This is an optimization exercise on Yosys and OpenROAD, whose aim is small area, a short achievable clock period and few clock cycles per item, not a production implementation. At most, simulation tests tie the RTL to the original design; equivalence was not proved. Some runs may be left out. An edit can pass the tests and still lose a function that they never use. The RTL of runs 6 and 7 was laid out without a check of its function.

## flow/design.v in outline (module list and top-level ports)
// module lms_core: 4313 lines
// module lms_gp: 11 lines
// module lms_g: 8 lines
// module lms_fa: 10 lines
module lms_core #(
    parameter WIDTH = 16,
    parameter FRAC  = 8
)(
    input wire clk,
    input wire rst,
    input wire start,
    input wire signed [WIDTH-1:0] x_in,
    input wire signed [WIDTH-1:0] d_in,
    output wire signed [WIDTH-1:0] y_out,
    output wire signed [WIDTH-1:0] e_out,
    output reg done
);
  // ...
==> flow/run.sh <==
#!/bin/bash
# synth_recipe.tcl (not shown) runs the flow's synth.tcl, then flattens the netlist and writes it again
# the make line also repeats each setting of config.mk as NAME=value (left out here)
make -C /OpenROAD-flow-scripts/flow DESIGN_CONFIG=/design/flow/config.mk WORK_HOME=/design/flow/orfs CLKGATE_MAP_FILE= SYNTH_SCRIPT=/design/flow/synth_recipe.tcl finish
==> flow/config.mk <==
export PLATFORM = sky130hd
export DESIGN_NAME = lms_core
export DESIGN_NICKNAME = lms_core
export VERILOG_FILES = /design/flow/design.v
export SDC_FILE = /design/flow/constraint.sdc
export NUM_CORES = 4
export LEC_CHECK = 0
export CAP_MARGIN = 20
export CORE_MARGIN = 2
export CORE_UTILIZATION = 55
export CTS_BUF_LIST = sky130_fd_sc_hd__clkbuf_4 sky130_fd_sc_hd__clkbuf_8
export SETUP_SLACK_MARGIN = 2.75
export SLEW_MARGIN = 20
export SYNTH_HIERARCHICAL = 1
export SYNTH_MINIMUM_KEEP_SIZE = 0
==> flow/constraint.sdc <==
create_clock -name core_clock -period 8.0 [get_ports {clk}]
set_input_delay 1.6000 -clock core_clock [delete_from_list [all_inputs] [get_ports {clk}]]
set_output_delay 1.6000 -clock core_clock [all_outputs]
set_load 0.01 [all_outputs]
### Wiring by layer, run 1

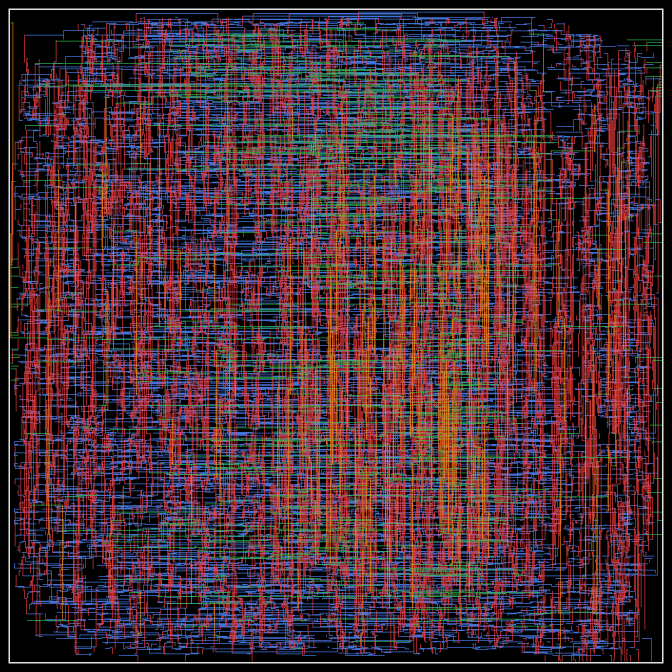
[blue] M1 | wire length: 75.0 mm
[orange] M4 | wire length: 9870 um
[green] M3 | wire length: 15400 um
[red] M2 | wire length: 81.9 mm
WL/cell: 27.2 um
DR vias: 39600
global routing usage summed across all routing layers: 36.4%

### Signal wires on met2, run 1

Scale bar: 100 um. Cells faint in the background.
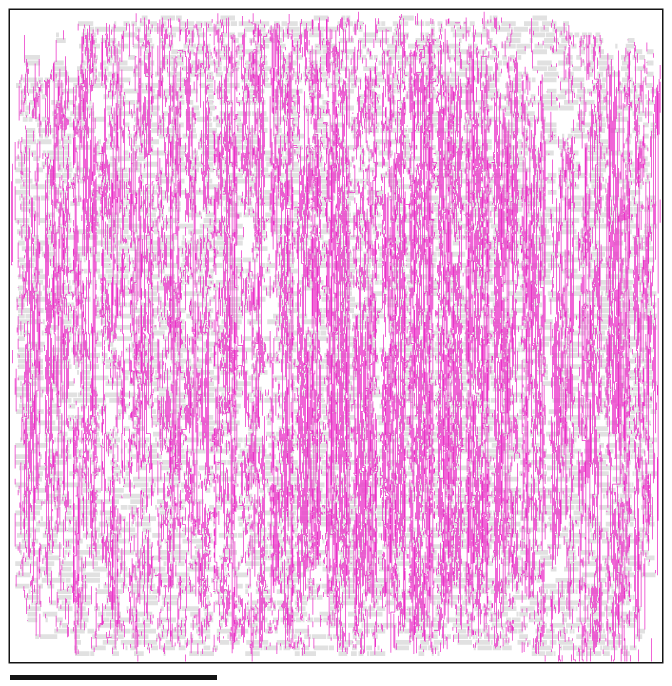
share of all routed wire: 45%
nets with wire on the layer: 5352

### Clock distribution, run 1

Scale bar: 100 um.
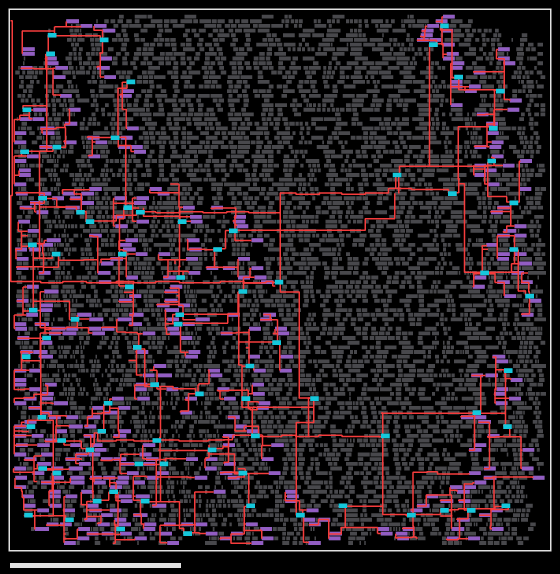
[cyan] clock-net drivers | count: 80
[red] clock wires | length: 7270 um
[purple] flip-flops | count: 415
routed clock nets: 81
maximum clock skew at final layout: 46.6 ps
Skew-Pair Late Insertion Delay: 760 ps

==> out/results.txt, run 1 <==
The run finished with no timing, DRC or antenna violations. The logic depth of the worst register-to-register path is 15, and the post-synthesis register bit count is 415. The number of placement rows was 114; the data required time of the critical path was 8610 ps. The net count of the finished layout is 6436.

For this design, the slowest cell found on the critical path is sky130_fd_sc_hd__fa_2. Global routing used 47.2% of the available met1 tracks.

Of the total synthesized cell area, the portion taken by full adders, half adders and majority gates is 32.3%. In the global route stage, met2 resource usage came out at 58.1%. Compared with the post-synthesis result, the final layout area differs by 11.5%. The buffering overhead is 4.87%. The multi-input logic portion of the cell area is 73.8%. Summed over all nets, wire length on met3 after detailed routing comes to 15.4 mm. The top cell types in the final layout, fill and taps aside, are sky130_fd_sc_hd__xnor2_1 (722), sky130_fd_sc_hd__mux2i_1 (660), sky130_fd_sc_hd__a21o_1 (505). The tools report the largest net degree at the start of global routing as 166.

In this run the standard cell core region covers 96400 um^2. Leaving out filler cells and counting taps, the final layout contains 6708. TritonCTS built the clock tree. The number of flip-flops in the largest register is 25. The most used flip-flop cell after synthesis is sky130_fd_sc_hd__dfxtp_1.

Before antenna repair, the detailed router went through 5 iterations. Cells fill 61.6% of the core in the end. The worst setup path is launched from a register.

The run gives 2 as the initial antenna violation count. The die span in x is 315 um. The worst setup slack after placement is 1590 ps. Port buffering added 67 buffers. The tools report the diode insertion count for antenna repair as 1. For the total I/O pin count, the log shows 68. The class of the most critical setup path was register to register. In this run the vertical extent of the chip is 315 um.

After detailed placement, the design holds a cell count of 6390. The post-placement cell area was 54500 um^2; the fill cell total of the finished layout was 8267. The synthesized design devotes to its leading area cell type 21.4% of total area. The share of async-settable or async-resettable flops after synthesis came out at 0%. Dividing the detail-routed via count by the number of cells gives 5.90. Signal routing reaches up to met4. Setup total negative slack on the finished layout was measured at 0 ps. The number of global-route vias before repair came out at 39700. The signal on the critical path passes through buf_6 -> fa_1 -> fa_2 -> fa_1 -> fa_1 -> and2_1 -> a21o_1 -> a21o_1 -> a21o_1 -> a21o_1 -> nand2_1 -> fa_2 -> fa_1 -> fa_2 -> fa_2.

The transition at the pin with the smallest max-transition slack was 1070 ps; the fraction of final layout cells with drive strength greater than 1 was 14.5%. In the routed design, unresolved DRC markers number 0. In this run the deepest clock path goes through 3 buffers.

The number of cells produced by synthesis is 5382, and the multiplexer share of the synthesized area is 12.7%. The clock distribution area overhead in the final layout was 3.05%; the layout inverter count without the clock tree was 183. Setup violations remaining at the end of the flow were counted as 0.

Max-cap violations in this run came to 0. At the end of routability-driven placement, the weighted congestion stood at 0.936. With fillers left out, the area of the finished cells amounts to 59400 um^2. On the worst path, the slowest cell contributes a delay of 550 ps. For this run the aggregate overflow at the end of global routing stands at 0. Across all setup checks in the final design, the least slack found is 2510 ps. The register-to-register setup slack was 2510 ps. CTS placed an instance of sky130_fd_sc_hd__clkbuf_8 at the clock tree root. The cell area that synthesis handed to floorplanning was 53300 um^2.

The sequential area share after synthesis is 15.6%. The run gives 182 MHz as the top achievable clock speed. The critical path arrival was 6100 ps.
Testbench counts for the RTL of run 1, summed over its fixed seeds: cycles 6,144, items 2,048.
### A small window of the routed layout, run 1

Region (148, 148) to (168, 168) um. Cells in gray, sequential cells in the stronger gray; small squares are vias.
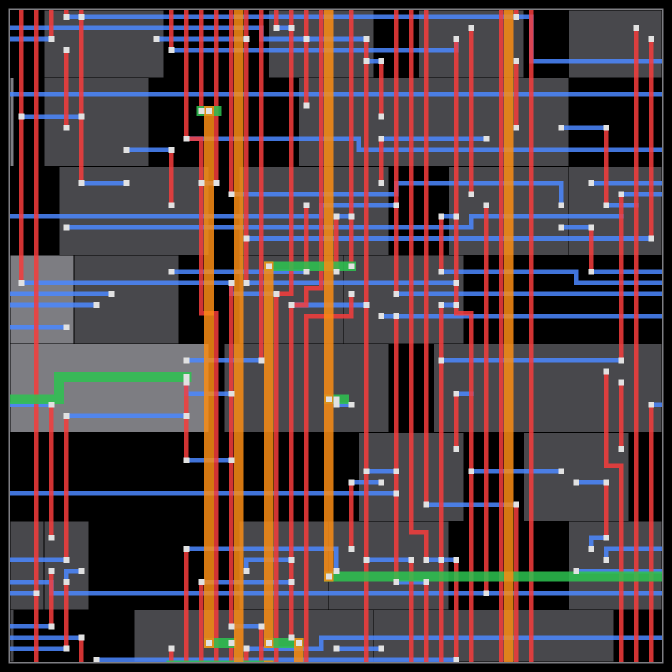

--- run 2 (diff from run 1) ---
--- a/flow/config.mk
+++ b/flow/config.mk
@@ -8,7 +8,6 @@
 export CAP_MARGIN = 20
 export CORE_MARGIN = 2
-export CORE_UTILIZATION = 55
-export CTS_BUF_LIST = sky130_fd_sc_hd__clkbuf_4 sky130_fd_sc_hd__clkbuf_8
-export SETUP_SLACK_MARGIN = 2.75
+export CORE_UTILIZATION = 40
+export SETUP_SLACK_MARGIN = 3.0
 export SLEW_MARGIN = 20
 export SYNTH_HIERARCHICAL = 1
### A small window of the routed layout, run 2

Region (175, 175) to (195, 195) um. Cells in gray, sequential cells in the stronger gray; small squares are vias.
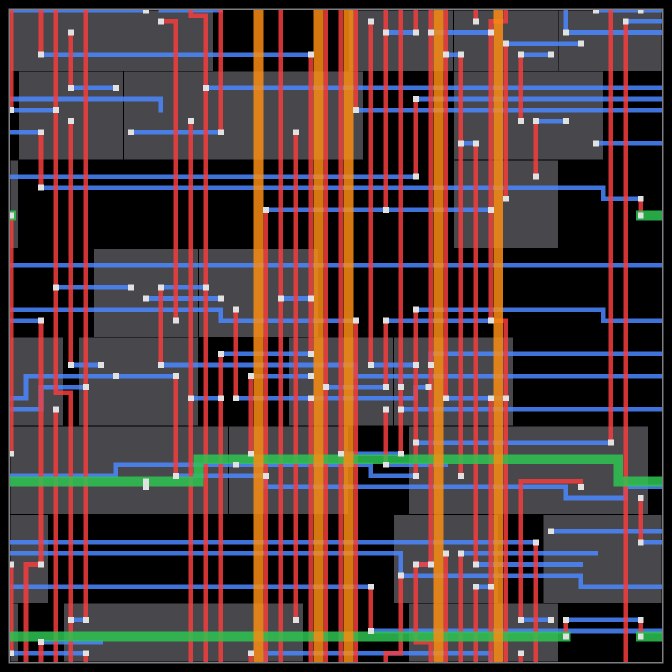
[red] M2
[orange] M4
[blue] M1
[green] M3
cells with their middle in the window: 20
most frequent: xnor2_1 (8), mux2i_1 (5), fa_1 (4)
sequential cells in the window: 0

### Wiring by layer, run 2

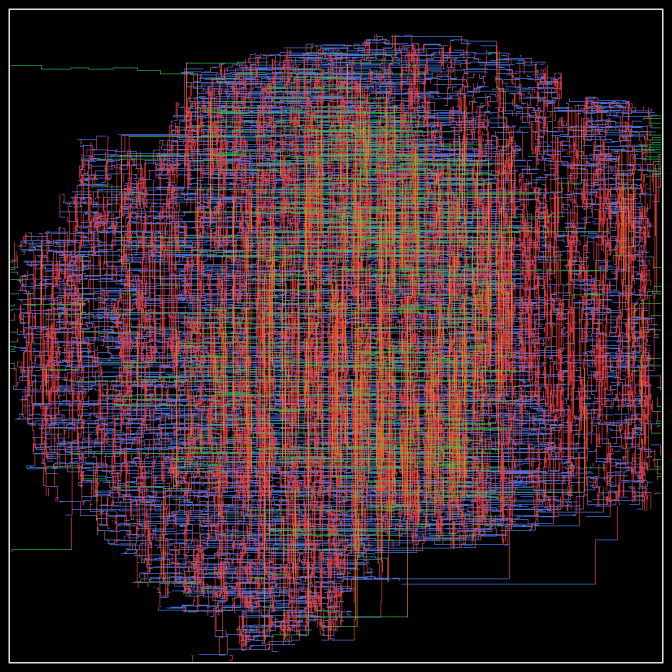
WL/cell: 26.0 um
global routing usage summed across all routing layers: 27.0%
DR vias: 40000
detailed-route wire length: 188 mm

==> run 2 against run 1 <==
Compared with the run above: still clean; global-route usage is 9.5 points lower; critical path depth unchanged; flip-flop and latch count is the same; wire length is 3.0% higher; register-to-register slack gained 40 ps; non-clock buffer count is 73 higher; fmax grew 0.79%; worst setup slack better by 43 ps; via count increased by 1.1%; critical path type unchanged; die area up 37%.
==> out/results.txt, run 2 <==
The met3 capacity usage during global routing is 5.66% (was 8.39%). Cells taking the most area after synthesis: sky130_fd_sc_hd__fa_1 (21%), sky130_fd_sc_hd__dfxtp_1 (16%), sky130_fd_sc_hd__mux2i_1 (13%) (unchanged). The number of max-slew violations in the final report is 0 (unchanged), and the post-synthesis register bit count is 415 (unchanged). The area share of xor/xnor cells in the synthesized design is 14.6% (unchanged). The worst clock skew is 53.7 ps (was 46.6 ps).

Cell-by-cell listing of the critical path: fa_1 -> fa_2 -> fa_1 -> fa_2 -> buf_6 -> and2_4 -> a21o_1 -> a21o_1 -> a21o_1 -> a21o_1 -> nand2_2 -> fa_1 -> fa_2 -> fa_2 -> fa_2 (was buf_6 -> fa_1 -> fa_2 -> fa_1 -> fa_1 -> and2_1 -> a21o_1 -> a21o_1 -> a21o_1 -> a21o_1 -> nand2_1 -> fa_2 -> fa_1 -> fa_2 -> fa_2). The highest-delay cell along the critical path was sky130_fd_sc_hd__fa_1 (was sky130_fd_sc_hd__fa_2). The layer carrying the most global-route usage is met2 (unchanged). Leftover overflow at the end of global routing: 0 (unchanged).

The largest buffer count on any clock path is 3 (unchanged), and the cell area after layout is 61500 um^2 (was 59400 um^2). The max capacitance violation total was 0 (unchanged); the data required time of the critical path was 8520 ps (was 8610 ps). The root buffer selected by CTS is sky130_fd_sc_hd__clkbuf_16 (was sky130_fd_sc_hd__clkbuf_8).

The tools report the global routing met1 resource utilization as 36.0% (was 47.2%). The end-of-flow core utilization is 46.6% (was 61.6%). The clock distribution area overhead in the final layout was 2.65% (was 3.05%); the layout inverter count without the clock tree was 183 (unchanged). The number of flip-flops in the largest register is 25 (unchanged), and the post-placement cell area is 55200 um^2 (was 54500 um^2). The smallest setup slack after layout is 2560 ps (was 2510 ps).

The number of cells produced by synthesis is 5382 (unchanged). The run finished with no timing, DRC or antenna violations. The per-cell via count in the routed design was 5.55 (was 5.90).

The share of async-settable or async-resettable flops after synthesis was 0% (unchanged); the weighted congestion reported at the end of routability-driven placement was 0.964 (was 0.936). The run gives 2 (unchanged) as the initial antenna violation count. The final critical-path required period came out at 5440 ps (was 5490 ps). The area occupied by multi-input gates is 44500 um^2 (was 43800 um^2). The largest net degree at the start of global routing came out at 142 (was 166). Commonest cells after routing, fill and taps aside: sky130_fd_sc_hd__xnor2_1 (703), sky130_fd_sc_hd__mux2i_1 (659), sky130_fd_sc_hd__a21o_1 (503) (was sky130_fd_sc_hd__xnor2_1 (722), sky130_fd_sc_hd__mux2i_1 (660), sky130_fd_sc_hd__a21o_1 (505)). Netlist area before placement: 53300 um^2 (unchanged). The tools report the number of setup buffers added after CTS as 142 (was 68). Total I/O pin count: 68 (unchanged).

The most numerous cell type found on the critical path is sky130_fd_sc_hd__fa_2. Buffering overhead: 6.24% (was 4.87%). Leading register cell type out of synthesis: sky130_fd_sc_hd__dfxtp_1 (unchanged). The final HPWL from detailed placement was 141 mm (was 139 mm); the worst path buffer plus inverter count was 1 (unchanged).

The critical path arrival was 5960 ps (was 6100 ps). The topmost layer with routed signal wires is met4 (unchanged). The tools report the nature of the critical path startpoint as a register (unchanged). For the number of detailed-route iterations in the first pass, the log shows 5 (unchanged). TritonCTS built the clock tree. The H-tree level count came out at 2 (was 3). For the initial core utilization, the log shows 40.4% (was 55.3%). Register-to-register setup slack: 2560 ps (was 2510 ps). Setup repair after global routing could not meet its margin everywhere. The sequential area share after synthesis was 15.6% (unchanged); the final setup violation count was 0 (unchanged).

The wire length of the first global-routing pass came out at 272 mm (was 264 mm). The CTS sink count is 415 (unchanged). The count of port buffers added during placement was 67 (unchanged); the transition at the pin with the smallest max-transition slack was 1080 ps (was 1070 ps). The synthesized-area fraction occupied by adder cells is 32.3% (unchanged).

Number of buffers added to fix hold violations after cts: 0 (unchanged). The multiplexer share of the synthesized area was 12.7% (unchanged). Placeable core area: 132000 um^2 (was 96400 um^2).

The number of cells on the worst hold path works out to 1 (unchanged). The tools report the met2 track utilization from global routing as 41.5% (was 58.1%). The number of placement rows came out at 133 (was 114). The post-synthesis compound-gate area fraction is 10.2% (unchanged), and the die span in x is 369 um (was 315 um). The final hold slack is 444 ps (was 433 ps).

The share of the synthesized area in the top cell type came out at 21.4% (unchanged). Cell class ranked first by area: multi-input gates (unchanged). The clock latency at the later pin of the worst-skew pair was 690 ps (was 760 ps); the aggregate negative setup slack was 0 ps (unchanged). The logic depth of the worst register-to-register path came out at 15 (unchanged). The sequential portion of the cell area is 13.9% (was 14.4%), and the count of non-filler cells in the finished layout is 7207 (was 6708). The run gives 12400 (was 8267) as the fill cell total of the finished layout. For the total length of routed met2 wires, the log shows 81.4 mm (was 81.9 mm).

Vertical extent of the die: 369 um (was 315 um). The run gives 6480 (was 6436) as the layout net count. The storage element area is 8560 um^2 (was 8540 um^2), and the post-placement cell count is 6889 (was 6390). The synthesis-to-finish area growth came out at 15.3% (was 11.5%). The library cell with the highest instance count after synthesis was sky130_fd_sc_hd__xnor2_1 (unchanged).

The number of distinct library cells after synthesis is 51 (unchanged), and the fraction of final layout cells with drive strength greater than 1 is 16.4% (was 14.5%). The class of the most critical setup path is register to register (unchanged). The run gives 40700 (was 39700) as the number of global-route vias before repair. The worst setup slack after placement is 1520 ps (was 1590 ps), and the multi-input logic portion of the cell area is 72.4% (was 73.8%). The longest individual stage delay on the worst path is 580 ps (was 550 ps). The logs give 0 (was 1) for the diode insertion count for antenna repair and 184 MHz (was 182 MHz) for the top achievable clock speed. The run gives 0 (unchanged) as the DRC violation count after routing. The quantity of gates resized following cts is 415 (was 268).

Amount of wire on met3 after detailed routing: 15.8 mm (was 15.4 mm).
### Signal wires on met2, run 2

Scale bar: 100 um. Cells faint in the background.
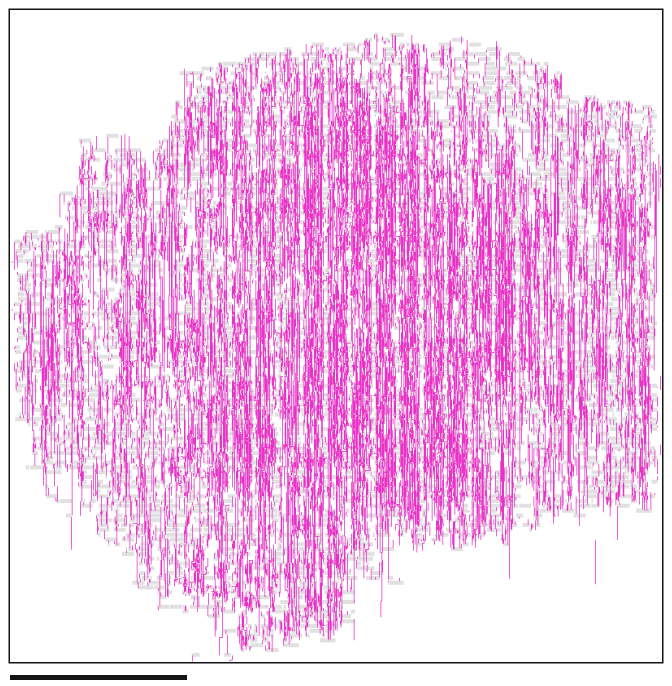

--- run 3 (diff from run 2) ---
--- a/flow/config.mk
+++ b/flow/config.mk
@@ -9,5 +9,5 @@
 export CORE_MARGIN = 2
 export CORE_UTILIZATION = 40
-export SETUP_SLACK_MARGIN = 3.0
+export SETUP_SLACK_MARGIN = 4.0
 export SLEW_MARGIN = 20
 export SYNTH_HIERARCHICAL = 1
### Signal wires on met2, run 3

Scale bar: 100 um. Cells faint in the background.
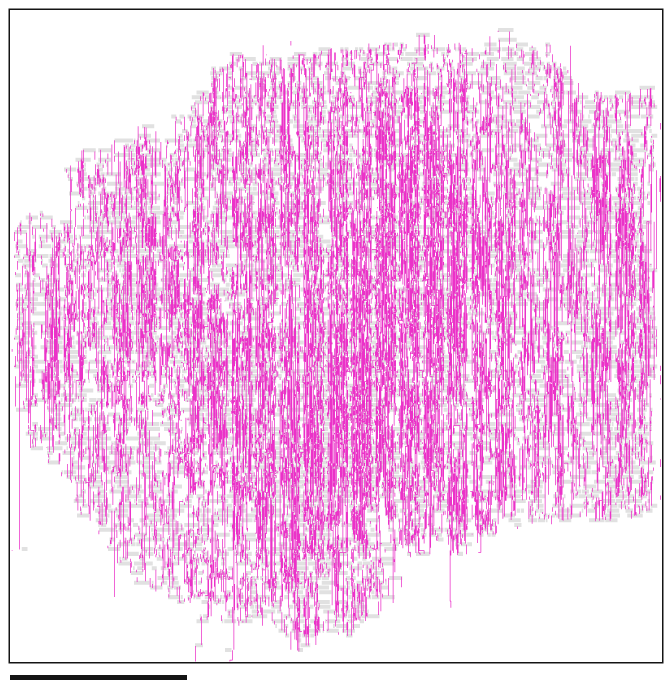
met2 global-route usage: 41.6%
DR vias: 40800
detailed-route wire length: 191 mm

==> run 3 against run 2 <==
Compared with the run above: still clean on timing, DRC and antenna; wire length grew 2.0%; sequential share of layout area shrank 0.45 points; flip-flop and latch count is the same; global-route usage grew 0.49 points; count of clock-buffer cells in the layout shrank 4; first-iteration DRC count grew 23%; clock skew shrank 1.8 ps; register-to-register slack gained 90 ps; non-clock buffer count grew 72.
==> out/results.txt, run 3 <==
The root buffer selected by CTS was sky130_fd_sc_hd__clkbuf_16 (unchanged). The leading register cell type out of synthesis is sky130_fd_sc_hd__dfxtp_1 (unchanged). The final critical-path required period was 5350 ps (was 5440 ps). For the post-placement cell area, the log shows 55500 um^2 (was 55200 um^2).

The highest-delay cell along the critical path is sky130_fd_sc_hd__dfxtp_1 (was sky130_fd_sc_hd__fa_1). The count of non-filler cells in the finished layout came out at 7285 (was 7207). Layer carrying the most global-route usage: met2 (unchanged).

The initial antenna violation count is 0 (was 2), and the count of port buffers added during placement is 67 (unchanged). The run gives 8600 um^2 (was 8560 um^2) as the storage element area. The share of the synthesized area in the top cell type was 21.4% (unchanged).

The cell class ranked first by area is multi-input gates (unchanged). The synthesis-to-finish area growth was 19.7% (was 15.3%). Nature of the critical path startpoint: a register (unchanged).

The tools report the netlist area before placement as 53300 um^2 (unchanged). The share of async-settable or async-resettable flops after synthesis works out to 0% (unchanged). Wire length of the first global-routing pass: 276 mm (was 272 mm).

Topmost layer with routed signal wires: met5 (was met4). The number of detailed-route iterations in the first pass is 6 (was 5). The top achievable clock speed was 187 MHz (was 184 MHz).

The post-synthesis compound-gate area fraction is 10.2% (unchanged). The class of the most critical setup path is register to register (unchanged). The clock latency at the later pin of the worst-skew pair was 680 ps (was 690 ps). The quantity of gates resized following cts is 661 (was 415). Largest buffer count on any clock path: 3 (unchanged). The CTS sink count came out at 415 (unchanged).

Synthesized-area fraction occupied by adder cells: 32.3% (unchanged). The number of cells on the worst hold path came out at 1 (unchanged). The multiplexer share of the synthesized area is 12.7% (unchanged). Logic depth of the worst register-to-register path: 14 (was 15). The weighted congestion reported at the end of routability-driven placement is 0.965 (was 0.964).

Commonest cells after routing, fill and taps aside: sky130_fd_sc_hd__xnor2_1 (661), sky130_fd_sc_hd__mux2i_1 (650), sky130_fd_sc_hd__a21o_1 (501) (was sky130_fd_sc_hd__xnor2_1 (703), sky130_fd_sc_hd__mux2i_1 (659), sky130_fd_sc_hd__a21o_1 (503)). The number of global-route vias before repair was 40900 (was 40700); the longest individual stage delay on the worst path was 860 ps (was 580 ps). Post-synthesis register bit count: 415 (unchanged). The post-placement cell count is 6868 (was 6889). The flow ran to the end and the layout has no timing, DRC or antenna violations. The sequential area share after synthesis was 15.6% (unchanged); the placeable core area was 132000 um^2 (unchanged). The number of distinct library cells after synthesis was 51 (unchanged); the largest net degree at the start of global routing was 121 (was 142).
### Wiring by layer, run 3

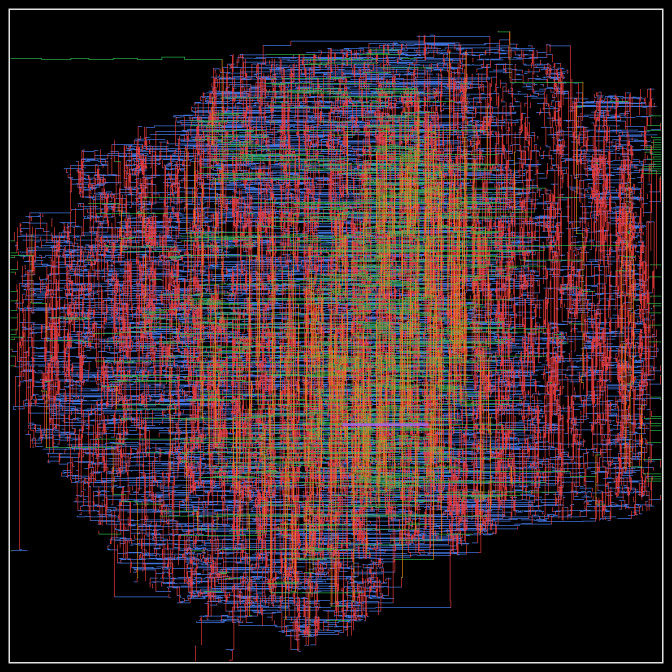
global routing usage summed across all routing layers: 27.5%
WL/cell: 26.3 um

### Clock nets, run 3

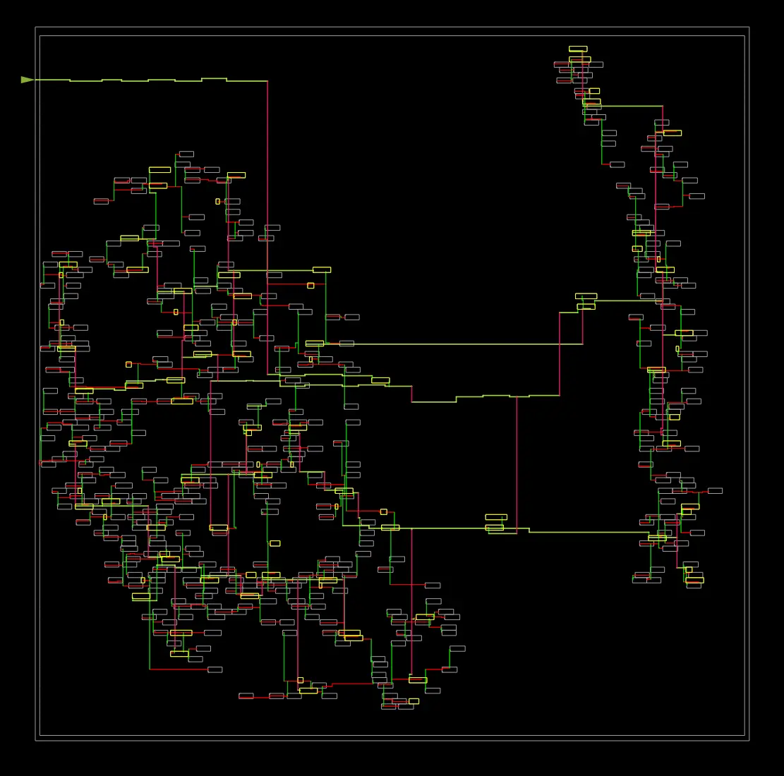

==> run 4: too many edits to list; what changed since run 3 <==
flow/design.v: 4343 -> 4401 lines; modules unchanged: 3
  lms_core: edited, 4313 -> 4371 lines
--- a/flow/config.mk
+++ b/flow/config.mk
@@ -8,6 +8,7 @@
 export CAP_MARGIN = 20
 export CORE_MARGIN = 2
-export CORE_UTILIZATION = 40
-export SETUP_SLACK_MARGIN = 4.0
+export CORE_UTILIZATION = 55
+export CTS_BUF_LIST = sky130_fd_sc_hd__clkbuf_4 sky130_fd_sc_hd__clkbuf_8
+export SETUP_SLACK_MARGIN = 3.0
 export SLEW_MARGIN = 20
 export SYNTH_HIERARCHICAL = 1
### Clock nets, run 4

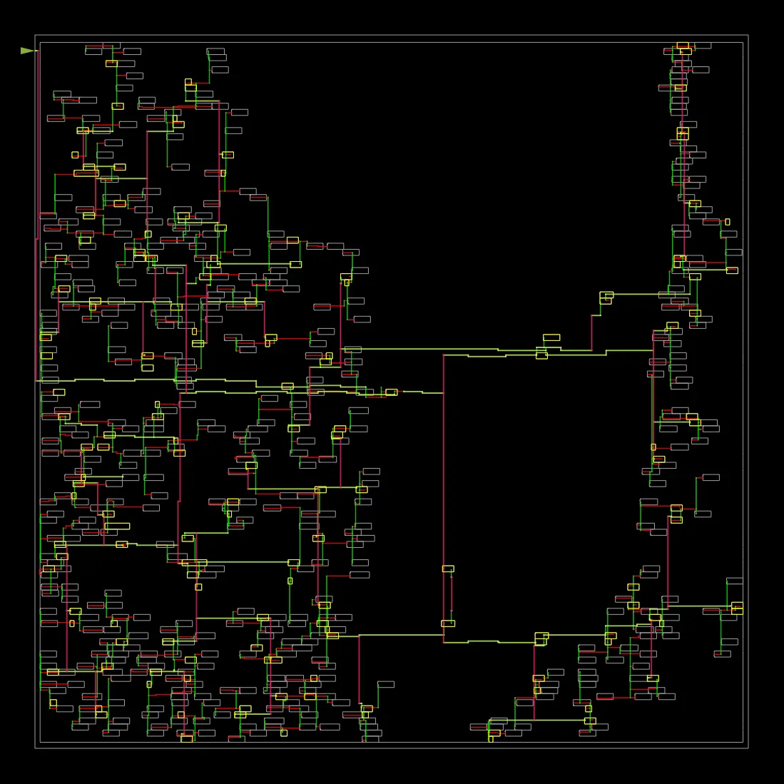
sequential cells: 446
maximum clock skew at final layout: 75.6 ps

### Wiring by layer, run 4

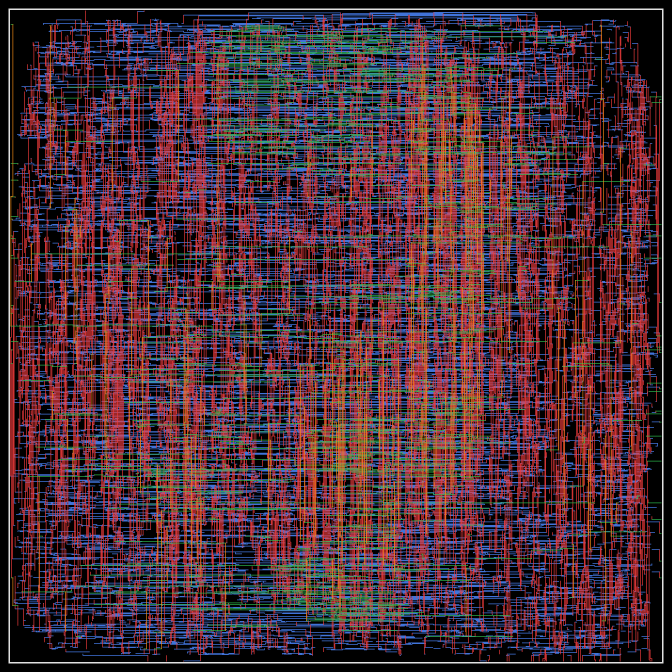
[green] M3 | wire length: 15100 um
[orange] M4 | wire length: 8160 um
[red] M2 | wire length: 84.2 mm
[blue] M1 | wire length: 79.6 mm

==> run 4 against run 3 <==
Compared with the run above: worst setup slack gained 41 ps; via count decreased by 1.6%; synthesized cell count is 1.8% higher; utilization grew 15 points; first-iteration DRC count decreased by 18%; final cell count shrank 5.5%; die area decreased by 25%; count of clock-buffer cells in the layout increased by 60; cell area shrank 2.8%; critical path type unchanged; largest cell class unchanged; highest routed layer is now met4.
==> out/results.txt, run 4 <==
The flow ran to the end and the layout has no timing, DRC or antenna violations. The area occupied by multi-input gates was 45000 um^2 (was 45900 um^2); the multi-input logic portion of the cell area was 72.6% (was 71.9%). The most numerous cell type found on the critical path is sky130_fd_sc_hd__fa_2. For the fill cell total of the finished layout, the log shows 8256 (was 12000). The weighted congestion reported at the end of routability-driven placement is 0.953 (was 0.965).

The routed wire length per instance is 27.2 um (was 26.3 um). Quantity of gates resized following cts: 404 (was 661). The met2 track utilization from global routing was 57.5% (was 41.6%). The number of global-route vias before repair was 40200 (was 40900).

Number of cells produced by synthesis: 5480 (was 5382). For the final hold slack, the log shows 435 ps (was 437 ps). The smallest setup slack after layout is 2690 ps (was 2650 ps). Setup repair after global routing could not meet its margin everywhere. The logs give 2690 ps (was 2650 ps) for the register-to-register setup slack and 115 (was 133) for the number of placement rows. The area share of xor/xnor cells in the synthesized design came out at 14.5% (was 14.6%). Commonest cells after routing, fill and taps aside: sky130_fd_sc_hd__xnor2_1 (732), sky130_fd_sc_hd__mux2i_1 (648), sky130_fd_sc_hd__a21o_1 (494), sky130_fd_sc_hd__fa_1 (494), sky130_fd_sc_hd__ha_1 (445) (was sky130_fd_sc_hd__xnor2_1 (661), sky130_fd_sc_hd__mux2i_1 (650), sky130_fd_sc_hd__a21o_1 (501)). The tools report the nature of the critical path startpoint as a register (unchanged). The leading register cell type out of synthesis was sky130_fd_sc_hd__dfxtp_1 (unchanged).

The final setup violation count was 0 (unchanged). Cell class ranked first by area: multi-input gates (unchanged). The fraction of final layout cells with drive strength greater than 1 works out to 18.0% (was 21.5%). The logs give 1790 ps (was 1650 ps) for the worst setup slack after placement and 4 (was 0) for the initial antenna violation count. The placeable core area was 98300 um^2 (was 132000 um^2). The share of the synthesized area in the top cell type came out at 21.2% (was 21.4%).

Cells taking the most area after synthesis: sky130_fd_sc_hd__fa_1 (21%), sky130_fd_sc_hd__dfxtp_1 (16%), sky130_fd_sc_hd__xnor2_1 (12%) (was sky130_fd_sc_hd__fa_1 (21%), sky130_fd_sc_hd__dfxtp_1 (16%), sky130_fd_sc_hd__mux2i_1 (13%)). The run gives 40100 (was 40800) as the number of vias in the routed layout. The library cell with the highest instance count after synthesis was sky130_fd_sc_hd__xnor2_1 (unchanged). The logs give 157 (was 121) for the largest net degree at the start of global routing and 145 mm (was 141 mm) for the final HPWL from detailed placement. The logic depth of the worst register-to-register path is 13 (was 14). The tools report the cell area after layout as 62000 um^2 (was 63800 um^2).

The synthesized-area fraction occupied by adder cells was 32.6% (was 32.3%); the post-placement cell area was 55700 um^2 (was 55500 um^2). Total I/O pin count: 68 (unchanged). The number of setup buffers added after CTS was 94 (was 201); the layout net count was 6631 (was 6558). The tools report the wire length of the first global-routing pass as 268 mm (was 276 mm). The synthesis-to-finish area growth was 13.8% (was 19.7%).

Total routing resource utilization after global routing: 36.0% (was 27.5%). The diode insertion count for antenna repair is 5 (was 3), and the post-synthesis register bit count is 446 (was 415). Wire length reported by the detailed router: 187 mm (was 191 mm).

The transition at the pin with the smallest max-transition slack was 1170 ps (was 978 ps); the data required time of the critical path was 8630 ps (was 8540 ps). The die span in x was 319 um (was 369 um); the number of buffers added to fix hold violations after cts was 0 (unchanged). Number of detailed-route iterations in the first pass: 5 (was 6). The layer carrying the most global-route usage was met2 (unchanged). Worst path buffer plus inverter count: 2 (was 0). The number of cells on the worst hold path works out to 1 (unchanged).

The global routing met1 resource utilization was 48.4% (was 37.0%). TritonCTS built the clock tree. The number of flip-flops in the largest register came out at 25 (unchanged). The tools report the amount of wire on met3 after detailed routing as 15.1 mm (was 19.2 mm). The top achievable clock speed is 188 MHz (was 187 MHz), and the clock distribution area overhead in the final layout is 3.07% (was 2.77%). The longest individual stage delay on the worst path works out to 620 ps (was 860 ps).

The netlist area before placement is 54500 um^2 (was 53300 um^2). The critical path arrival is 5940 ps (was 5890 ps). Clock latency at the later pin of the worst-skew pair: 780 ps (was 680 ps). Cell-by-cell listing of the critical path: buf_12 -> buf_12 -> mux2i_2 -> xnor2_1 -> ha_2 -> fa_1 -> fa_2 -> fa_1 -> fa_2 -> fa_1 -> fa_2 -> fa_2 -> fa_2 (was mux2i_1 -> xnor2_1 -> fa_1 -> fa_2 -> or2_4 -> a21o_1 -> a21o_1 -> a21o_1 -> a21o_1 -> nand2_1 -> fa_1 -> fa_2 -> fa_2 -> fa_2). The post-placement cell count was 6500 (was 6868). The layout inverter count without the clock tree is 231 (was 184).

For the CTS sink count, the log shows 446 (was 415). The final critical-path required period works out to 5310 ps (was 5350 ps). The end-of-flow core utilization was 63.1% (was 48.4%); the vertical extent of the die was 319 um (was 369 um). Multiplexer share of the synthesized area: 12.9% (was 12.7%). The class of the most critical setup path was register to register (unchanged).

Sequential portion of the cell area: 14.8% (was 13.5%). Per-cell via count in the routed design: 5.83 (was 5.60). The total length of routed met2 wires is 84.2 mm (was 80.7 mm).

Testbench counts for the RTL of run 4, summed over its fixed seeds: cycles 6,144, items 2,048.
### Clock distribution, run 4

Scale bar: 100 um.
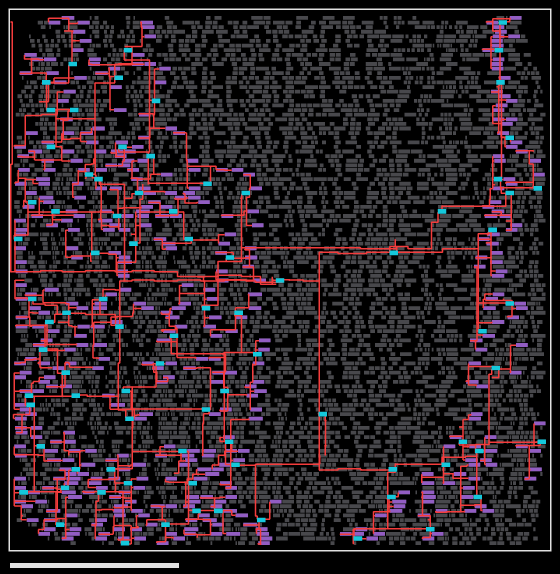

--- run 5 (diff from run 4) ---
--- a/flow/config.mk
+++ b/flow/config.mk
@@ -8,6 +8,5 @@
 export CAP_MARGIN = 20
 export CORE_MARGIN = 2
-export CORE_UTILIZATION = 55
-export CTS_BUF_LIST = sky130_fd_sc_hd__clkbuf_4 sky130_fd_sc_hd__clkbuf_8
+export CORE_UTILIZATION = 40
 export SETUP_SLACK_MARGIN = 3.0
 export SLEW_MARGIN = 20
### Clock distribution, run 5

Scale bar: 100 um.
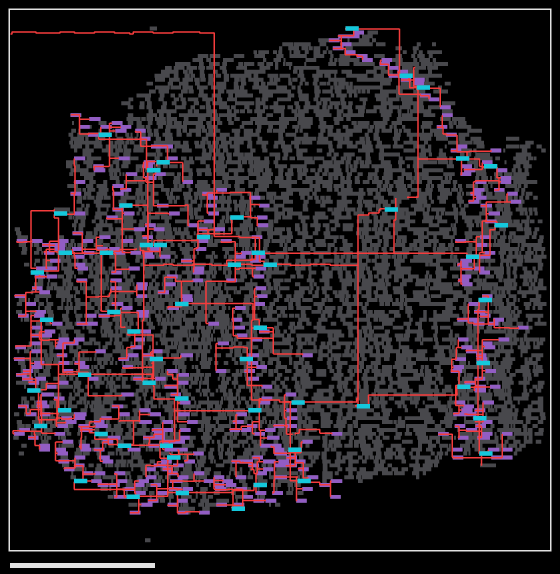
[red] clock wires | length: 7170 um
[cyan] clock-net drivers | count: 55
[purple] flip-flops | count: 446
routed clock nets: 56

### Routing congestion map, run 5

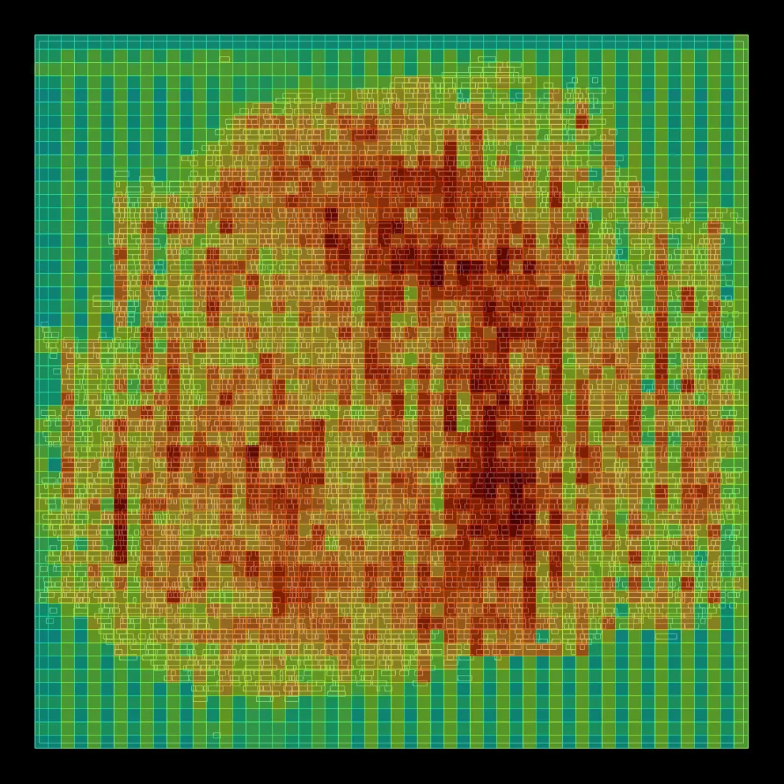
met1 Resource Use GR: 35.9%
layer with the highest usage after global routing: met2

==> run 5 against run 4 <==
Compared with the run above: largest cell class unchanged; synthesized cell count stayed put; register-to-register slack got worse by 99 ps; die area up 37%; sequential share of layout area is 0.19 points lower; cell area is 0.35% higher; critical path depth up 1; critical path type unchanged; utilization is 17 points lower; still clean on timing, DRC and antenna; global-route usage shrank 9.9 points; via count down 0.82%; hold slack improved by 4.8 ps.
==> out/results.txt, run 5 <==
For the data required time of the critical path, the log shows 8520 ps (was 8630 ps). The final setup violation count is 0 (unchanged).

The run gives 46.0% (was 63.1%) as the end-of-flow core utilization. The cell class ranked first by area was multi-input gates (unchanged). Post-synthesis compound-gate area fraction: 8.92% (unchanged). The placeable core area came out at 135000 um^2 (was 98300 um^2).

The run gives 80.0 mm (was 84.2 mm) as the total length of routed met2 wires. The sequential portion of the cell area is 14.6% (was 14.8%). The initial core utilization came out at 40.3% (was 55.5%). The run gives 6591 (was 6631) as the layout net count. The DRC violation count after routing was 0 (unchanged); the final critical-path required period was 5410 ps (was 5310 ps). The number of cells produced by synthesis is 5480 (unchanged), and the logic depth of the worst register-to-register path is 14 (was 13).

The smallest setup slack after layout was 2590 ps (was 2690 ps). The logs give 6 (was 5) for the number of detailed-route iterations in the first pass and 40.2% (was 57.5%) for the met2 track utilization from global routing. TritonCTS built the clock tree. Routed wire length per instance: 25.5 um (was 27.2 um). The final HPWL from detailed placement was 144 mm (was 145 mm).

The run gives 90 (was 94) as the number of setup buffers added after CTS. The multi-input logic portion of the cell area works out to 72.2% (was 72.6%). The run gives 0 (unchanged) as the max capacitance violation total.

The sequential area share after synthesis came out at 16.4% (unchanged). The synthesis-to-finish area growth is 14.2% (was 13.8%). The fill cell total of the finished layout was 12600 (was 8256); the die span in x was 373 um (was 319 um). Critical path's most frequent cell: sky130_fd_sc_hd__fa_2 (unchanged). The fraction of final layout cells with drive strength greater than 1 came out at 15.7% (was 18.0%). The largest net degree at the start of global routing was 152 (was 157); the post-synthesis register bit count was 446 (unchanged). The synthesized-area fraction occupied by adder cells works out to 32.6% (unchanged).

The run finished with no timing, DRC or antenna violations. Class of the most critical setup path: register to register (unchanged). The logs give 710 ps (was 780 ps) for the clock latency at the later pin of the worst-skew pair and 0 (unchanged) for the number of max-slew violations in the final report. The number of buffers added to fix hold violations after cts is 0 (unchanged). The tools report the H-tree level count as 2 (was 3).

Cell-by-cell listing of the critical path: buf_12 -> buf_12 -> buf_12 -> mux2i_2 -> xnor2_1 -> ha_2 -> fa_1 -> fa_2 -> fa_2 -> fa_2 -> fa_1 -> fa_2 -> fa_2 -> fa_2 (was buf_12 -> buf_12 -> mux2i_2 -> xnor2_1 -> ha_2 -> fa_1 -> fa_2 -> fa_1 -> fa_2 -> fa_1 -> fa_2 -> fa_2 -> fa_2). The buffering overhead was 5.01% (was 5.47%). Cells taking the most area after synthesis: sky130_fd_sc_hd__fa_1 (21%), sky130_fd_sc_hd__dfxtp_1 (16%), sky130_fd_sc_hd__xnor2_1 (12%) (unchanged).

The number of cells on the worst hold path is 1 (unchanged), and the share of the synthesized area in the top cell type is 21.2% (unchanged). The largest buffer count on any clock path is 3 (unchanged). The cell area after layout is 62200 um^2 (was 62000 um^2), and the register-to-register setup slack is 2590 ps (was 2690 ps). The highest-delay cell along the critical path was sky130_fd_sc_hd__fa_2 (unchanged). The number of global-route vias before repair came out at 40200 (about the same).
### Wiring by layer, run 5

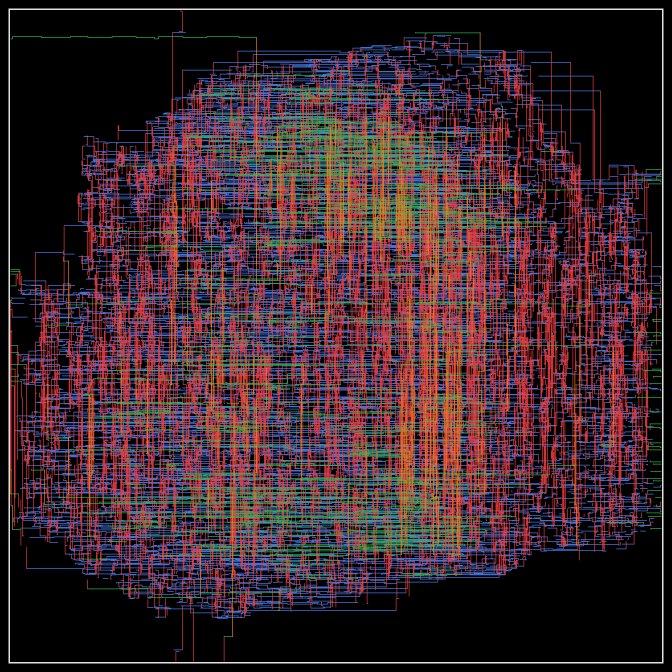

--- run 6 (diff from run 5) ---
--- a/flow/design.v
+++ b/flow/design.v
@@ -19,4 +19,5 @@
     reg [7:1] sc_r;                               
     wire [7:1] sc_w;
+    reg [15:0] d_r;
     reg [15:0] w_r;                               
     reg [16:0] h_r;                               
@@ -2831,35 +2832,35 @@
     wire xas1693 = xax1590 ^ xag1668;
     assign h_sum = {xas1693, xas1692, xas1691, xas1690, xas1689, xas1688, xas1687, xas1686, xas1685, xas1684, xas1683, xas1682, xas1681, xas1680, xas1679, xas1678, xas1677};
-    wire q_s1694 = 1'b1 ^ d_in[1];
-    wire q_c1694 = 1'b1 & d_in[1];
-    wire q_s1695 = d_in[2] ^ ~h_sum[3];
-    wire q_c1695 = d_in[2] & ~h_sum[3];
-    wire q_s1696 = d_in[3] ^ ~h_sum[4];
-    wire q_c1696 = d_in[3] & ~h_sum[4];
-    wire q_s1697 = d_in[4] ^ ~h_sum[5];
-    wire q_c1697 = d_in[4] & ~h_sum[5];
-    wire q_s1698 = d_in[5] ^ ~h_sum[6];
-    wire q_c1698 = d_in[5] & ~h_sum[6];
-    wire q_s1699 = d_in[6] ^ ~h_sum[7];
-    wire q_c1699 = d_in[6] & ~h_sum[7];
-    wire q_s1700 = d_in[7] ^ ~h_sum[8];
-    wire q_c1700 = d_in[7] & ~h_sum[8];
-    wire q_s1701 = d_in[8] ^ ~h_sum[9];
-    wire q_c1701 = d_in[8] & ~h_sum[9];
-    wire q_s1702 = d_in[9] ^ ~h_sum[10];
-    wire q_c1702 = d_in[9] & ~h_sum[10];
-    wire q_s1703 = d_in[10] ^ ~h_sum[11];
-    wire q_c1703 = d_in[10] & ~h_sum[11];
-    wire q_s1704 = d_in[11] ^ ~h_sum[12];
-    wire q_c1704 = d_in[11] & ~h_sum[12];
-    wire q_s1705 = d_in[12] ^ ~h_sum[13];
-    wire q_c1705 = d_in[12] & ~h_sum[13];
-    wire q_s1706 = d_in[13] ^ ~h_sum[14];
-    wire q_c1706 = d_in[13] & ~h_sum[14];
-    wire q_s1707 = d_in[14] ^ ~h_sum[15];
-    wire q_c1707 = d_in[14] & ~h_sum[15];
-    wire q_s1708 = d_in[15] ^ ~h_sum[16];
-    wire q_c1708 = d_in[15] & ~h_sum[16];
-    wire [16:0] qra = {q_c1707, q_c1706, q_c1705, q_c1704, q_c1703, q_c1702, q_c1701, q_c1700, q_c1699, q_c1698, q_c1697, q_c1696, q_c1695, q_c1694, q_s1694, d_in[0], ~h_sum[0]};
+    wire q_s1694 = 1'b1 ^ d_r[1];
+    wire q_c1694 = 1'b1 & d_r[1];
+    wire q_s1695 = d_r[2] ^ ~h_sum[3];
+    wire q_c1695 = d_r[2] & ~h_sum[3];
+    wire q_s1696 = d_r[3] ^ ~h_sum[4];
+    wire q_c1696 = d_r[3] & ~h_sum[4];
+    wire q_s1697 = d_r[4] ^ ~h_sum[5];
+    wire q_c1697 = d_r[4] & ~h_sum[5];
+    wire q_s1698 = d_r[5] ^ ~h_sum[6];
+    wire q_c1698 = d_r[5] & ~h_sum[6];
+    wire q_s1699 = d_r[6] ^ ~h_sum[7];
+    wire q_c1699 = d_r[6] & ~h_sum[7];
+    wire q_s1700 = d_r[7] ^ ~h_sum[8];
+    wire q_c1700 = d_r[7] & ~h_sum[8];
+    wire q_s1701 = d_r[8] ^ ~h_sum[9];
+    wire q_c1701 = d_r[8] & ~h_sum[9];
+    wire q_s1702 = d_r[9] ^ ~h_sum[10];
+    wire q_c1702 = d_r[9] & ~h_sum[10];
+    wire q_s1703 = d_r[10] ^ ~h_sum[11];
+    wire q_c1703 = d_r[10] & ~h_sum[11];
+    wire q_s1704 = d_r[11] ^ ~h_sum[12];
+    wire q_c1704 = d_r[11] & ~h_sum[12];
+    wire q_s1705 = d_r[12] ^ ~h_sum[13];
+    wire q_c1705 = d_r[12] & ~h_sum[13];
+    wire q_s1706 = d_r[13] ^ ~h_sum[14];
+    wire q_c1706 = d_r[13] & ~h_sum[14];
+    wire q_s1707 = d_r[14] ^ ~h_sum[15];
+    wire q_c1707 = d_r[14] & ~h_sum[15];
+    wire q_s1708 = d_r[15] ^ ~h_sum[16];
+    wire q_c1708 = d_r[15] & ~h_sum[16];
+    wire [16:0] qra = {q_c1707, q_c1706, q_c1705, q_c1704, q_c1703, q_c1702, q_c1701, q_c1700, q_c1699, q_c1698, q_c1697, q_c1696, q_c1695, q_c1694, q_s1694, d_r[0], ~h_sum[0]};
     wire [16:0] qrb = {q_s1708, q_s1707, q_s1706, q_s1705, q_s1704, q_s1703, q_s1702, q_s1701, q_s1700, q_s1699, q_s1698, q_s1697, q_s1696, q_s1695, ~h_sum[2], ~h_sum[1], 1'b0};
     wire qax1709 = qra[0] ^ qrb[0];
@@ -4275,4 +4276,5 @@
     end
     always @(posedge clk) begin
+        if (start) d_r <= d_in;
         acc_a <= treea;
         acc_b <= treeb;
--- a/flow/config.mk
+++ b/flow/config.mk
@@ -8,7 +8,9 @@
 export CAP_MARGIN = 20
 export CORE_MARGIN = 2
-export CORE_UTILIZATION = 40
-export SETUP_SLACK_MARGIN = 3.0
+export CORE_UTILIZATION = 55
+export CTS_BUF_LIST = sky130_fd_sc_hd__clkbuf_4 sky130_fd_sc_hd__clkbuf_8
+export SETUP_SLACK_MARGIN = 2.75
 export SLEW_MARGIN = 20
 export SYNTH_HIERARCHICAL = 1
 export SYNTH_MINIMUM_KEEP_SIZE = 0
+export TNS_END_PERCENT = 10
### Wiring by layer, run 6

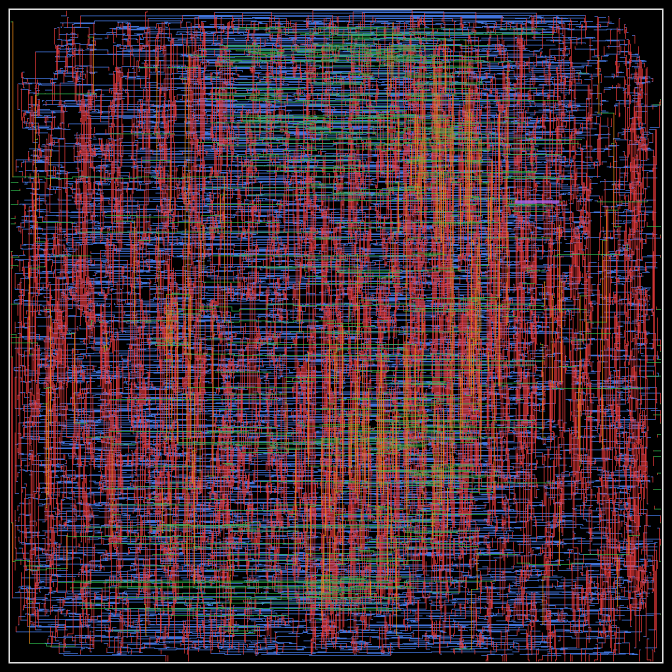
[purple] M5 | wire length: 20.2 um
[blue] M1 | wire length: 78.9 mm
[red] M2 | wire length: 80.4 mm
[green] M3 | wire length: 13800 um
[orange] M4 | wire length: 7300 um

### Clock distribution, run 6

Scale bar: 100 um.
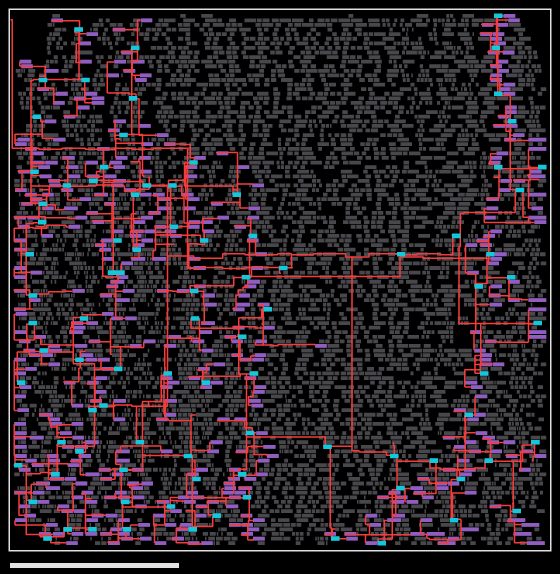
maximum clock skew at final layout: 38.1 ps

==> run 6 against run 5 <==
Compared with the run above: wire length fell by 3.0%; critical path depth fell by 5; worst setup slack barely moved; hold slack got worse by 1.5 ps.
==> out/results.txt, run 6 <==
The tools report the layout net count as 6501 (was 6591). The highest-delay cell along the critical path was sky130_fd_sc_hd__dfxtp_2 (was sky130_fd_sc_hd__fa_2). The area occupied by multi-input gates is 43800 um^2 (was 44900 um^2), and the vertical extent of the die is 320 um (was 373 um). Diode insertion count for antenna repair: 4 (was 0).

Post-synthesis register bit count: 462 (was 446). The run gives 55000 um^2 (was 54500 um^2) as the netlist area before placement. Setup repair after global routing could not meet its margin everywhere. For the initial antenna violation count, the log shows 7 (was 9). DRC violation count after routing: 0 (unchanged). The tools report the number of setup buffers added after CTS as 12 (was 90). The met2 track utilization from global routing is 55.4% (was 40.2%), and the met3 capacity usage during global routing is 7.48% (was 5.86%).

The initial core utilization came out at 55.2% (was 40.3%). For the storage element area, the log shows 9590 um^2 (was 9120 um^2). The leftover overflow at the end of global routing is 0 (unchanged). For the number of max-slew violations in the final report, the log shows 0 (unchanged). TritonCTS built the clock tree. The final setup violation count came out at 0 (unchanged). The count of port buffers added during placement came out at 67 (unchanged). The aggregate negative setup slack came out at 0 ps (unchanged).

The post-synthesis compound-gate area fraction was 8.91% (was 8.92%). For the count of non-filler cells in the finished layout, the log shows 6767 (was 7306). The multi-input logic portion of the cell area was 72.9% (was 72.2%). The transition at the pin with the smallest max-transition slack works out to 960 ps (was 1010 ps). The leading register cell type out of synthesis was sky130_fd_sc_hd__dfxtp_1 (unchanged). For the largest buffer count on any clock path, the log shows 3 (unchanged). Cell-by-cell listing of the critical path: xnor2_1 -> fa_1 -> fa_1 -> fa_1 -> fa_1 -> fa_1 -> fa_1 -> fa_1 -> fa_1 (was buf_12 -> buf_12 -> buf_12 -> mux2i_2 -> xnor2_1 -> ha_2 -> fa_1 -> fa_2 -> fa_2 -> fa_2 -> fa_1 -> fa_2 -> fa_2 -> fa_2). The run gives 8636 (was 12600) as the fill cell total of the finished layout.

Class of the most critical setup path: register to register (unchanged). The post-placement cell count is 6523 (was 7017). The critical path's most frequent cell is sky130_fd_sc_hd__fa_1 (was sky130_fd_sc_hd__fa_2).

The final HPWL from detailed placement is 144 mm (about the same). The H-tree level count was 3 (was 2). Library cell with the highest instance count after synthesis: sky130_fd_sc_hd__xnor2_1 (unchanged). The end-of-flow core utilization is 60.2% (was 46.0%). The final critical-path required period came out at 5410 ps (about the same). The number of flip-flops and latches was 462 (was 446). The topmost layer with routed signal wires was met5 (was met4).

The routed wire length per instance was 26.7 um (was 25.5 um). The tools report the worst setup slack after placement as 1740 ps (was 1730 ps). The layer carrying the most global-route usage was met2 (unchanged). The logs give 66 (was 59) for the number of distinct library cells after synthesis and 180 mm (was 186 mm) for the wire length reported by the detailed router. The total I/O pin count was 68 (unchanged).

Multiplexer share of the synthesized area: 12.8% (was 12.9%). The register-to-register setup slack is 2590 ps (about the same). Cell class ranked first by area: multi-input gates (unchanged). The number of cells produced by synthesis came out at 5492 (was 5480).

The number of flip-flops in the largest register is 25 (unchanged), and the cell area after layout is 60000 um^2 (was 62200 um^2). For the post-placement cell area, the log shows 56200 um^2 (was 56400 um^2). Number of detailed-route iterations in the first pass: 6 (unchanged). The flow ran to the end and the layout has no timing, DRC or antenna violations. The total routing resource utilization after global routing was 35.1% (was 26.1%); the share of the synthesized area in the top cell type was 21.0% (was 21.2%).

Logic depth of the worst register-to-register path: 9 (was 14). For the number of vias in the routed layout, the log shows 38900 (was 39800). The run gives 116 (was 135) as the number of placement rows.

The layout inverter count without the clock tree is 233 (was 231). The worst path buffer plus inverter count works out to 0 (was 3). The sequential portion of the cell area works out to 16.0% (was 14.6%).

The buffering overhead is 3.19% (was 5.01%). The clock latency at the later pin of the worst-skew pair is 770 ps (was 710 ps). The final hold slack is 439 ps (was 440 ps). The weighted congestion reported at the end of routability-driven placement is 0.945 (was 0.948), and the largest net degree at the start of global routing is 107 (was 152).

For the number of global-route vias before repair, the log shows 39700 (was 40200). The count of plain and timing-repair buffers was 187 (was 318). The top achievable clock speed came out at 185 MHz (about the same).

The area share of xor/xnor cells in the synthesized design was 14.4% (was 14.5%). The per-cell via count in the routed design is 5.75 (was 5.45). The synthesis-to-finish area growth is 9.08% (was 14.2%). The die span in x was 320 um (was 373 um).

Share of async-settable or async-resettable flops after synthesis: 0% (unchanged). The CTS sink count is 462 (was 446), and the global routing met1 resource utilization is 47.6% (was 35.9%). The max capacitance violation total came out at 0 (unchanged).

Commonest cells after routing, fill and taps aside: sky130_fd_sc_hd__xnor2_1 (741), sky130_fd_sc_hd__mux2i_1 (655), sky130_fd_sc_hd__fa_1 (566) (was sky130_fd_sc_hd__xnor2_1 (739), sky130_fd_sc_hd__mux2i_1 (655), sky130_fd_sc_hd__a21o_1 (496)). The logs give 2590 ps (about the same) for the smallest setup slack after layout and 98 (was 328) for the quantity of gates resized following cts. The number of cells on the worst hold path was 1 (unchanged); the wire length of the first global-routing pass was 263 mm (was 270 mm). The total length of routed met2 wires came out at 80.4 mm (was 80.0 mm).

The longest individual stage delay on the worst path is 900 ps (was 670 ps). The fraction of final layout cells with drive strength greater than 1 is 11.3% (was 15.7%), and the clock distribution area overhead in the final layout is 3.65% (was 3.17%).
### Routing congestion map, run 6

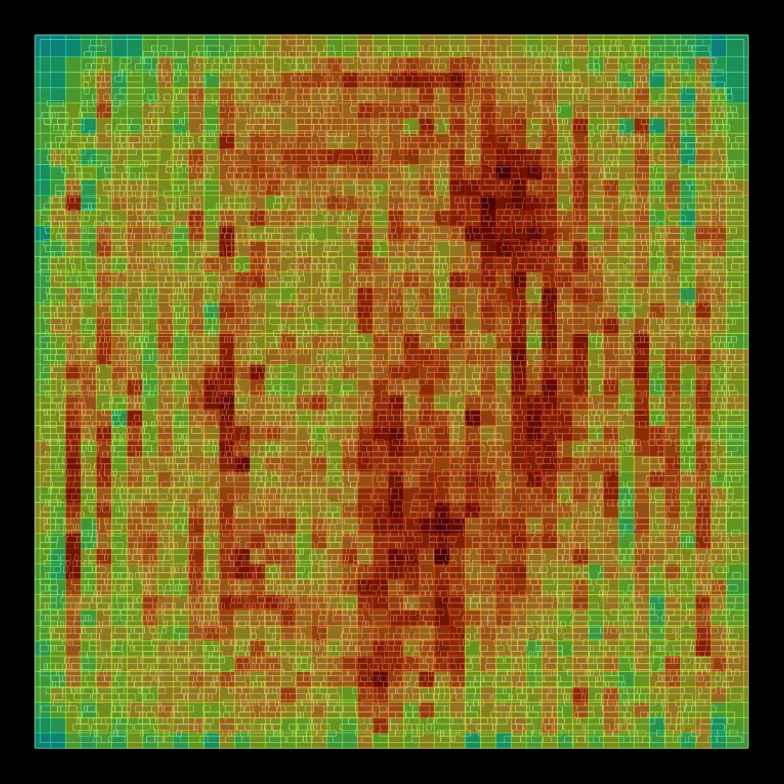

--- run 7: outline of the changes from run 6 ---
flow/design.v: 4403 -> 4408 lines; modules unchanged: 3
  lms_core: edited, 4373 -> 4378 lines
--- a/flow/config.mk
+++ b/flow/config.mk
@@ -8,9 +8,7 @@
 export CAP_MARGIN = 20
 export CORE_MARGIN = 2
-export CORE_UTILIZATION = 55
-export CTS_BUF_LIST = sky130_fd_sc_hd__clkbuf_4 sky130_fd_sc_hd__clkbuf_8
+export CORE_UTILIZATION = 40
 export SETUP_SLACK_MARGIN = 2.75
 export SLEW_MARGIN = 20
 export SYNTH_HIERARCHICAL = 1
 export SYNTH_MINIMUM_KEEP_SIZE = 0
-export TNS_END_PERCENT = 10
### Routing congestion map, run 7

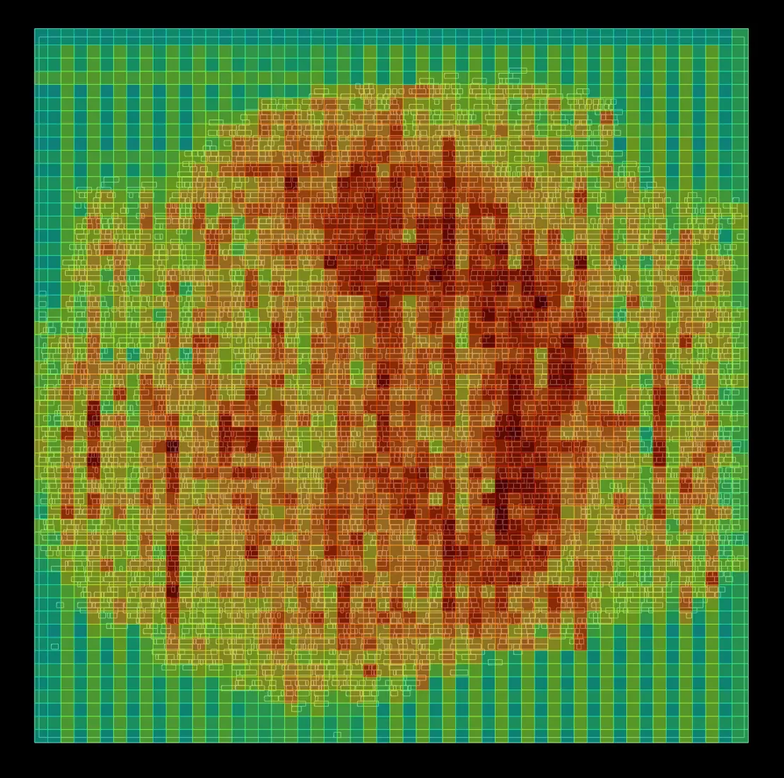
Global Route met3 Usage: 5.22%
global routing usage summed across all routing layers: 26.4%
met1 Resource Use GR: 36.3%
met2 global-route usage: 41.2%

==> run 7 against run 6 <==
Compared with the run above: worst setup slack improved by 34 ps; count of clock-buffer cells in the layout decreased by 74; non-clock buffer count increased by 76; final cell count increased by 6.8%; clock skew increased by 12 ps; area after synthesis decreased by 0.35%; flip-flop and latch count decreased by 16; critical endpoint is now acc_b[17]; highest routed layer is now met4.
==> out/results.txt, run 7 <==
The number of distinct library cells after synthesis is 57 (was 66). Cell-by-cell listing of the critical path: mux2i_1 -> xnor2_1 -> fa_1 -> fa_1 -> or2_2 -> a21o_1 -> a21o_1 -> a21o_1 -> a21o_1 -> nand2_2 -> fa_1 -> fa_2 -> fa_2 -> fa_1 (was xnor2_1 -> fa_1 -> fa_1 -> fa_1 -> fa_1 -> fa_1 -> fa_1 -> fa_1 -> fa_1). The synthesis-to-finish area growth works out to 11.5% (was 9.08%).

The share of the synthesized area in the top cell type works out to 21.1% (was 21.0%). The tools report the area occupied by multi-input gates as 44300 um^2 (was 43800 um^2). The post-placement cell area came out at 56900 um^2 (was 56200 um^2). Cell area after layout: 61100 um^2 (was 60000 um^2).

The run gives 136000 um^2 (was 99700 um^2) as the placeable core area. The layout inverter count without the clock tree is 255 (was 233). The library cell with the highest instance count after synthesis was sky130_fd_sc_hd__xnor2_1 (unchanged). The diode insertion count for antenna repair was 4 (unchanged).

Highest-delay cell along the critical path: sky130_fd_sc_hd__dfxtp_1 (was sky130_fd_sc_hd__dfxtp_2). Register-to-register setup slack: 2620 ps (was 2590 ps). Nature of the critical path startpoint: a register (unchanged). Post-synthesis register bit count: 446 (was 462). The layer carrying the most global-route usage is met2 (unchanged). For the data required time of the critical path, the log shows 8530 ps (was 8620 ps). The cell class ranked first by area is multi-input gates (unchanged). The sequential area share after synthesis is 16.3% (was 17.1%), and the post-synthesis compound-gate area fraction is 10.9% (was 8.91%). The area share of xor/xnor cells in the synthesized design was 14.4% (about the same); the total length of routed met2 wires was 81.5 mm (was 80.4 mm).

The multiplexer share of the synthesized area works out to 12.6% (was 12.8%). The buffering overhead is 4.23% (was 3.19%). For the number of setup buffers added after CTS, the log shows 44 (was 12). Count of plain and timing-repair buffers: 263 (was 187).

The longest individual stage delay on the worst path was 810 ps (was 900 ps). The H-tree level count is 2 (was 3). Setup repair after global routing could not meet its margin everywhere.

The number of buffers added to fix hold violations after cts is 0 (unchanged). The number of placement rows is 135 (was 116). The run gives 7229 (was 6767) as the count of non-filler cells in the finished layout.

Synthesized-area fraction occupied by adder cells: 32.4% (was 32.3%). The run finished with no timing, DRC or antenna violations. The transition at the pin with the smallest max-transition slack was 1070 ps (was 960 ps).

For the number of global-route vias before repair, the log shows 40700 (was 39700). The logic depth of the worst register-to-register path is 14 (was 9). Cells taking the most area after synthesis: sky130_fd_sc_hd__fa_1 (21%), sky130_fd_sc_hd__dfxtp_1 (16%), sky130_fd_sc_hd__mux2i_1 (12%) (unchanged). The largest buffer count on any clock path came out at 3 (unchanged).

The die span in x is 374 um (was 320 um). The logs give 5463 (was 5492) for the number of cells produced by synthesis and 167 (was 98) for the quantity of gates resized following cts. Commonest cells after routing, fill and taps aside: sky130_fd_sc_hd__xnor2_1 (694), sky130_fd_sc_hd__mux2i_1 (653), sky130_fd_sc_hd__fa_1 (537) (was sky130_fd_sc_hd__xnor2_1 (741), sky130_fd_sc_hd__mux2i_1 (655), sky130_fd_sc_hd__fa_1 (566)).

The multi-input logic portion of the cell area works out to 72.5% (was 72.9%). The number of flip-flops in the largest register works out to 25 (unchanged). The max capacitance violation total is 0 (unchanged).

The topmost layer with routed signal wires was met4 (was met5). TritonCTS built the clock tree. The largest net degree at the start of global routing was 220 (was 107); the final critical-path required period was 5380 ps (was 5410 ps). The tools report the clock latency at the later pin of the worst-skew pair as 700 ps (was 770 ps). The layout net count is 6512 (was 6501), and the initial core utilization is 40.4% (was 55.2%).
### Wiring by layer, run 7

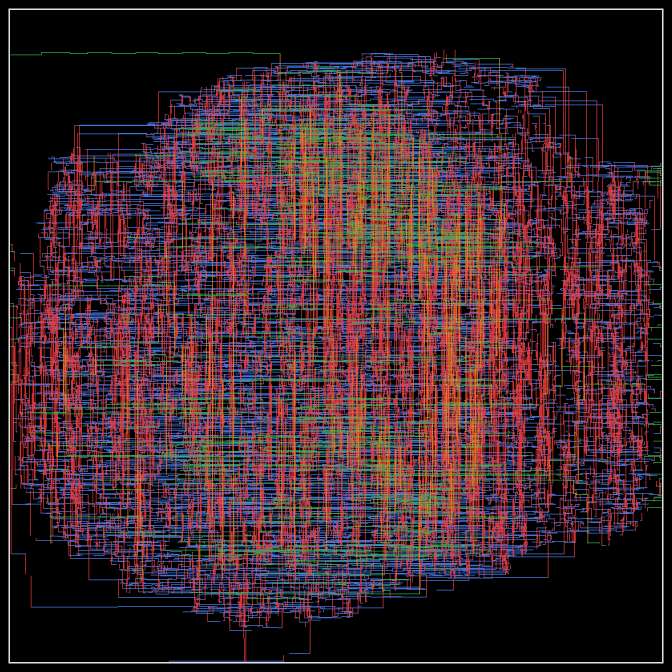
[blue] M1 | wire length: 82.1 mm
[orange] M4 | wire length: 8220 um
[red] M2 | wire length: 81.5 mm
[green] M3 | wire length: 16500 um
DR vias: 40200
detailed-route wire length: 188 mm
WL/cell: 26.1 um

### Clock nets, run 7

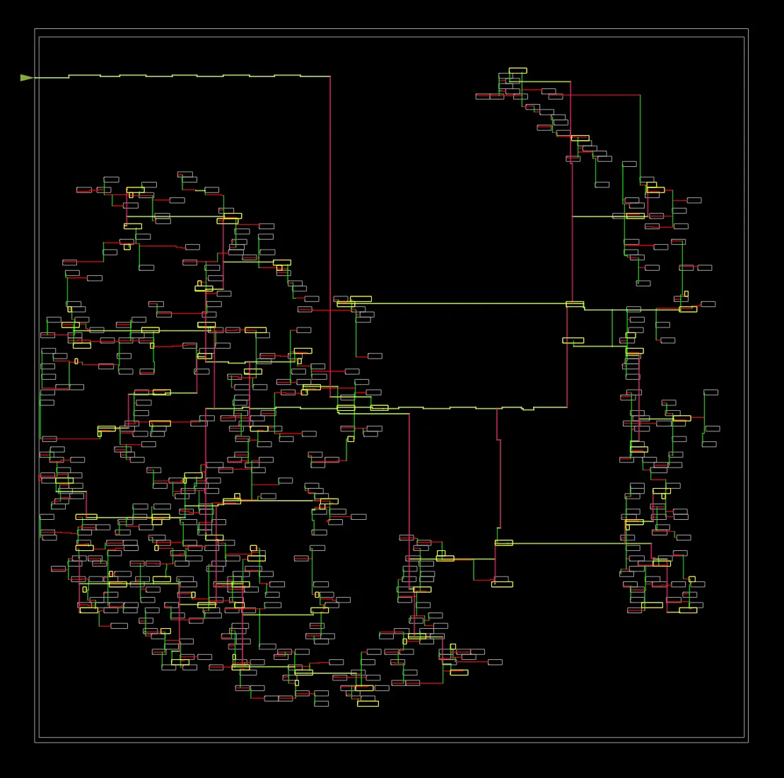

## Run 8: large edit since run 7, in outline
flow/design.v: 4408 -> 4529 lines; modules unchanged: 3
  lms_core: edited, 4378 -> 4499 lines
--- a/flow/config.mk
+++ b/flow/config.mk
@@ -8,7 +8,9 @@
 export CAP_MARGIN = 20
 export CORE_MARGIN = 2
-export CORE_UTILIZATION = 40
+export CORE_UTILIZATION = 55
+export CTS_BUF_LIST = sky130_fd_sc_hd__clkbuf_4 sky130_fd_sc_hd__clkbuf_8
 export SETUP_SLACK_MARGIN = 2.75
 export SLEW_MARGIN = 20
 export SYNTH_HIERARCHICAL = 1
 export SYNTH_MINIMUM_KEEP_SIZE = 0
+export TNS_END_PERCENT = 10
### Clock nets, run 8

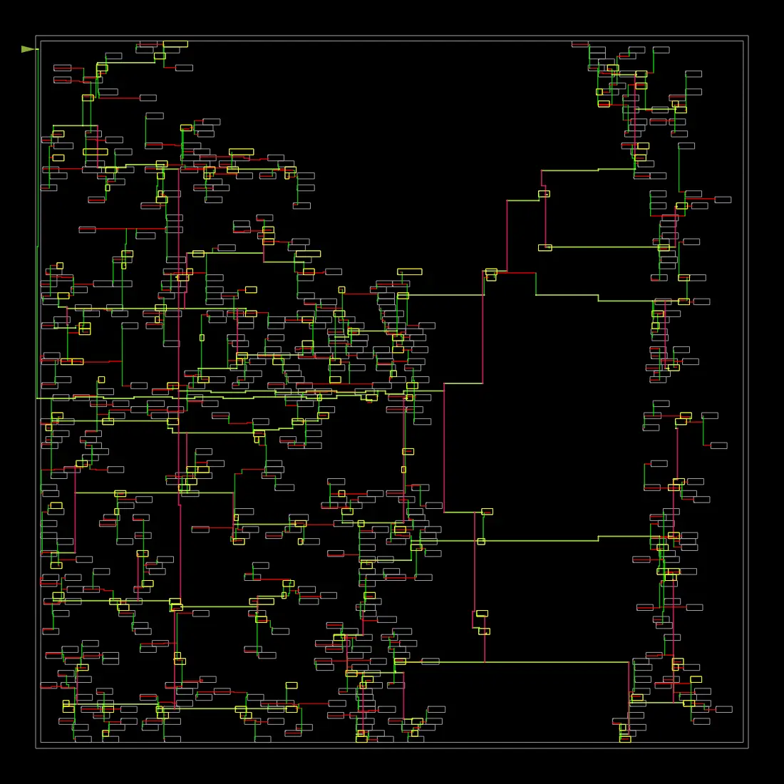
sequential cells: 510
count of clock tree sinks: 510
maximum clock skew at final layout: 57.4 ps

==> run 8 against run 7 <==
Compared with the run above: still clean; die area is 25% lower; first-iteration DRC count grew 1.2%; utilization is 15 points higher; count of clock-buffer cells in the layout grew 78; non-clock buffer count is 100 lower; area after synthesis rose by 2.3%; global-route usage grew 10 points; wire length rose by 1.9%; critical endpoint is now y_out[15].
==> out/results.txt, run 8 <==
The flow ran to the end and the layout has no timing, DRC or antenna violations. The tools report the total I/O pin count as 68 (unchanged). The post-placement cell area came out at 57200 um^2 (was 56900 um^2). The tools report the number of vias in the routed layout as 39800 (was 40200). The worst path buffer plus inverter count is 1 (was 0), and the worst setup slack after placement is 1420 ps (was 2280 ps).

The cell class ranked first by area was multi-input gates (unchanged). The placeable core area is 101000 um^2 (was 136000 um^2). The number of setup buffers added after CTS is 29 (was 44), and the end-of-flow core utilization is 59.7% (was 45.0%). The final critical-path required period is 5330 ps (was 5380 ps). For the largest net degree at the start of global routing, the log shows 136 (was 220).

The fraction of final layout cells with drive strength greater than 1 came out at 11.5% (was 12.8%). The root buffer selected by CTS was sky130_fd_sc_hd__clkbuf_8 (was sky130_fd_sc_hd__clkbuf_16).

For the DRC violation count after routing, the log shows 0 (unchanged). The smallest setup slack after layout is 2670 ps (was 2620 ps), and the share of async-settable or async-resettable flops after synthesis is 0% (unchanged).

The area occupied by multi-input gates is 43500 um^2 (was 44300 um^2). The run gives 10500 um^2 (was 9150 um^2) as the storage element area. The library cell with the highest instance count after synthesis is sky130_fd_sc_hd__mux2i_1 (was sky130_fd_sc_hd__xnor2_1).

The vertical extent of the die is 323 um (was 374 um), and the longest individual stage delay on the worst path is 580 ps (was 810 ps). Total length of routed met2 wires: 82.7 mm (was 81.5 mm). The post-synthesis compound-gate area fraction was 8.82% (was 10.9%); the amount of wire on met3 after detailed routing was 16.5 mm (about the same). The netlist area before placement was 56100 um^2 (was 54800 um^2). The share of the synthesized area in the top cell type was 20.6% (was 21.1%). The sequential portion of the cell area was 17.3% (was 15.0%); the number of flip-flops in the largest register was 25 (unchanged).

Class of the most critical setup path: register to primary output (was register to register). The per-cell via count in the routed design works out to 5.75 (was 5.57). Critical path arrival: 3730 ps (was 5910 ps).

The number of buffers added to fix hold violations after cts came out at 0 (unchanged). The diode insertion count for antenna repair is 1 (was 4). The area share of xor/xnor cells in the synthesized design was 14.2% (was 14.4%).

The max capacitance violation total was 0 (unchanged); the initial antenna violation count was 4 (was 3). The number of detailed-route iterations in the first pass is 6 (unchanged), and the top achievable clock speed is 187 MHz (was 186 MHz). The run gives 6708 (was 7019) as the post-placement cell count. Setup repair after global routing could not meet its margin everywhere. The layout net count came out at 6599 (was 6512). The number of cells on the worst hold path is 1 (was 2), and the number of max-slew violations in the final report is 0 (unchanged).

The number of global-route vias before repair came out at 40000 (was 40700). The logs give 780 ps (was 700 ps) for the clock latency at the later pin of the worst-skew pair and 2690 ps (was 2620 ps) for the register-to-register setup slack. The final hold slack is 440 ps (was 502 ps).

Global routing met1 resource utilization: 49.0% (was 36.3%). The die span in x is 323 um (was 374 um). The layer carrying the most global-route usage is met2 (unchanged). The run gives 274 mm (about the same) as the wire length of the first global-routing pass. The count of port buffers added during placement is 67 (unchanged).
Testbench counts for the RTL of run 8, summed over its fixed seeds: cycles 6,144, items 2,048.
### Routing congestion map, run 8

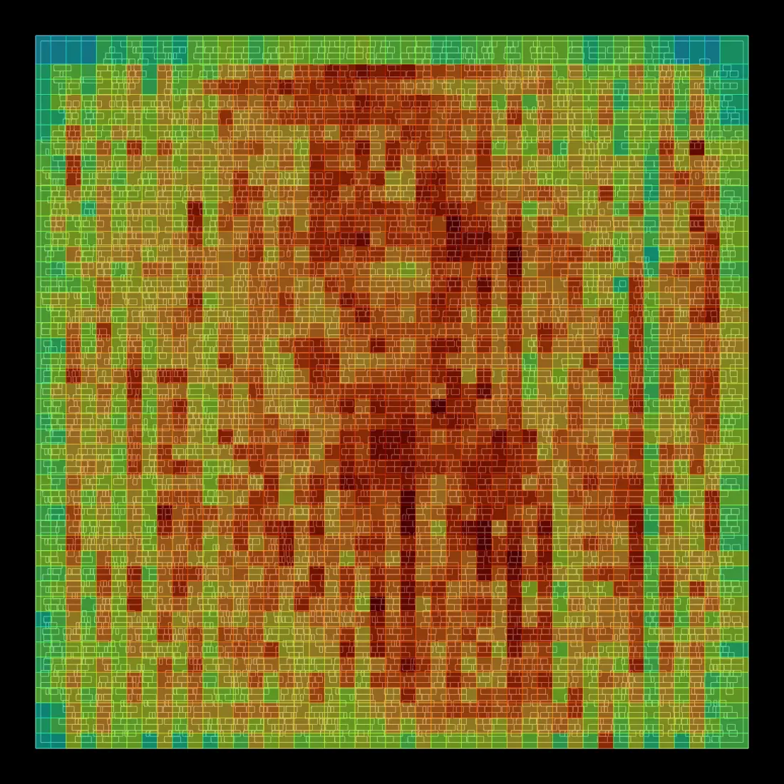
met2 global-route usage: 56.1%
Global Route met3 Usage: 8.01%

### Clock distribution, run 8

Scale bar: 100 um.
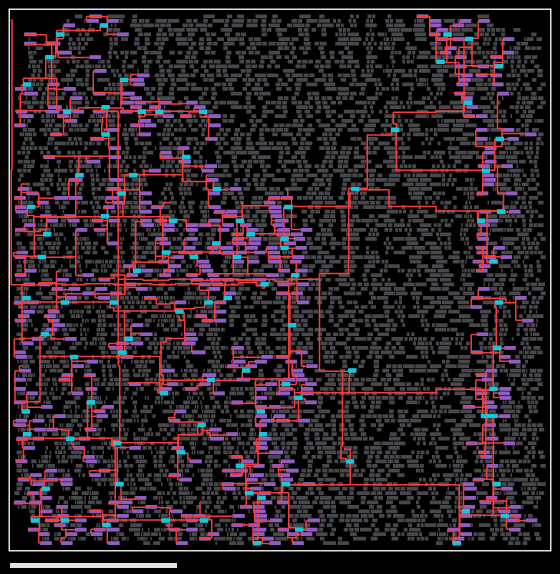

--- run 9 (diff from run 8) ---
--- a/flow/config.mk
+++ b/flow/config.mk
@@ -10,7 +10,6 @@
 export CORE_UTILIZATION = 55
 export CTS_BUF_LIST = sky130_fd_sc_hd__clkbuf_4 sky130_fd_sc_hd__clkbuf_8
-export SETUP_SLACK_MARGIN = 2.75
+export SETUP_SLACK_MARGIN = 3.0
 export SLEW_MARGIN = 20
 export SYNTH_HIERARCHICAL = 1
 export SYNTH_MINIMUM_KEEP_SIZE = 0
-export TNS_END_PERCENT = 10
### Clock distribution, run 9

Scale bar: 100 um.
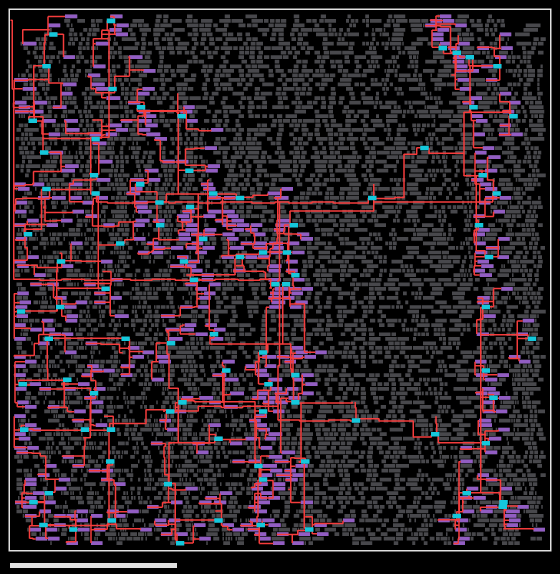
maximum clock skew at final layout: 74.4 ps

### Routing congestion map, run 9

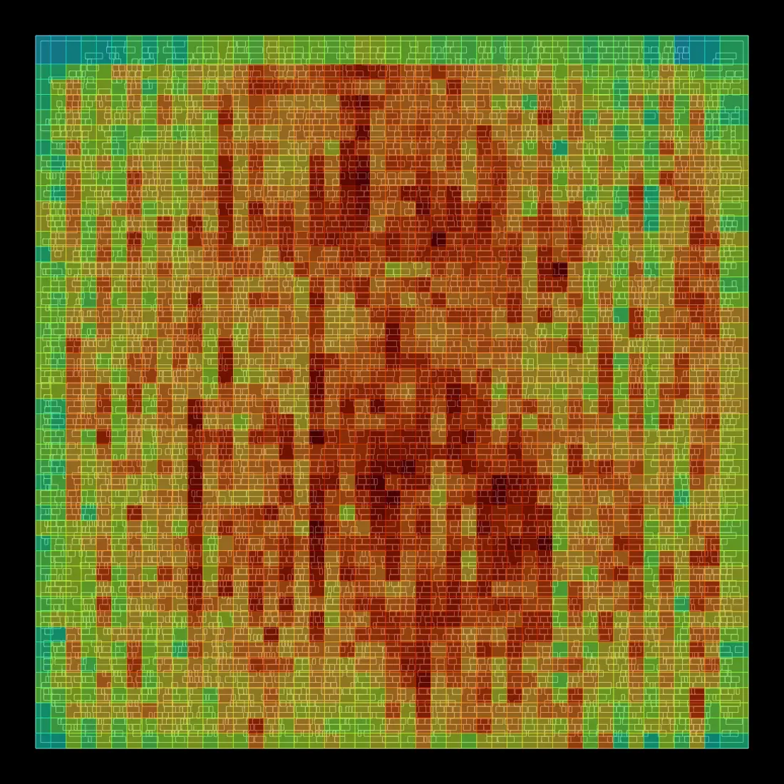
Post-Route Utilization: 62.2%
WL/cell: 27.9 um
Global Route met3 Usage: 8.53%
met2 global-route usage: 56.6%

==> run 9 against run 8 <==
Compared with the run above: area after synthesis unchanged; cell area increased by 4.0%; global-route usage increased by 0.56 points; critical path type is now register to register.
==> out/results.txt, run 9 <==
The run finished with no timing, DRC or antenna violations. The class of the most critical setup path is register to register (was register to primary output). Commonest cells after routing, fill and taps aside: sky130_fd_sc_hd__mux2i_1 (617), sky130_fd_sc_hd__xnor2_1 (506), sky130_fd_sc_hd__fa_1 (506) (was sky130_fd_sc_hd__mux2i_1 (628), sky130_fd_sc_hd__fa_1 (552), sky130_fd_sc_hd__xnor2_1 (531)). The fill cell total of the finished layout is 8698 (was 8967).

The area share of xor/xnor cells in the synthesized design came out at 14.2% (unchanged). The count of plain and timing-repair buffers came out at 286 (was 163). The DRC violation count after routing came out at 0 (unchanged). The smallest setup slack after layout was 2740 ps (was 2670 ps). The top achievable clock speed was 190 MHz (was 187 MHz). The synthesized-area fraction occupied by adder cells was 31.7% (unchanged); the H-tree level count was 3 (unchanged). Cell class ranked first by area: multi-input gates (unchanged). Critical path's most frequent cell: sky130_fd_sc_hd__fa_2 (was sky130_fd_sc_hd__a21o_1). The cell area after layout was 63100 um^2 (was 60600 um^2); the die span in x was 323 um (unchanged). Setup repair after global routing could not meet its margin everywhere.

The final hold slack is 440 ps (about the same), and the largest net degree at the start of global routing is 203 (was 136). The data required time of the critical path is 8620 ps (was 6400 ps). The total length of routed met2 wires was 84.2 mm (was 82.7 mm); the post-placement cell area was 57200 um^2 (about the same). The per-cell via count in the routed design was 5.76 (was 5.75). The placeable core area was 101000 um^2 (unchanged); the post-placement cell count was 6699 (was 6708).

The final HPWL from detailed placement came out at 153 mm (was 154 mm). The quantity of gates resized following cts came out at 436 (was 88). The layer carrying the most global-route usage was met2 (unchanged). The worst path buffer plus inverter count is 1 (unchanged), and the number of setup buffers added after CTS is 77 (was 29). The run gives 50.0% (was 49.0%) as the global routing met1 resource utilization. The initial core utilization is 55.3% (unchanged). Cells taking the most area after synthesis: sky130_fd_sc_hd__fa_1 (21%), sky130_fd_sc_hd__dfxtp_1 (18%), sky130_fd_sc_hd__mux2i_1 (11%) (unchanged). The wire length of the first global-routing pass was 279 mm (was 274 mm); the yosys synthesis warning count was 7 (unchanged). Sequential area share after synthesis: 18.2% (unchanged).

The final critical-path required period was 5260 ps (was 5330 ps); the area occupied by multi-input gates was 44900 um^2 (was 43500 um^2). Leading register cell type out of synthesis: sky130_fd_sc_hd__dfxtp_1 (unchanged). For the wire length reported by the detailed router, the log shows 197 mm (was 192 mm). The library cell with the highest instance count after synthesis is sky130_fd_sc_hd__mux2i_1 (unchanged). The number of buffers added to fix hold violations after cts came out at 0 (unchanged). The longest individual stage delay on the worst path was 540 ps (was 580 ps).

Buffering overhead: 4.23% (was 2.58%). The number of global-route vias before repair was 40500 (was 40000); the number of max-slew violations in the final report was 0 (unchanged). The run gives 7050 (was 6928) as the count of non-filler cells in the finished layout.

The aggregate negative setup slack was 0 ps (unchanged); the sequential portion of the cell area was 16.9% (was 17.3%). The clock distribution area overhead in the final layout was 3.10% (was 3.48%). Share of the synthesized area in the top cell type: 20.6% (unchanged).

Initial antenna violation count: 8 (was 4). The run gives 8 (was 1) as the diode insertion count for antenna repair. Number of flip-flops in the largest register: 25 (unchanged). The number of detailed-route iterations in the first pass was 5 (was 6).

The logic depth of the worst register-to-register path is 16 (unchanged). Leftover overflow at the end of global routing: 0 (unchanged). The layout inverter count without the clock tree was 306 (unchanged); the amount of wire on met3 after detailed routing was 16.4 mm (was 16.5 mm). Cell-by-cell listing of the critical path: buf_6 -> mux2i_1 -> xnor2_1 -> fa_2 -> fa_1 -> fa_2 -> or2_4 -> and2_4 -> a21o_1 -> a21o_4 -> a21o_1 -> nand2_2 -> fa_2 -> fa_2 -> fa_2 -> fa_2 (was fa_1 -> ha_1 -> a21o_1 -> a21o_1 -> a21o_4 -> a21o_1 -> xnor2_2 -> xnor2_1 -> clkdlybuf4s50_1). The largest buffer count on any clock path was 3 (unchanged); the number of distinct library cells after synthesis was 60 (unchanged). Register-to-register setup slack: 2740 ps (was 2690 ps). The max capacitance violation total was 0 (unchanged); the post-synthesis register bit count was 510 (unchanged). CTS sink count: 510 (unchanged). The logs give 68 (unchanged) for the total I/O pin count and 0.990 (was 0.989) for the weighted congestion reported at the end of routability-driven placement.

TritonCTS built the clock tree. The tools report the netlist area before placement as 56100 um^2 (unchanged). The post-synthesis compound-gate area fraction was 8.82% (unchanged). The number of flip-flops and latches came out at 510 (unchanged). The fraction of final layout cells with drive strength greater than 1 came out at 17.8% (was 11.5%). The clock latency at the later pin of the worst-skew pair is 810 ps (was 780 ps).

The total routing resource utilization after global routing is 37.4% (was 36.8%), and the transition at the pin with the smallest max-transition slack is 1310 ps (was 1290 ps). The number of cells produced by synthesis came out at 5606 (unchanged). Topmost layer with routed signal wires: met5 (unchanged). The highest-delay cell along the critical path was sky130_fd_sc_hd__fa_1 (was sky130_fd_sc_hd__clkdlybuf4s50_1). The final setup violation count is 0 (unchanged). The vertical extent of the die is 323 um (unchanged).
### Signal wires on met2, run 9

Scale bar: 100 um. Cells faint in the background.
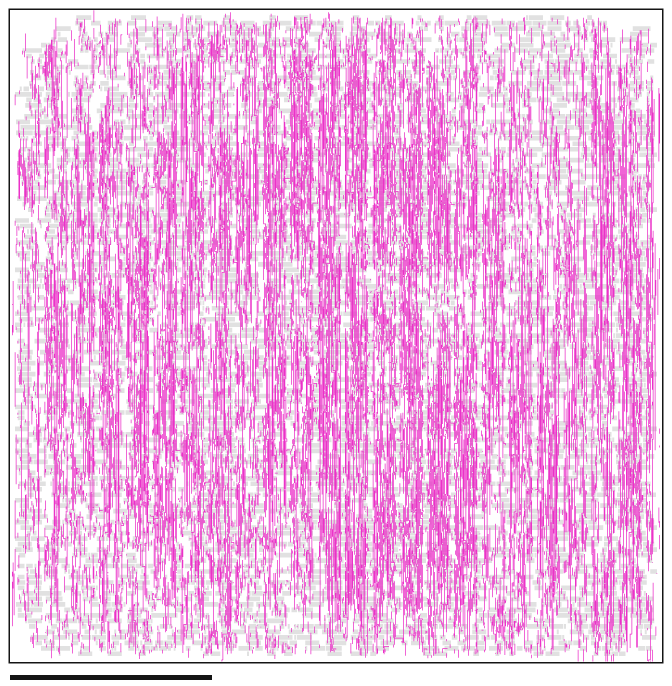

--- run 10 (diff from run 9) ---
--- a/flow/design.v
+++ b/flow/design.v
@@ -3367,5 +3367,5 @@
     wire e_zero = ez1992 & ez1993 & ez1994 & ez1995 & ez1996 & ez1997 & ez1998 & ez1999 & ez2000 & ez2001 & ez2002 & ez2003 & ez2004 & ez2005 & ez2006 & ez2007;
     assign e_out = {eas1991, eas1990, eas1989, eas1988, eas1987, eas1986, eas1985, eas1984, eas1983, eas1982, eas1981, eas1980, eas1979, eas1978, eas1977, eas1976};
-    wire upd_n = done & e_out[15];
+    wire e_neg = e_out[15];
     wire upd = done & ~e_zero;
     wire [15:0] t0 = {{7{x0[15]}}, x0[15:7]};
@@ -3389,7 +3389,6 @@
     wire [9:0] dv3s = {t6[8], t6[8:0]} - {t7[8], t7[8:0]};
     wire [15:0] du3 = {{6{du3s[9]}}, du3s}, dv3 = {{6{dv3s[9]}}, dv3s};
-    wire [15:0] m16 = {16{upd_n}};
-    wire [15:0] g16 = {16{upd}};
-    wire [15:0] du0g = (du0 & g16) ^ m16;
+    wire [15:0] m16 = {16{e_neg}};
+    wire [15:0] du0g = du0 ^ m16;
     wire u0ax2009 = u0[0] ^ du0g[0];
     wire u0ax2010 = u0[1] ^ du0g[1];
@@ -3425,5 +3424,5 @@
     wire u0ag2040 = u0[15] & du0g[15];
     wire u0ag2041;
-    lms_g gq2041 (.g1(u0ag2025), .p1(u0ax2009), .g0(upd_n), .g(u0ag2041));
+    lms_g gq2041 (.g1(u0ag2025), .p1(u0ax2009), .g0(e_neg), .g(u0ag2041));
     wire u0ag2042, u0ap2042;
     lms_gp gp2042 (.g1(u0ag2027), .p1(u0ax2011), .g0(u0ag2026), .p0(u0ax2010), .g(u0ag2042), .p(u0ap2042));
@@ -3490,5 +3489,5 @@
     wire u0ag2073;
     lms_g gq2073 (.g1(u0ag2040), .p1(u0ax2024), .g0(u0ag2072), .g(u0ag2073));
-    wire u0as2074 = u0ax2009 ^ upd_n;
+    wire u0as2074 = u0ax2009 ^ e_neg;
     wire u0as2075 = u0ax2010 ^ u0ag2041;
     wire u0as2076 = u0ax2011 ^ u0ag2049;
@@ -3506,6 +3505,7 @@
     wire u0as2088 = u0ax2023 ^ u0ag2071;
     wire u0as2089 = u0ax2024 ^ u0ag2072;
-    wire [15:0] u0n = {u0as2089, u0as2088, u0as2087, u0as2086, u0as2085, u0as2084, u0as2083, u0as2082, u0as2081, u0as2080, u0as2079, u0as2078, u0as2077, u0as2076, u0as2075, u0as2074};
-    wire [15:0] du1g = (du1 & g16) ^ m16;
+    wire [15:0] u0s = {u0as2089, u0as2088, u0as2087, u0as2086, u0as2085, u0as2084, u0as2083, u0as2082, u0as2081, u0as2080, u0as2079, u0as2078, u0as2077, u0as2076, u0as2075, u0as2074};
+    wire [15:0] u0n = upd ? u0s : u0;
+    wire [15:0] du1g = du1 ^ m16;
     wire u1ax2090 = u1[0] ^ du1g[0];
     wire u1ax2091 = u1[1] ^ du1g[1];
@@ -3541,5 +3541,5 @@
     wire u1ag2121 = u1[15] & du1g[15];
     wire u1ag2122;
-    lms_g gq2122 (.g1(u1ag2106), .p1(u1ax2090), .g0(upd_n), .g(u1ag2122));
+    lms_g gq2122 (.g1(u1ag2106), .p1(u1ax2090), .g0(e_neg), .g(u1ag2122));
     wire u1ag2123, u1ap2123;
     lms_gp gp2123 (.g1(u1ag2108), .p1(u1ax2092), .g0(u1ag2107), .p0(u1ax2091), .g(u1ag2123), .p(u1ap2123));
@@ -3606,5 +3606,5 @@
     wire u1ag2154;
     lms_g gq2154 (.g1(u1ag2121), .p1(u1ax2105), .g0(u1ag2153), .g(u1ag2154));
-    wire u1as2155 = u1ax2090 ^ upd_n;
+    wire u1as2155 = u1ax2090 ^ e_neg;
     wire u1as2156 = u1ax2091 ^ u1ag2122;
     wire u1as2157 = u1ax2092 ^ u1ag2130;
@@ -3622,6 +3622,7 @@
     wire u1as2169 = u1ax2104 ^ u1ag2152;
     wire u1as2170 = u1ax2105 ^ u1ag2153;
-    wire [15:0] u1n = {u1as2170, u1as2169, u1as2168, u1as2167, u1as2166, u1as2165, u1as2164, u1as2163, u1as2162, u1as2161, u1as2160, u1as2159, u1as2158, u1as2157, u1as2156, u1as2155};
-    wire [15:0] du2g = (du2 & g16) ^ m16;
+    wire [15:0] u1s = {u1as2170, u1as2169, u1as2168, u1as2167, u1as2166, u1as2165, u1as2164, u1as2163, u1as2162, u1as2161, u1as2160, u1as2159, u1as2158, u1as2157, u1as2156, u1as2155};
+    wire [15:0] u1n = upd ? u1s : u1;
+    wire [15:0] du2g = du2 ^ m16;
     wire u2ax2171 = u2[0] ^ du2g[0];
     wire u2ax2172 = u2[1] ^ du2g[1];
@@ -3657,5 +3658,5 @@
     wire u2ag2202 = u2[15] & du2g[15];
     wire u2ag2203;
-    lms_g gq2203 (.g1(u2ag2187), .p1(u2ax2171), .g0(upd_n), .g(u2ag2203));
+    lms_g gq2203 (.g1(u2ag2187), .p1(u2ax2171), .g0(e_neg), .g(u2ag2203));
     wire u2ag2204, u2ap2204;
     lms_gp gp2204 (.g1(u2ag2189), .p1(u2ax2173), .g0(u2ag2188), .p0(u2ax2172), .g(u2ag2204), .p(u2ap2204));
@@ -3722,5 +3723,5 @@
     wire u2ag2235;
     lms_g gq2235 (.g1(u2ag2202), .p1(u2ax2186), .g0(u2ag2234), .g(u2ag2235));
-    wire u2as2236 = u2ax2171 ^ upd_n;
+    wire u2as2236 = u2ax2171 ^ e_neg;
     wire u2as2237 = u2ax2172 ^ u2ag2203;
     wire u2as2238 = u2ax2173 ^ u2ag2211;
@@ -3738,6 +3739,7 @@
     wire u2as2250 = u2ax2185 ^ u2ag2233;
     wire u2as2251 = u2ax2186 ^ u2ag2234;
-    wire [15:0] u2n = {u2as2251, u2as2250, u2as2249, u2as2248, u2as2247, u2as2246, u2as2245, u2as2244, u2as2243, u2as2242, u2as2241, u2as2240, u2as2239, u2as2238, u2as2237, u2as2236};
-    wire [15:0] du3g = (du3 & g16) ^ m16;
+    wire [15:0] u2s = {u2as2251, u2as2250, u2as2249, u2as2248, u2as2247, u2as2246, u2as2245, u2as2244, u2as2243, u2as2242, u2as2241, u2as2240, u2as2239, u2as2238, u2as2237, u2as2236};
+    wire [15:0] u2n = upd ? u2s : u2;
+    wire [15:0] du3g = du3 ^ m16;
     wire u3ax2252 = u3[0] ^ du3g[0];
     wire u3ax2253 = u3[1] ^ du3g[1];
@@ -3773,5 +3775,5 @@
     wire u3ag2283 = u3[15] & du3g[15];
     wire u3ag2284;
-    lms_g gq2284 (.g1(u3ag2268), .p1(u3ax2252), .g0(upd_n), .g(u3ag2284));
+    lms_g gq2284 (.g1(u3ag2268), .p1(u3ax2252), .g0(e_neg), .g(u3ag2284));
     wire u3ag2285, u3ap2285;
     lms_gp gp2285 (.g1(u3ag2270), .p1(u3ax2254), .g0(u3ag2269), .p0(u3ax2253), .g(u3ag2285), .p(u3ap2285));
@@ -3838,5 +3840,5 @@
     wire u3ag2316;
     lms_g gq2316 (.g1(u3ag2283), .p1(u3ax2267), .g0(u3ag2315), .g(u3ag2316));
-    wire u3as2317 = u3ax2252 ^ upd_n;
+    wire u3as2317 = u3ax2252 ^ e_neg;
     wire u3as2318 = u3ax2253 ^ u3ag2284;
     wire u3as2319 = u3ax2254 ^ u3ag2292;
@@ -3854,6 +3856,7 @@
     wire u3as2331 = u3ax2266 ^ u3ag2314;
     wire u3as2332 = u3ax2267 ^ u3ag2315;
-    wire [15:0] u3n = {u3as2332, u3as2331, u3as2330, u3as2329, u3as2328, u3as2327, u3as2326, u3as2325, u3as2324, u3as2323, u3as2322, u3as2321, u3as2320, u3as2319, u3as2318, u3as2317};
-    wire [15:0] dv0g = (dv0 & g16) ^ m16;
+    wire [15:0] u3s = {u3as2332, u3as2331, u3as2330, u3as2329, u3as2328, u3as2327, u3as2326, u3as2325, u3as2324, u3as2323, u3as2322, u3as2321, u3as2320, u3as2319, u3as2318, u3as2317};
+    wire [15:0] u3n = upd ? u3s : u3;
+    wire [15:0] dv0g = dv0 ^ m16;
     wire v0ax2333 = v0[0] ^ dv0g[0];
     wire v0ax2334 = v0[1] ^ dv0g[1];
@@ -3889,5 +3892,5 @@
     wire v0ag2364 = v0[15] & dv0g[15];
     wire v0ag2365;
-    lms_g gq2365 (.g1(v0ag2349), .p1(v0ax2333), .g0(upd_n), .g(v0ag2365));
+    lms_g gq2365 (.g1(v0ag2349), .p1(v0ax2333), .g0(e_neg), .g(v0ag2365));
     wire v0ag2366, v0ap2366;
     lms_gp gp2366 (.g1(v0ag2351), .p1(v0ax2335), .g0(v0ag2350), .p0(v0ax2334), .g(v0ag2366), .p(v0ap2366));
@@ -3954,5 +3957,5 @@
     wire v0ag2397;
     lms_g gq2397 (.g1(v0ag2364), .p1(v0ax2348), .g0(v0ag2396), .g(v0ag2397));
-    wire v0as2398 = v0ax2333 ^ upd_n;
+    wire v0as2398 = v0ax2333 ^ e_neg;
     wire v0as2399 = v0ax2334 ^ v0ag2365;
     wire v0as2400 = v0ax2335 ^ v0ag2373;
@@ -3970,6 +3973,7 @@
     wire v0as2412 = v0ax2347 ^ v0ag2395;
     wire v0as2413 = v0ax2348 ^ v0ag2396;
-    wire [15:0] v0n = {v0as2413, v0as2412, v0as2411, v0as2410, v0as2409, v0as2408, v0as2407, v0as2406, v0as2405, v0as2404, v0as2403, v0as2402, v0as2401, v0as2400, v0as2399, v0as2398};
-    wire [15:0] dv1g = (dv1 & g16) ^ m16;
+    wire [15:0] v0s = {v0as2413, v0as2412, v0as2411, v0as2410, v0as2409, v0as2408, v0as2407, v0as2406, v0as2405, v0as2404, v0as2403, v0as2402, v0as2401, v0as2400, v0as2399, v0as2398};
+    wire [15:0] v0n = upd ? v0s : v0;
+    wire [15:0] dv1g = dv1 ^ m16;
     wire v1ax2414 = v1[0] ^ dv1g[0];
     wire v1ax2415 = v1[1] ^ dv1g[1];
@@ -4005,5 +4009,5 @@
     wire v1ag2445 = v1[15] & dv1g[15];
     wire v1ag2446;
-    lms_g gq2446 (.g1(v1ag2430), .p1(v1ax2414), .g0(upd_n), .g(v1ag2446));
+    lms_g gq2446 (.g1(v1ag2430), .p1(v1ax2414), .g0(e_neg), .g(v1ag2446));
     wire v1ag2447, v1ap2447;
     lms_gp gp2447 (.g1(v1ag2432), .p1(v1ax2416), .g0(v1ag2431), .p0(v1ax2415), .g(v1ag2447), .p(v1ap2447));
@@ -4070,5 +4074,5 @@
     wire v1ag2478;
     lms_g gq2478 (.g1(v1ag2445), .p1(v1ax2429), .g0(v1ag2477), .g(v1ag2478));
-    wire v1as2479 = v1ax2414 ^ upd_n;
+    wire v1as2479 = v1ax2414 ^ e_neg;
     wire v1as2480 = v1ax2415 ^ v1ag2446;
     wire v1as2481 = v1ax2416 ^ v1ag2454;
@@ -4086,6 +4090,7 @@
     wire v1as2493 = v1ax2428 ^ v1ag2476;
     wire v1as2494 = v1ax2429 ^ v1ag2477;
-    wire [15:0] v1n = {v1as2494, v1as2493, v1as2492, v1as2491, v1as2490, v1as2489, v1as2488, v1as2487, v1as2486, v1as2485, v1as2484, v1as2483, v1as2482, v1as2481, v1as2480, v1as2479};
-    wire [15:0] dv2g = (dv2 & g16) ^ m16;
+    wire [15:0] v1s = {v1as2494, v1as2493, v1as2492, v1as2491, v1as2490, v1as2489, v1as2488, v1as2487, v1as2486, v1as2485, v1as2484, v1as2483, v1as2482, v1as2481, v1as2480, v1as2479};
+    wire [15:0] v1n = upd ? v1s : v1;
+    wire [15:0] dv2g = dv2 ^ m16;
     wire v2ax2495 = v2[0] ^ dv2g[0];
     wire v2ax2496 = v2[1] ^ dv2g[1];
@@ -4121,5 +4126,5 @@
     wire v2ag2526 = v2[15] & dv2g[15];
     wire v2ag2527;
-    lms_g gq2527 (.g1(v2ag2511), .p1(v2ax2495), .g0(upd_n), .g(v2ag2527));
+    lms_g gq2527 (.g1(v2ag2511), .p1(v2ax2495), .g0(e_neg), .g(v2ag2527));
     wire v2ag2528, v2ap2528;
     lms_gp gp2528 (.g1(v2ag2513), .p1(v2ax2497), .g0(v2ag2512), .p0(v2ax2496), .g(v2ag2528), .p(v2ap2528));
@@ -4186,5 +4191,5 @@
     wire v2ag2559;
     lms_g gq2559 (.g1(v2ag2526), .p1(v2ax2510), .g0(v2ag2558), .g(v2ag2559));
-    wire v2as2560 = v2ax2495 ^ upd_n;
+    wire v2as2560 = v2ax2495 ^ e_neg;
     wire v2as2561 = v2ax2496 ^ v2ag2527;
     wire v2as2562 = v2ax2497 ^ v2ag2535;
@@ -4202,6 +4207,7 @@
     wire v2as2574 = v2ax2509 ^ v2ag2557;
     wire v2as2575 = v2ax2510 ^ v2ag2558;
-    wire [15:0] v2n = {v2as2575, v2as2574, v2as2573, v2as2572, v2as2571, v2as2570, v2as2569, v2as2568, v2as2567, v2as2566, v2as2565, v2as2564, v2as2563, v2as2562, v2as2561, v2as2560};
-    wire [15:0] dv3g = (dv3 & g16) ^ m16;
+    wire [15:0] v2s = {v2as2575, v2as2574, v2as2573, v2as2572, v2as2571, v2as2570, v2as2569, v2as2568, v2as2567, v2as2566, v2as2565, v2as2564, v2as2563, v2as2562, v2as2561, v2as2560};
+    wire [15:0] v2n = upd ? v2s : v2;
+    wire [15:0] dv3g = dv3 ^ m16;
     wire v3ax2576 = v3[0] ^ dv3g[0];
     wire v3ax2577 = v3[1] ^ dv3g[1];
@@ -4237,5 +4243,5 @@
     wire v3ag2607 = v3[15] & dv3g[15];
     wire v3ag2608;
-    lms_g gq2608 (.g1(v3ag2592), .p1(v3ax2576), .g0(upd_n), .g(v3ag2608));
+    lms_g gq2608 (.g1(v3ag2592), .p1(v3ax2576), .g0(e_neg), .g(v3ag2608));
     wire v3ag2609, v3ap2609;
     lms_gp gp2609 (.g1(v3ag2594), .p1(v3ax2578), .g0(v3ag2593), .p0(v3ax2577), .g(v3ag2609), .p(v3ap2609));
@@ -4302,5 +4308,5 @@
     wire v3ag2640;
     lms_g gq2640 (.g1(v3ag2607), .p1(v3ax2591), .g0(v3ag2639), .g(v3ag2640));
-    wire v3as2641 = v3ax2576 ^ upd_n;
+    wire v3as2641 = v3ax2576 ^ e_neg;
     wire v3as2642 = v3ax2577 ^ v3ag2608;
     wire v3as2643 = v3ax2578 ^ v3ag2616;
@@ -4318,5 +4324,6 @@
     wire v3as2655 = v3ax2590 ^ v3ag2638;
     wire v3as2656 = v3ax2591 ^ v3ag2639;
-    wire [15:0] v3n = {v3as2656, v3as2655, v3as2654, v3as2653, v3as2652, v3as2651, v3as2650, v3as2649, v3as2648, v3as2647, v3as2646, v3as2645, v3as2644, v3as2643, v3as2642, v3as2641};
+    wire [15:0] v3s = {v3as2656, v3as2655, v3as2654, v3as2653, v3as2652, v3as2651, v3as2650, v3as2649, v3as2648, v3as2647, v3as2646, v3as2645, v3as2644, v3as2643, v3as2642, v3as2641};
+    wire [15:0] v3n = upd ? v3s : v3;
     always @(posedge clk) begin
         if (rst) begin
### Signal wires on met2, run 10

Scale bar: 100 um. Cells faint in the background.
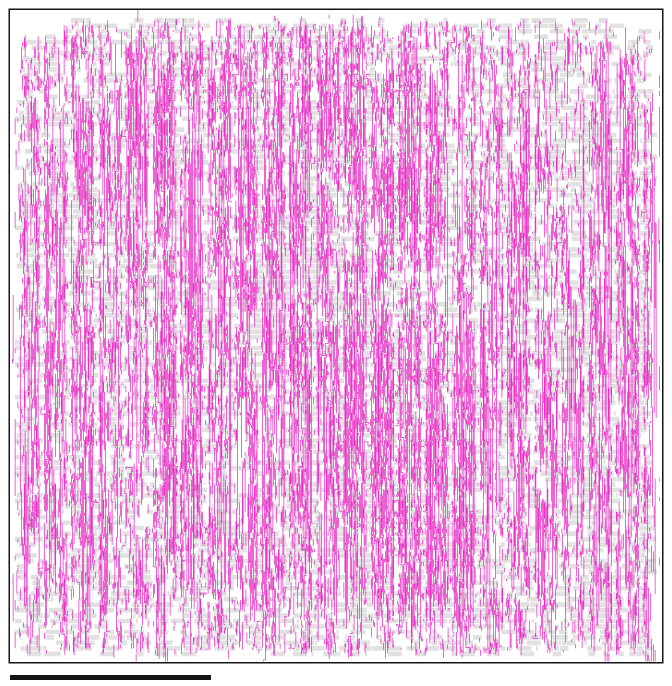
longest straight run: 169 um
nets with wire on the layer: 5609
main direction: vertical
wire length on this layer: 86.1 mm
share of all routed wire: 43%
DR vias: 41100
detailed-route wire length: 199 mm
met2 global-route usage: 56.6%

### Clock nets, run 10

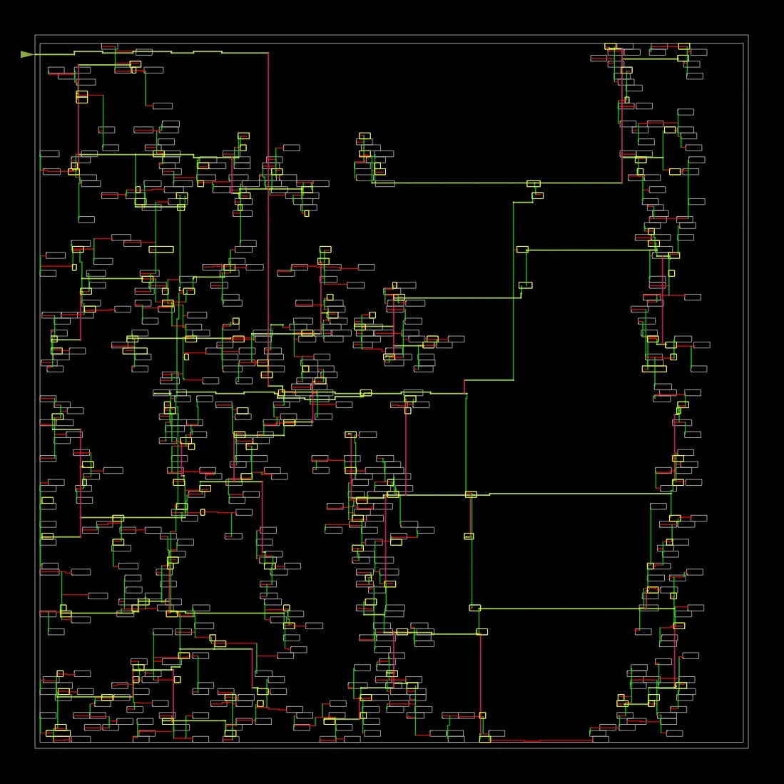
Skew-Pair Late Insertion Delay: 750 ps
cts bufs inserted: 94

==> run 10 against run 9 <==
Compared with the run above: still clean on timing, DRC and antenna; clock skew down 24 ps; hold slack improved by 70 ps; fmax increased by 1.3%; count of clock-buffer cells in the layout grew 9; critical path type unchanged; critical endpoint unchanged; largest cell class unchanged.
==> out/results.txt, run 10 <==
Post-synthesis register bit count: 510 (unchanged). Per-cell via count in the routed design: 5.80 (was 5.76). The die span in x is 325 um (was 323 um). The longest individual stage delay on the worst path works out to 590 ps (was 540 ps). The run gives 41600 (was 40500) as the number of global-route vias before repair. The highest-delay cell along the critical path was sky130_fd_sc_hd__fa_1 (unchanged). The logs give 64000 um^2 (was 63100 um^2) for the cell area after layout and 6 (was 5) for the number of detailed-route iterations in the first pass.

Cell-by-cell listing of the critical path: mux2i_2 -> xnor2_1 -> fa_1 -> fa_1 -> inv_1 -> ha_2 -> inv_1 -> a21o_1 -> a21o_1 -> a21o_4 -> a21o_1 -> nand2_2 -> fa_2 -> fa_2 -> fa_2 -> fa_2 (was buf_6 -> mux2i_1 -> xnor2_1 -> fa_2 -> fa_1 -> fa_2 -> or2_4 -> and2_4 -> a21o_1 -> a21o_4 -> a21o_1 -> nand2_2 -> fa_2 -> fa_2 -> fa_2 -> fa_2). The number of placement rows was 117 (unchanged). The aggregate negative setup slack came out at 0 ps (unchanged).

The tools report the worst setup slack after placement as 2100 ps (was 1460 ps). The routed wire length per instance is 28.1 um (was 27.9 um). The synthesis-to-finish area growth was 13.2% (was 12.4%); the number of flip-flops and latches was 510 (unchanged). The run gives 62.8% (was 62.2%) as the end-of-flow core utilization. The run finished with no timing, DRC or antenna violations. The library cell with the highest instance count after synthesis was sky130_fd_sc_hd__mux2i_1 (unchanged). The DRC violation count after routing was 0 (unchanged); the fraction of final layout cells with drive strength greater than 1 was 19.6% (was 17.8%). Area share of xor/xnor cells in the synthesized design: 14.0% (was 14.2%). The buffering overhead is 4.67% (was 4.23%). Root buffer selected by CTS: sky130_fd_sc_hd__clkbuf_8 (unchanged). The share of async-settable or async-resettable flops after synthesis is 0% (unchanged), and the share of the synthesized area in the top cell type is 20.4% (was 20.6%).

Post-synthesis compound-gate area fraction: 10.5% (was 8.82%). The vertical extent of the die is 325 um (was 323 um), and the global routing met1 resource utilization is 49.5% (was 50.0%). The number of setup buffers added after CTS is 96 (was 77), and the number of cells on the worst hold path is 2 (was 1). The met3 capacity usage during global routing came out at 9.25% (was 8.53%). For the initial antenna violation count, the log shows 16 (was 8). The run gives 459 (was 436) as the quantity of gates resized following cts.

The final setup violation count is 0 (unchanged). The fill cell total of the finished layout is 8542 (was 8698). Storage element area: 10700 um^2 (was 10600 um^2). The tools report the count of non-filler cells in the finished layout as 7085 (was 7050).

The area occupied by multi-input gates is 45400 um^2 (was 44900 um^2).
Testbench counts for the RTL of run 10, summed over its fixed seeds: cycles 6,144, items 2,048.

==> notes/layouts.md <==
Pictures saved along the way, in no particular order.

Signal wires on met2.
Scale bar: 100 um. Cells faint in the background.
panel A
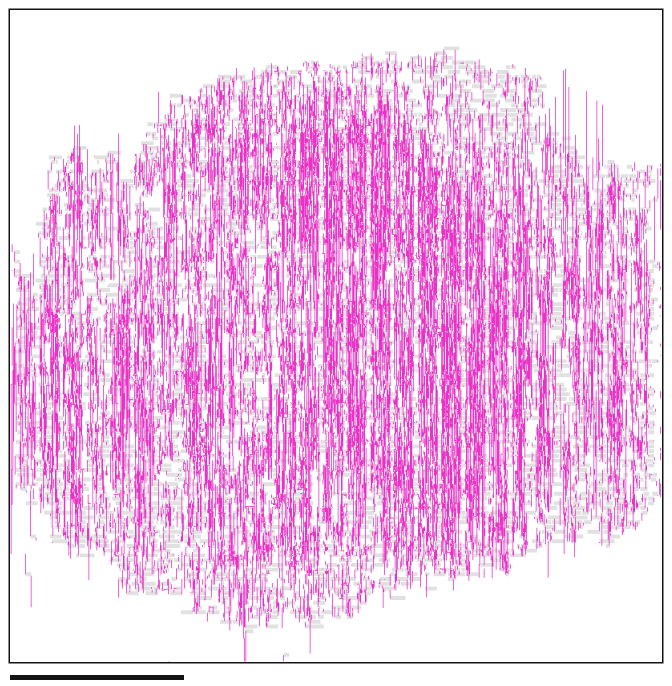
panel B
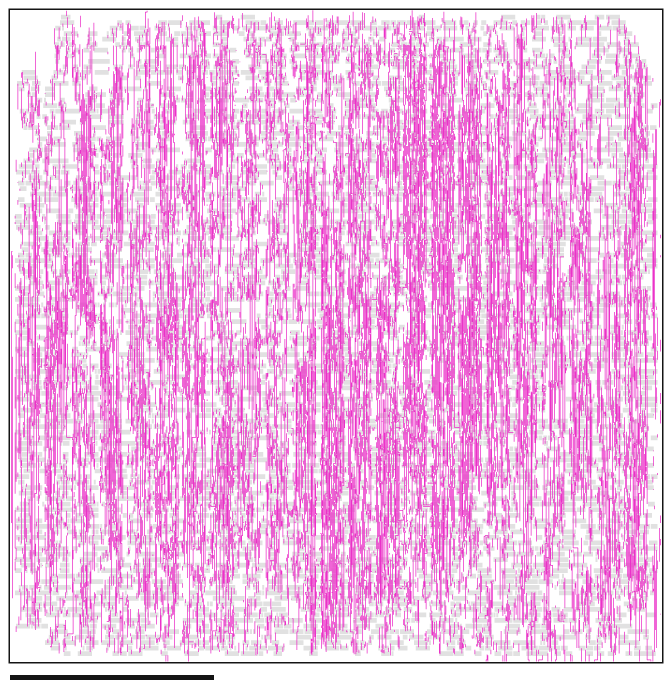
panel C
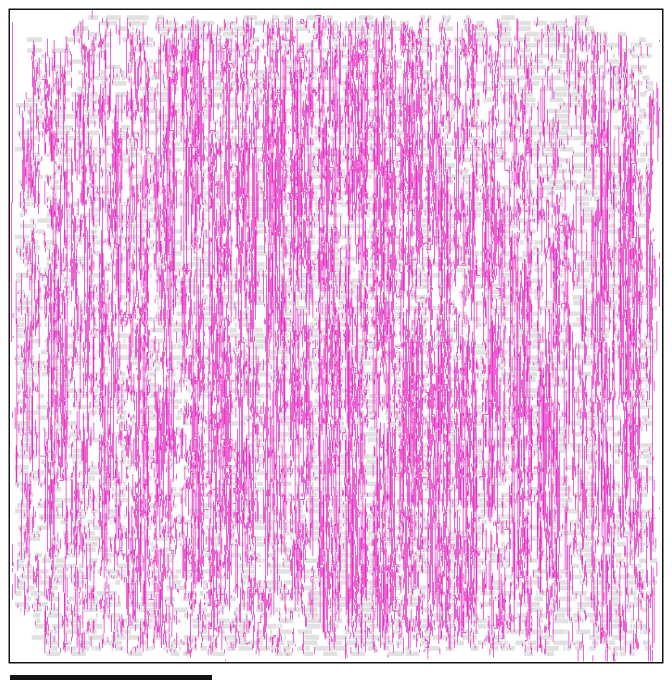
| picture | from |
|---|---|
| panel C | run 8 |
| panel B | run 6 |
| panel A | run 7 |
The one with the largest die is panel A.

Key to panel C:
share of all routed wire: 43%
longest straight run: 165 um
wire length on this layer: 82.7 mm


==> gallery <==
Clock nets.
picture 1
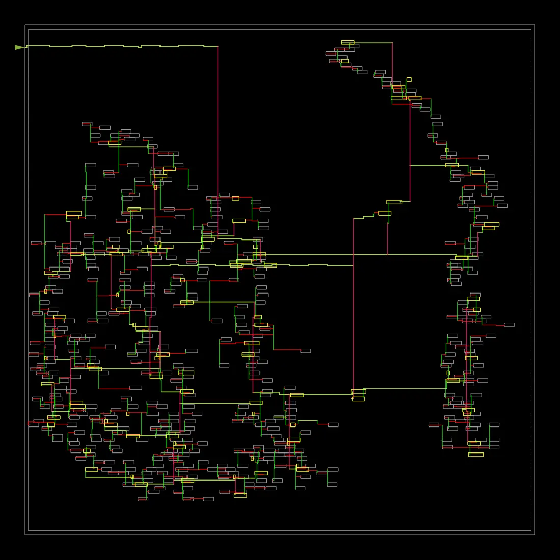
picture 2
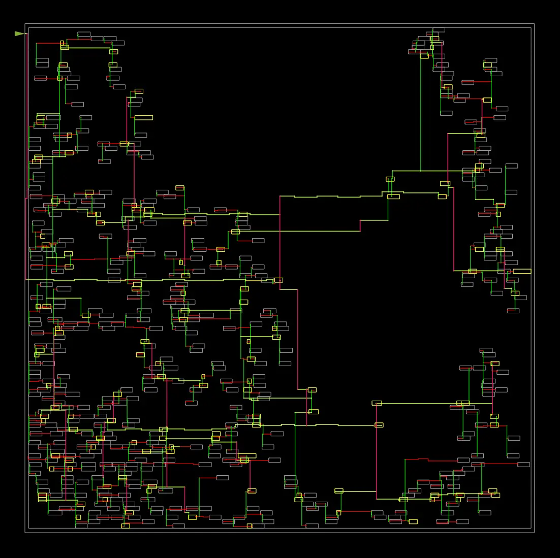
picture 3
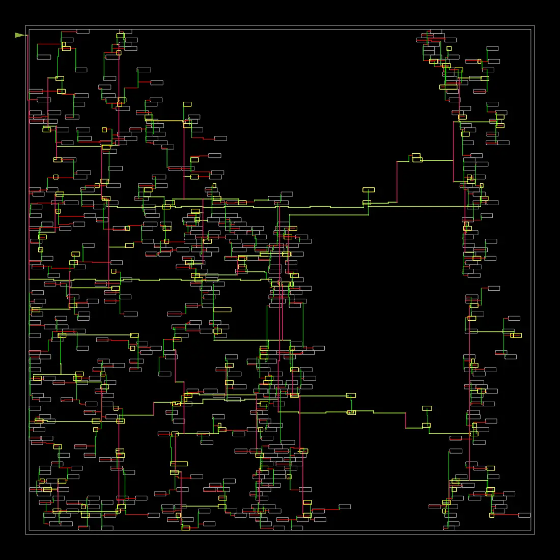
picture 4
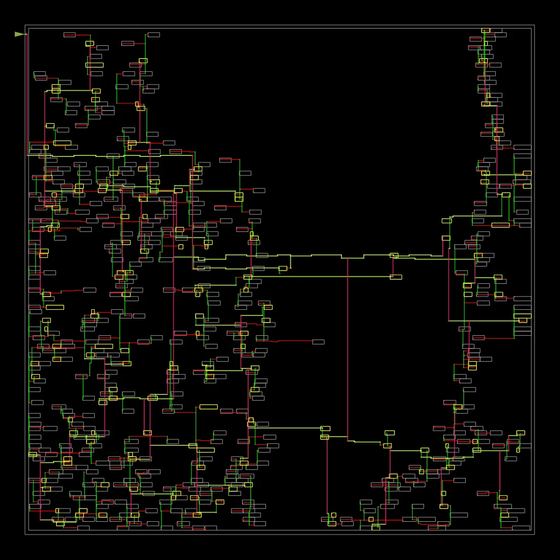
run 1 -> picture 2
run 9 -> picture 3
run 5 -> picture 1
run 6 -> picture 4

-- separate check: timing with driven ports --
Ports are ideal in the flow. The routed layouts listed here were re-timed in OpenROAD. Step 1 sets driving cells, clkbuf_16 on the clock port and buf_2 on the other inputs (assumed; they add their load-dependent delay and slew). Step 2 adds t to the input delays and takes it off the output delays; t is the mean of the earliest and latest rising clock arrival at the registers after step 1. Input paths then give back, and output paths get back, about the clock's delay inside the block. Slacks: ideal / step 1 / step 2; pairs: ideal / step 1.
run | shift t [ns] | setup WS [ns] | worst setup path after step 2 | pins driven straight from the clock port
run 1 | 0.803 | 2.514 / 2.514 / 2.514 | register to register | 1
run 2 | 0.742 | 2.557 / 2.557 / 2.557 | register to register | 1
run 3 | 0.731 | 2.646 / 2.646 / 2.646 | register to register | 1
run 4 | 0.809 | 2.688 / 2.688 / 2.688 | register to register | 1
run 5 | 0.746 | 2.589 / 2.589 / 2.589 | register to register | 1
run 6 | 0.824 | 2.589 / 2.589 / 2.589 | register to register | 1
run 7 | 0.749 | 2.622 / 2.622 / 2.622 | register to register | 1
run 8 | 0.815 | 2.666 / 2.604 / 2.695 | register to register | 1
run 9 | 0.844 | 2.739 / 2.739 / 2.739 | register to register | 1
run 10 | 0.796 | 2.805 / 2.761 / 2.805 | register to register | 1
After both steps every run listed still meets setup and hold.
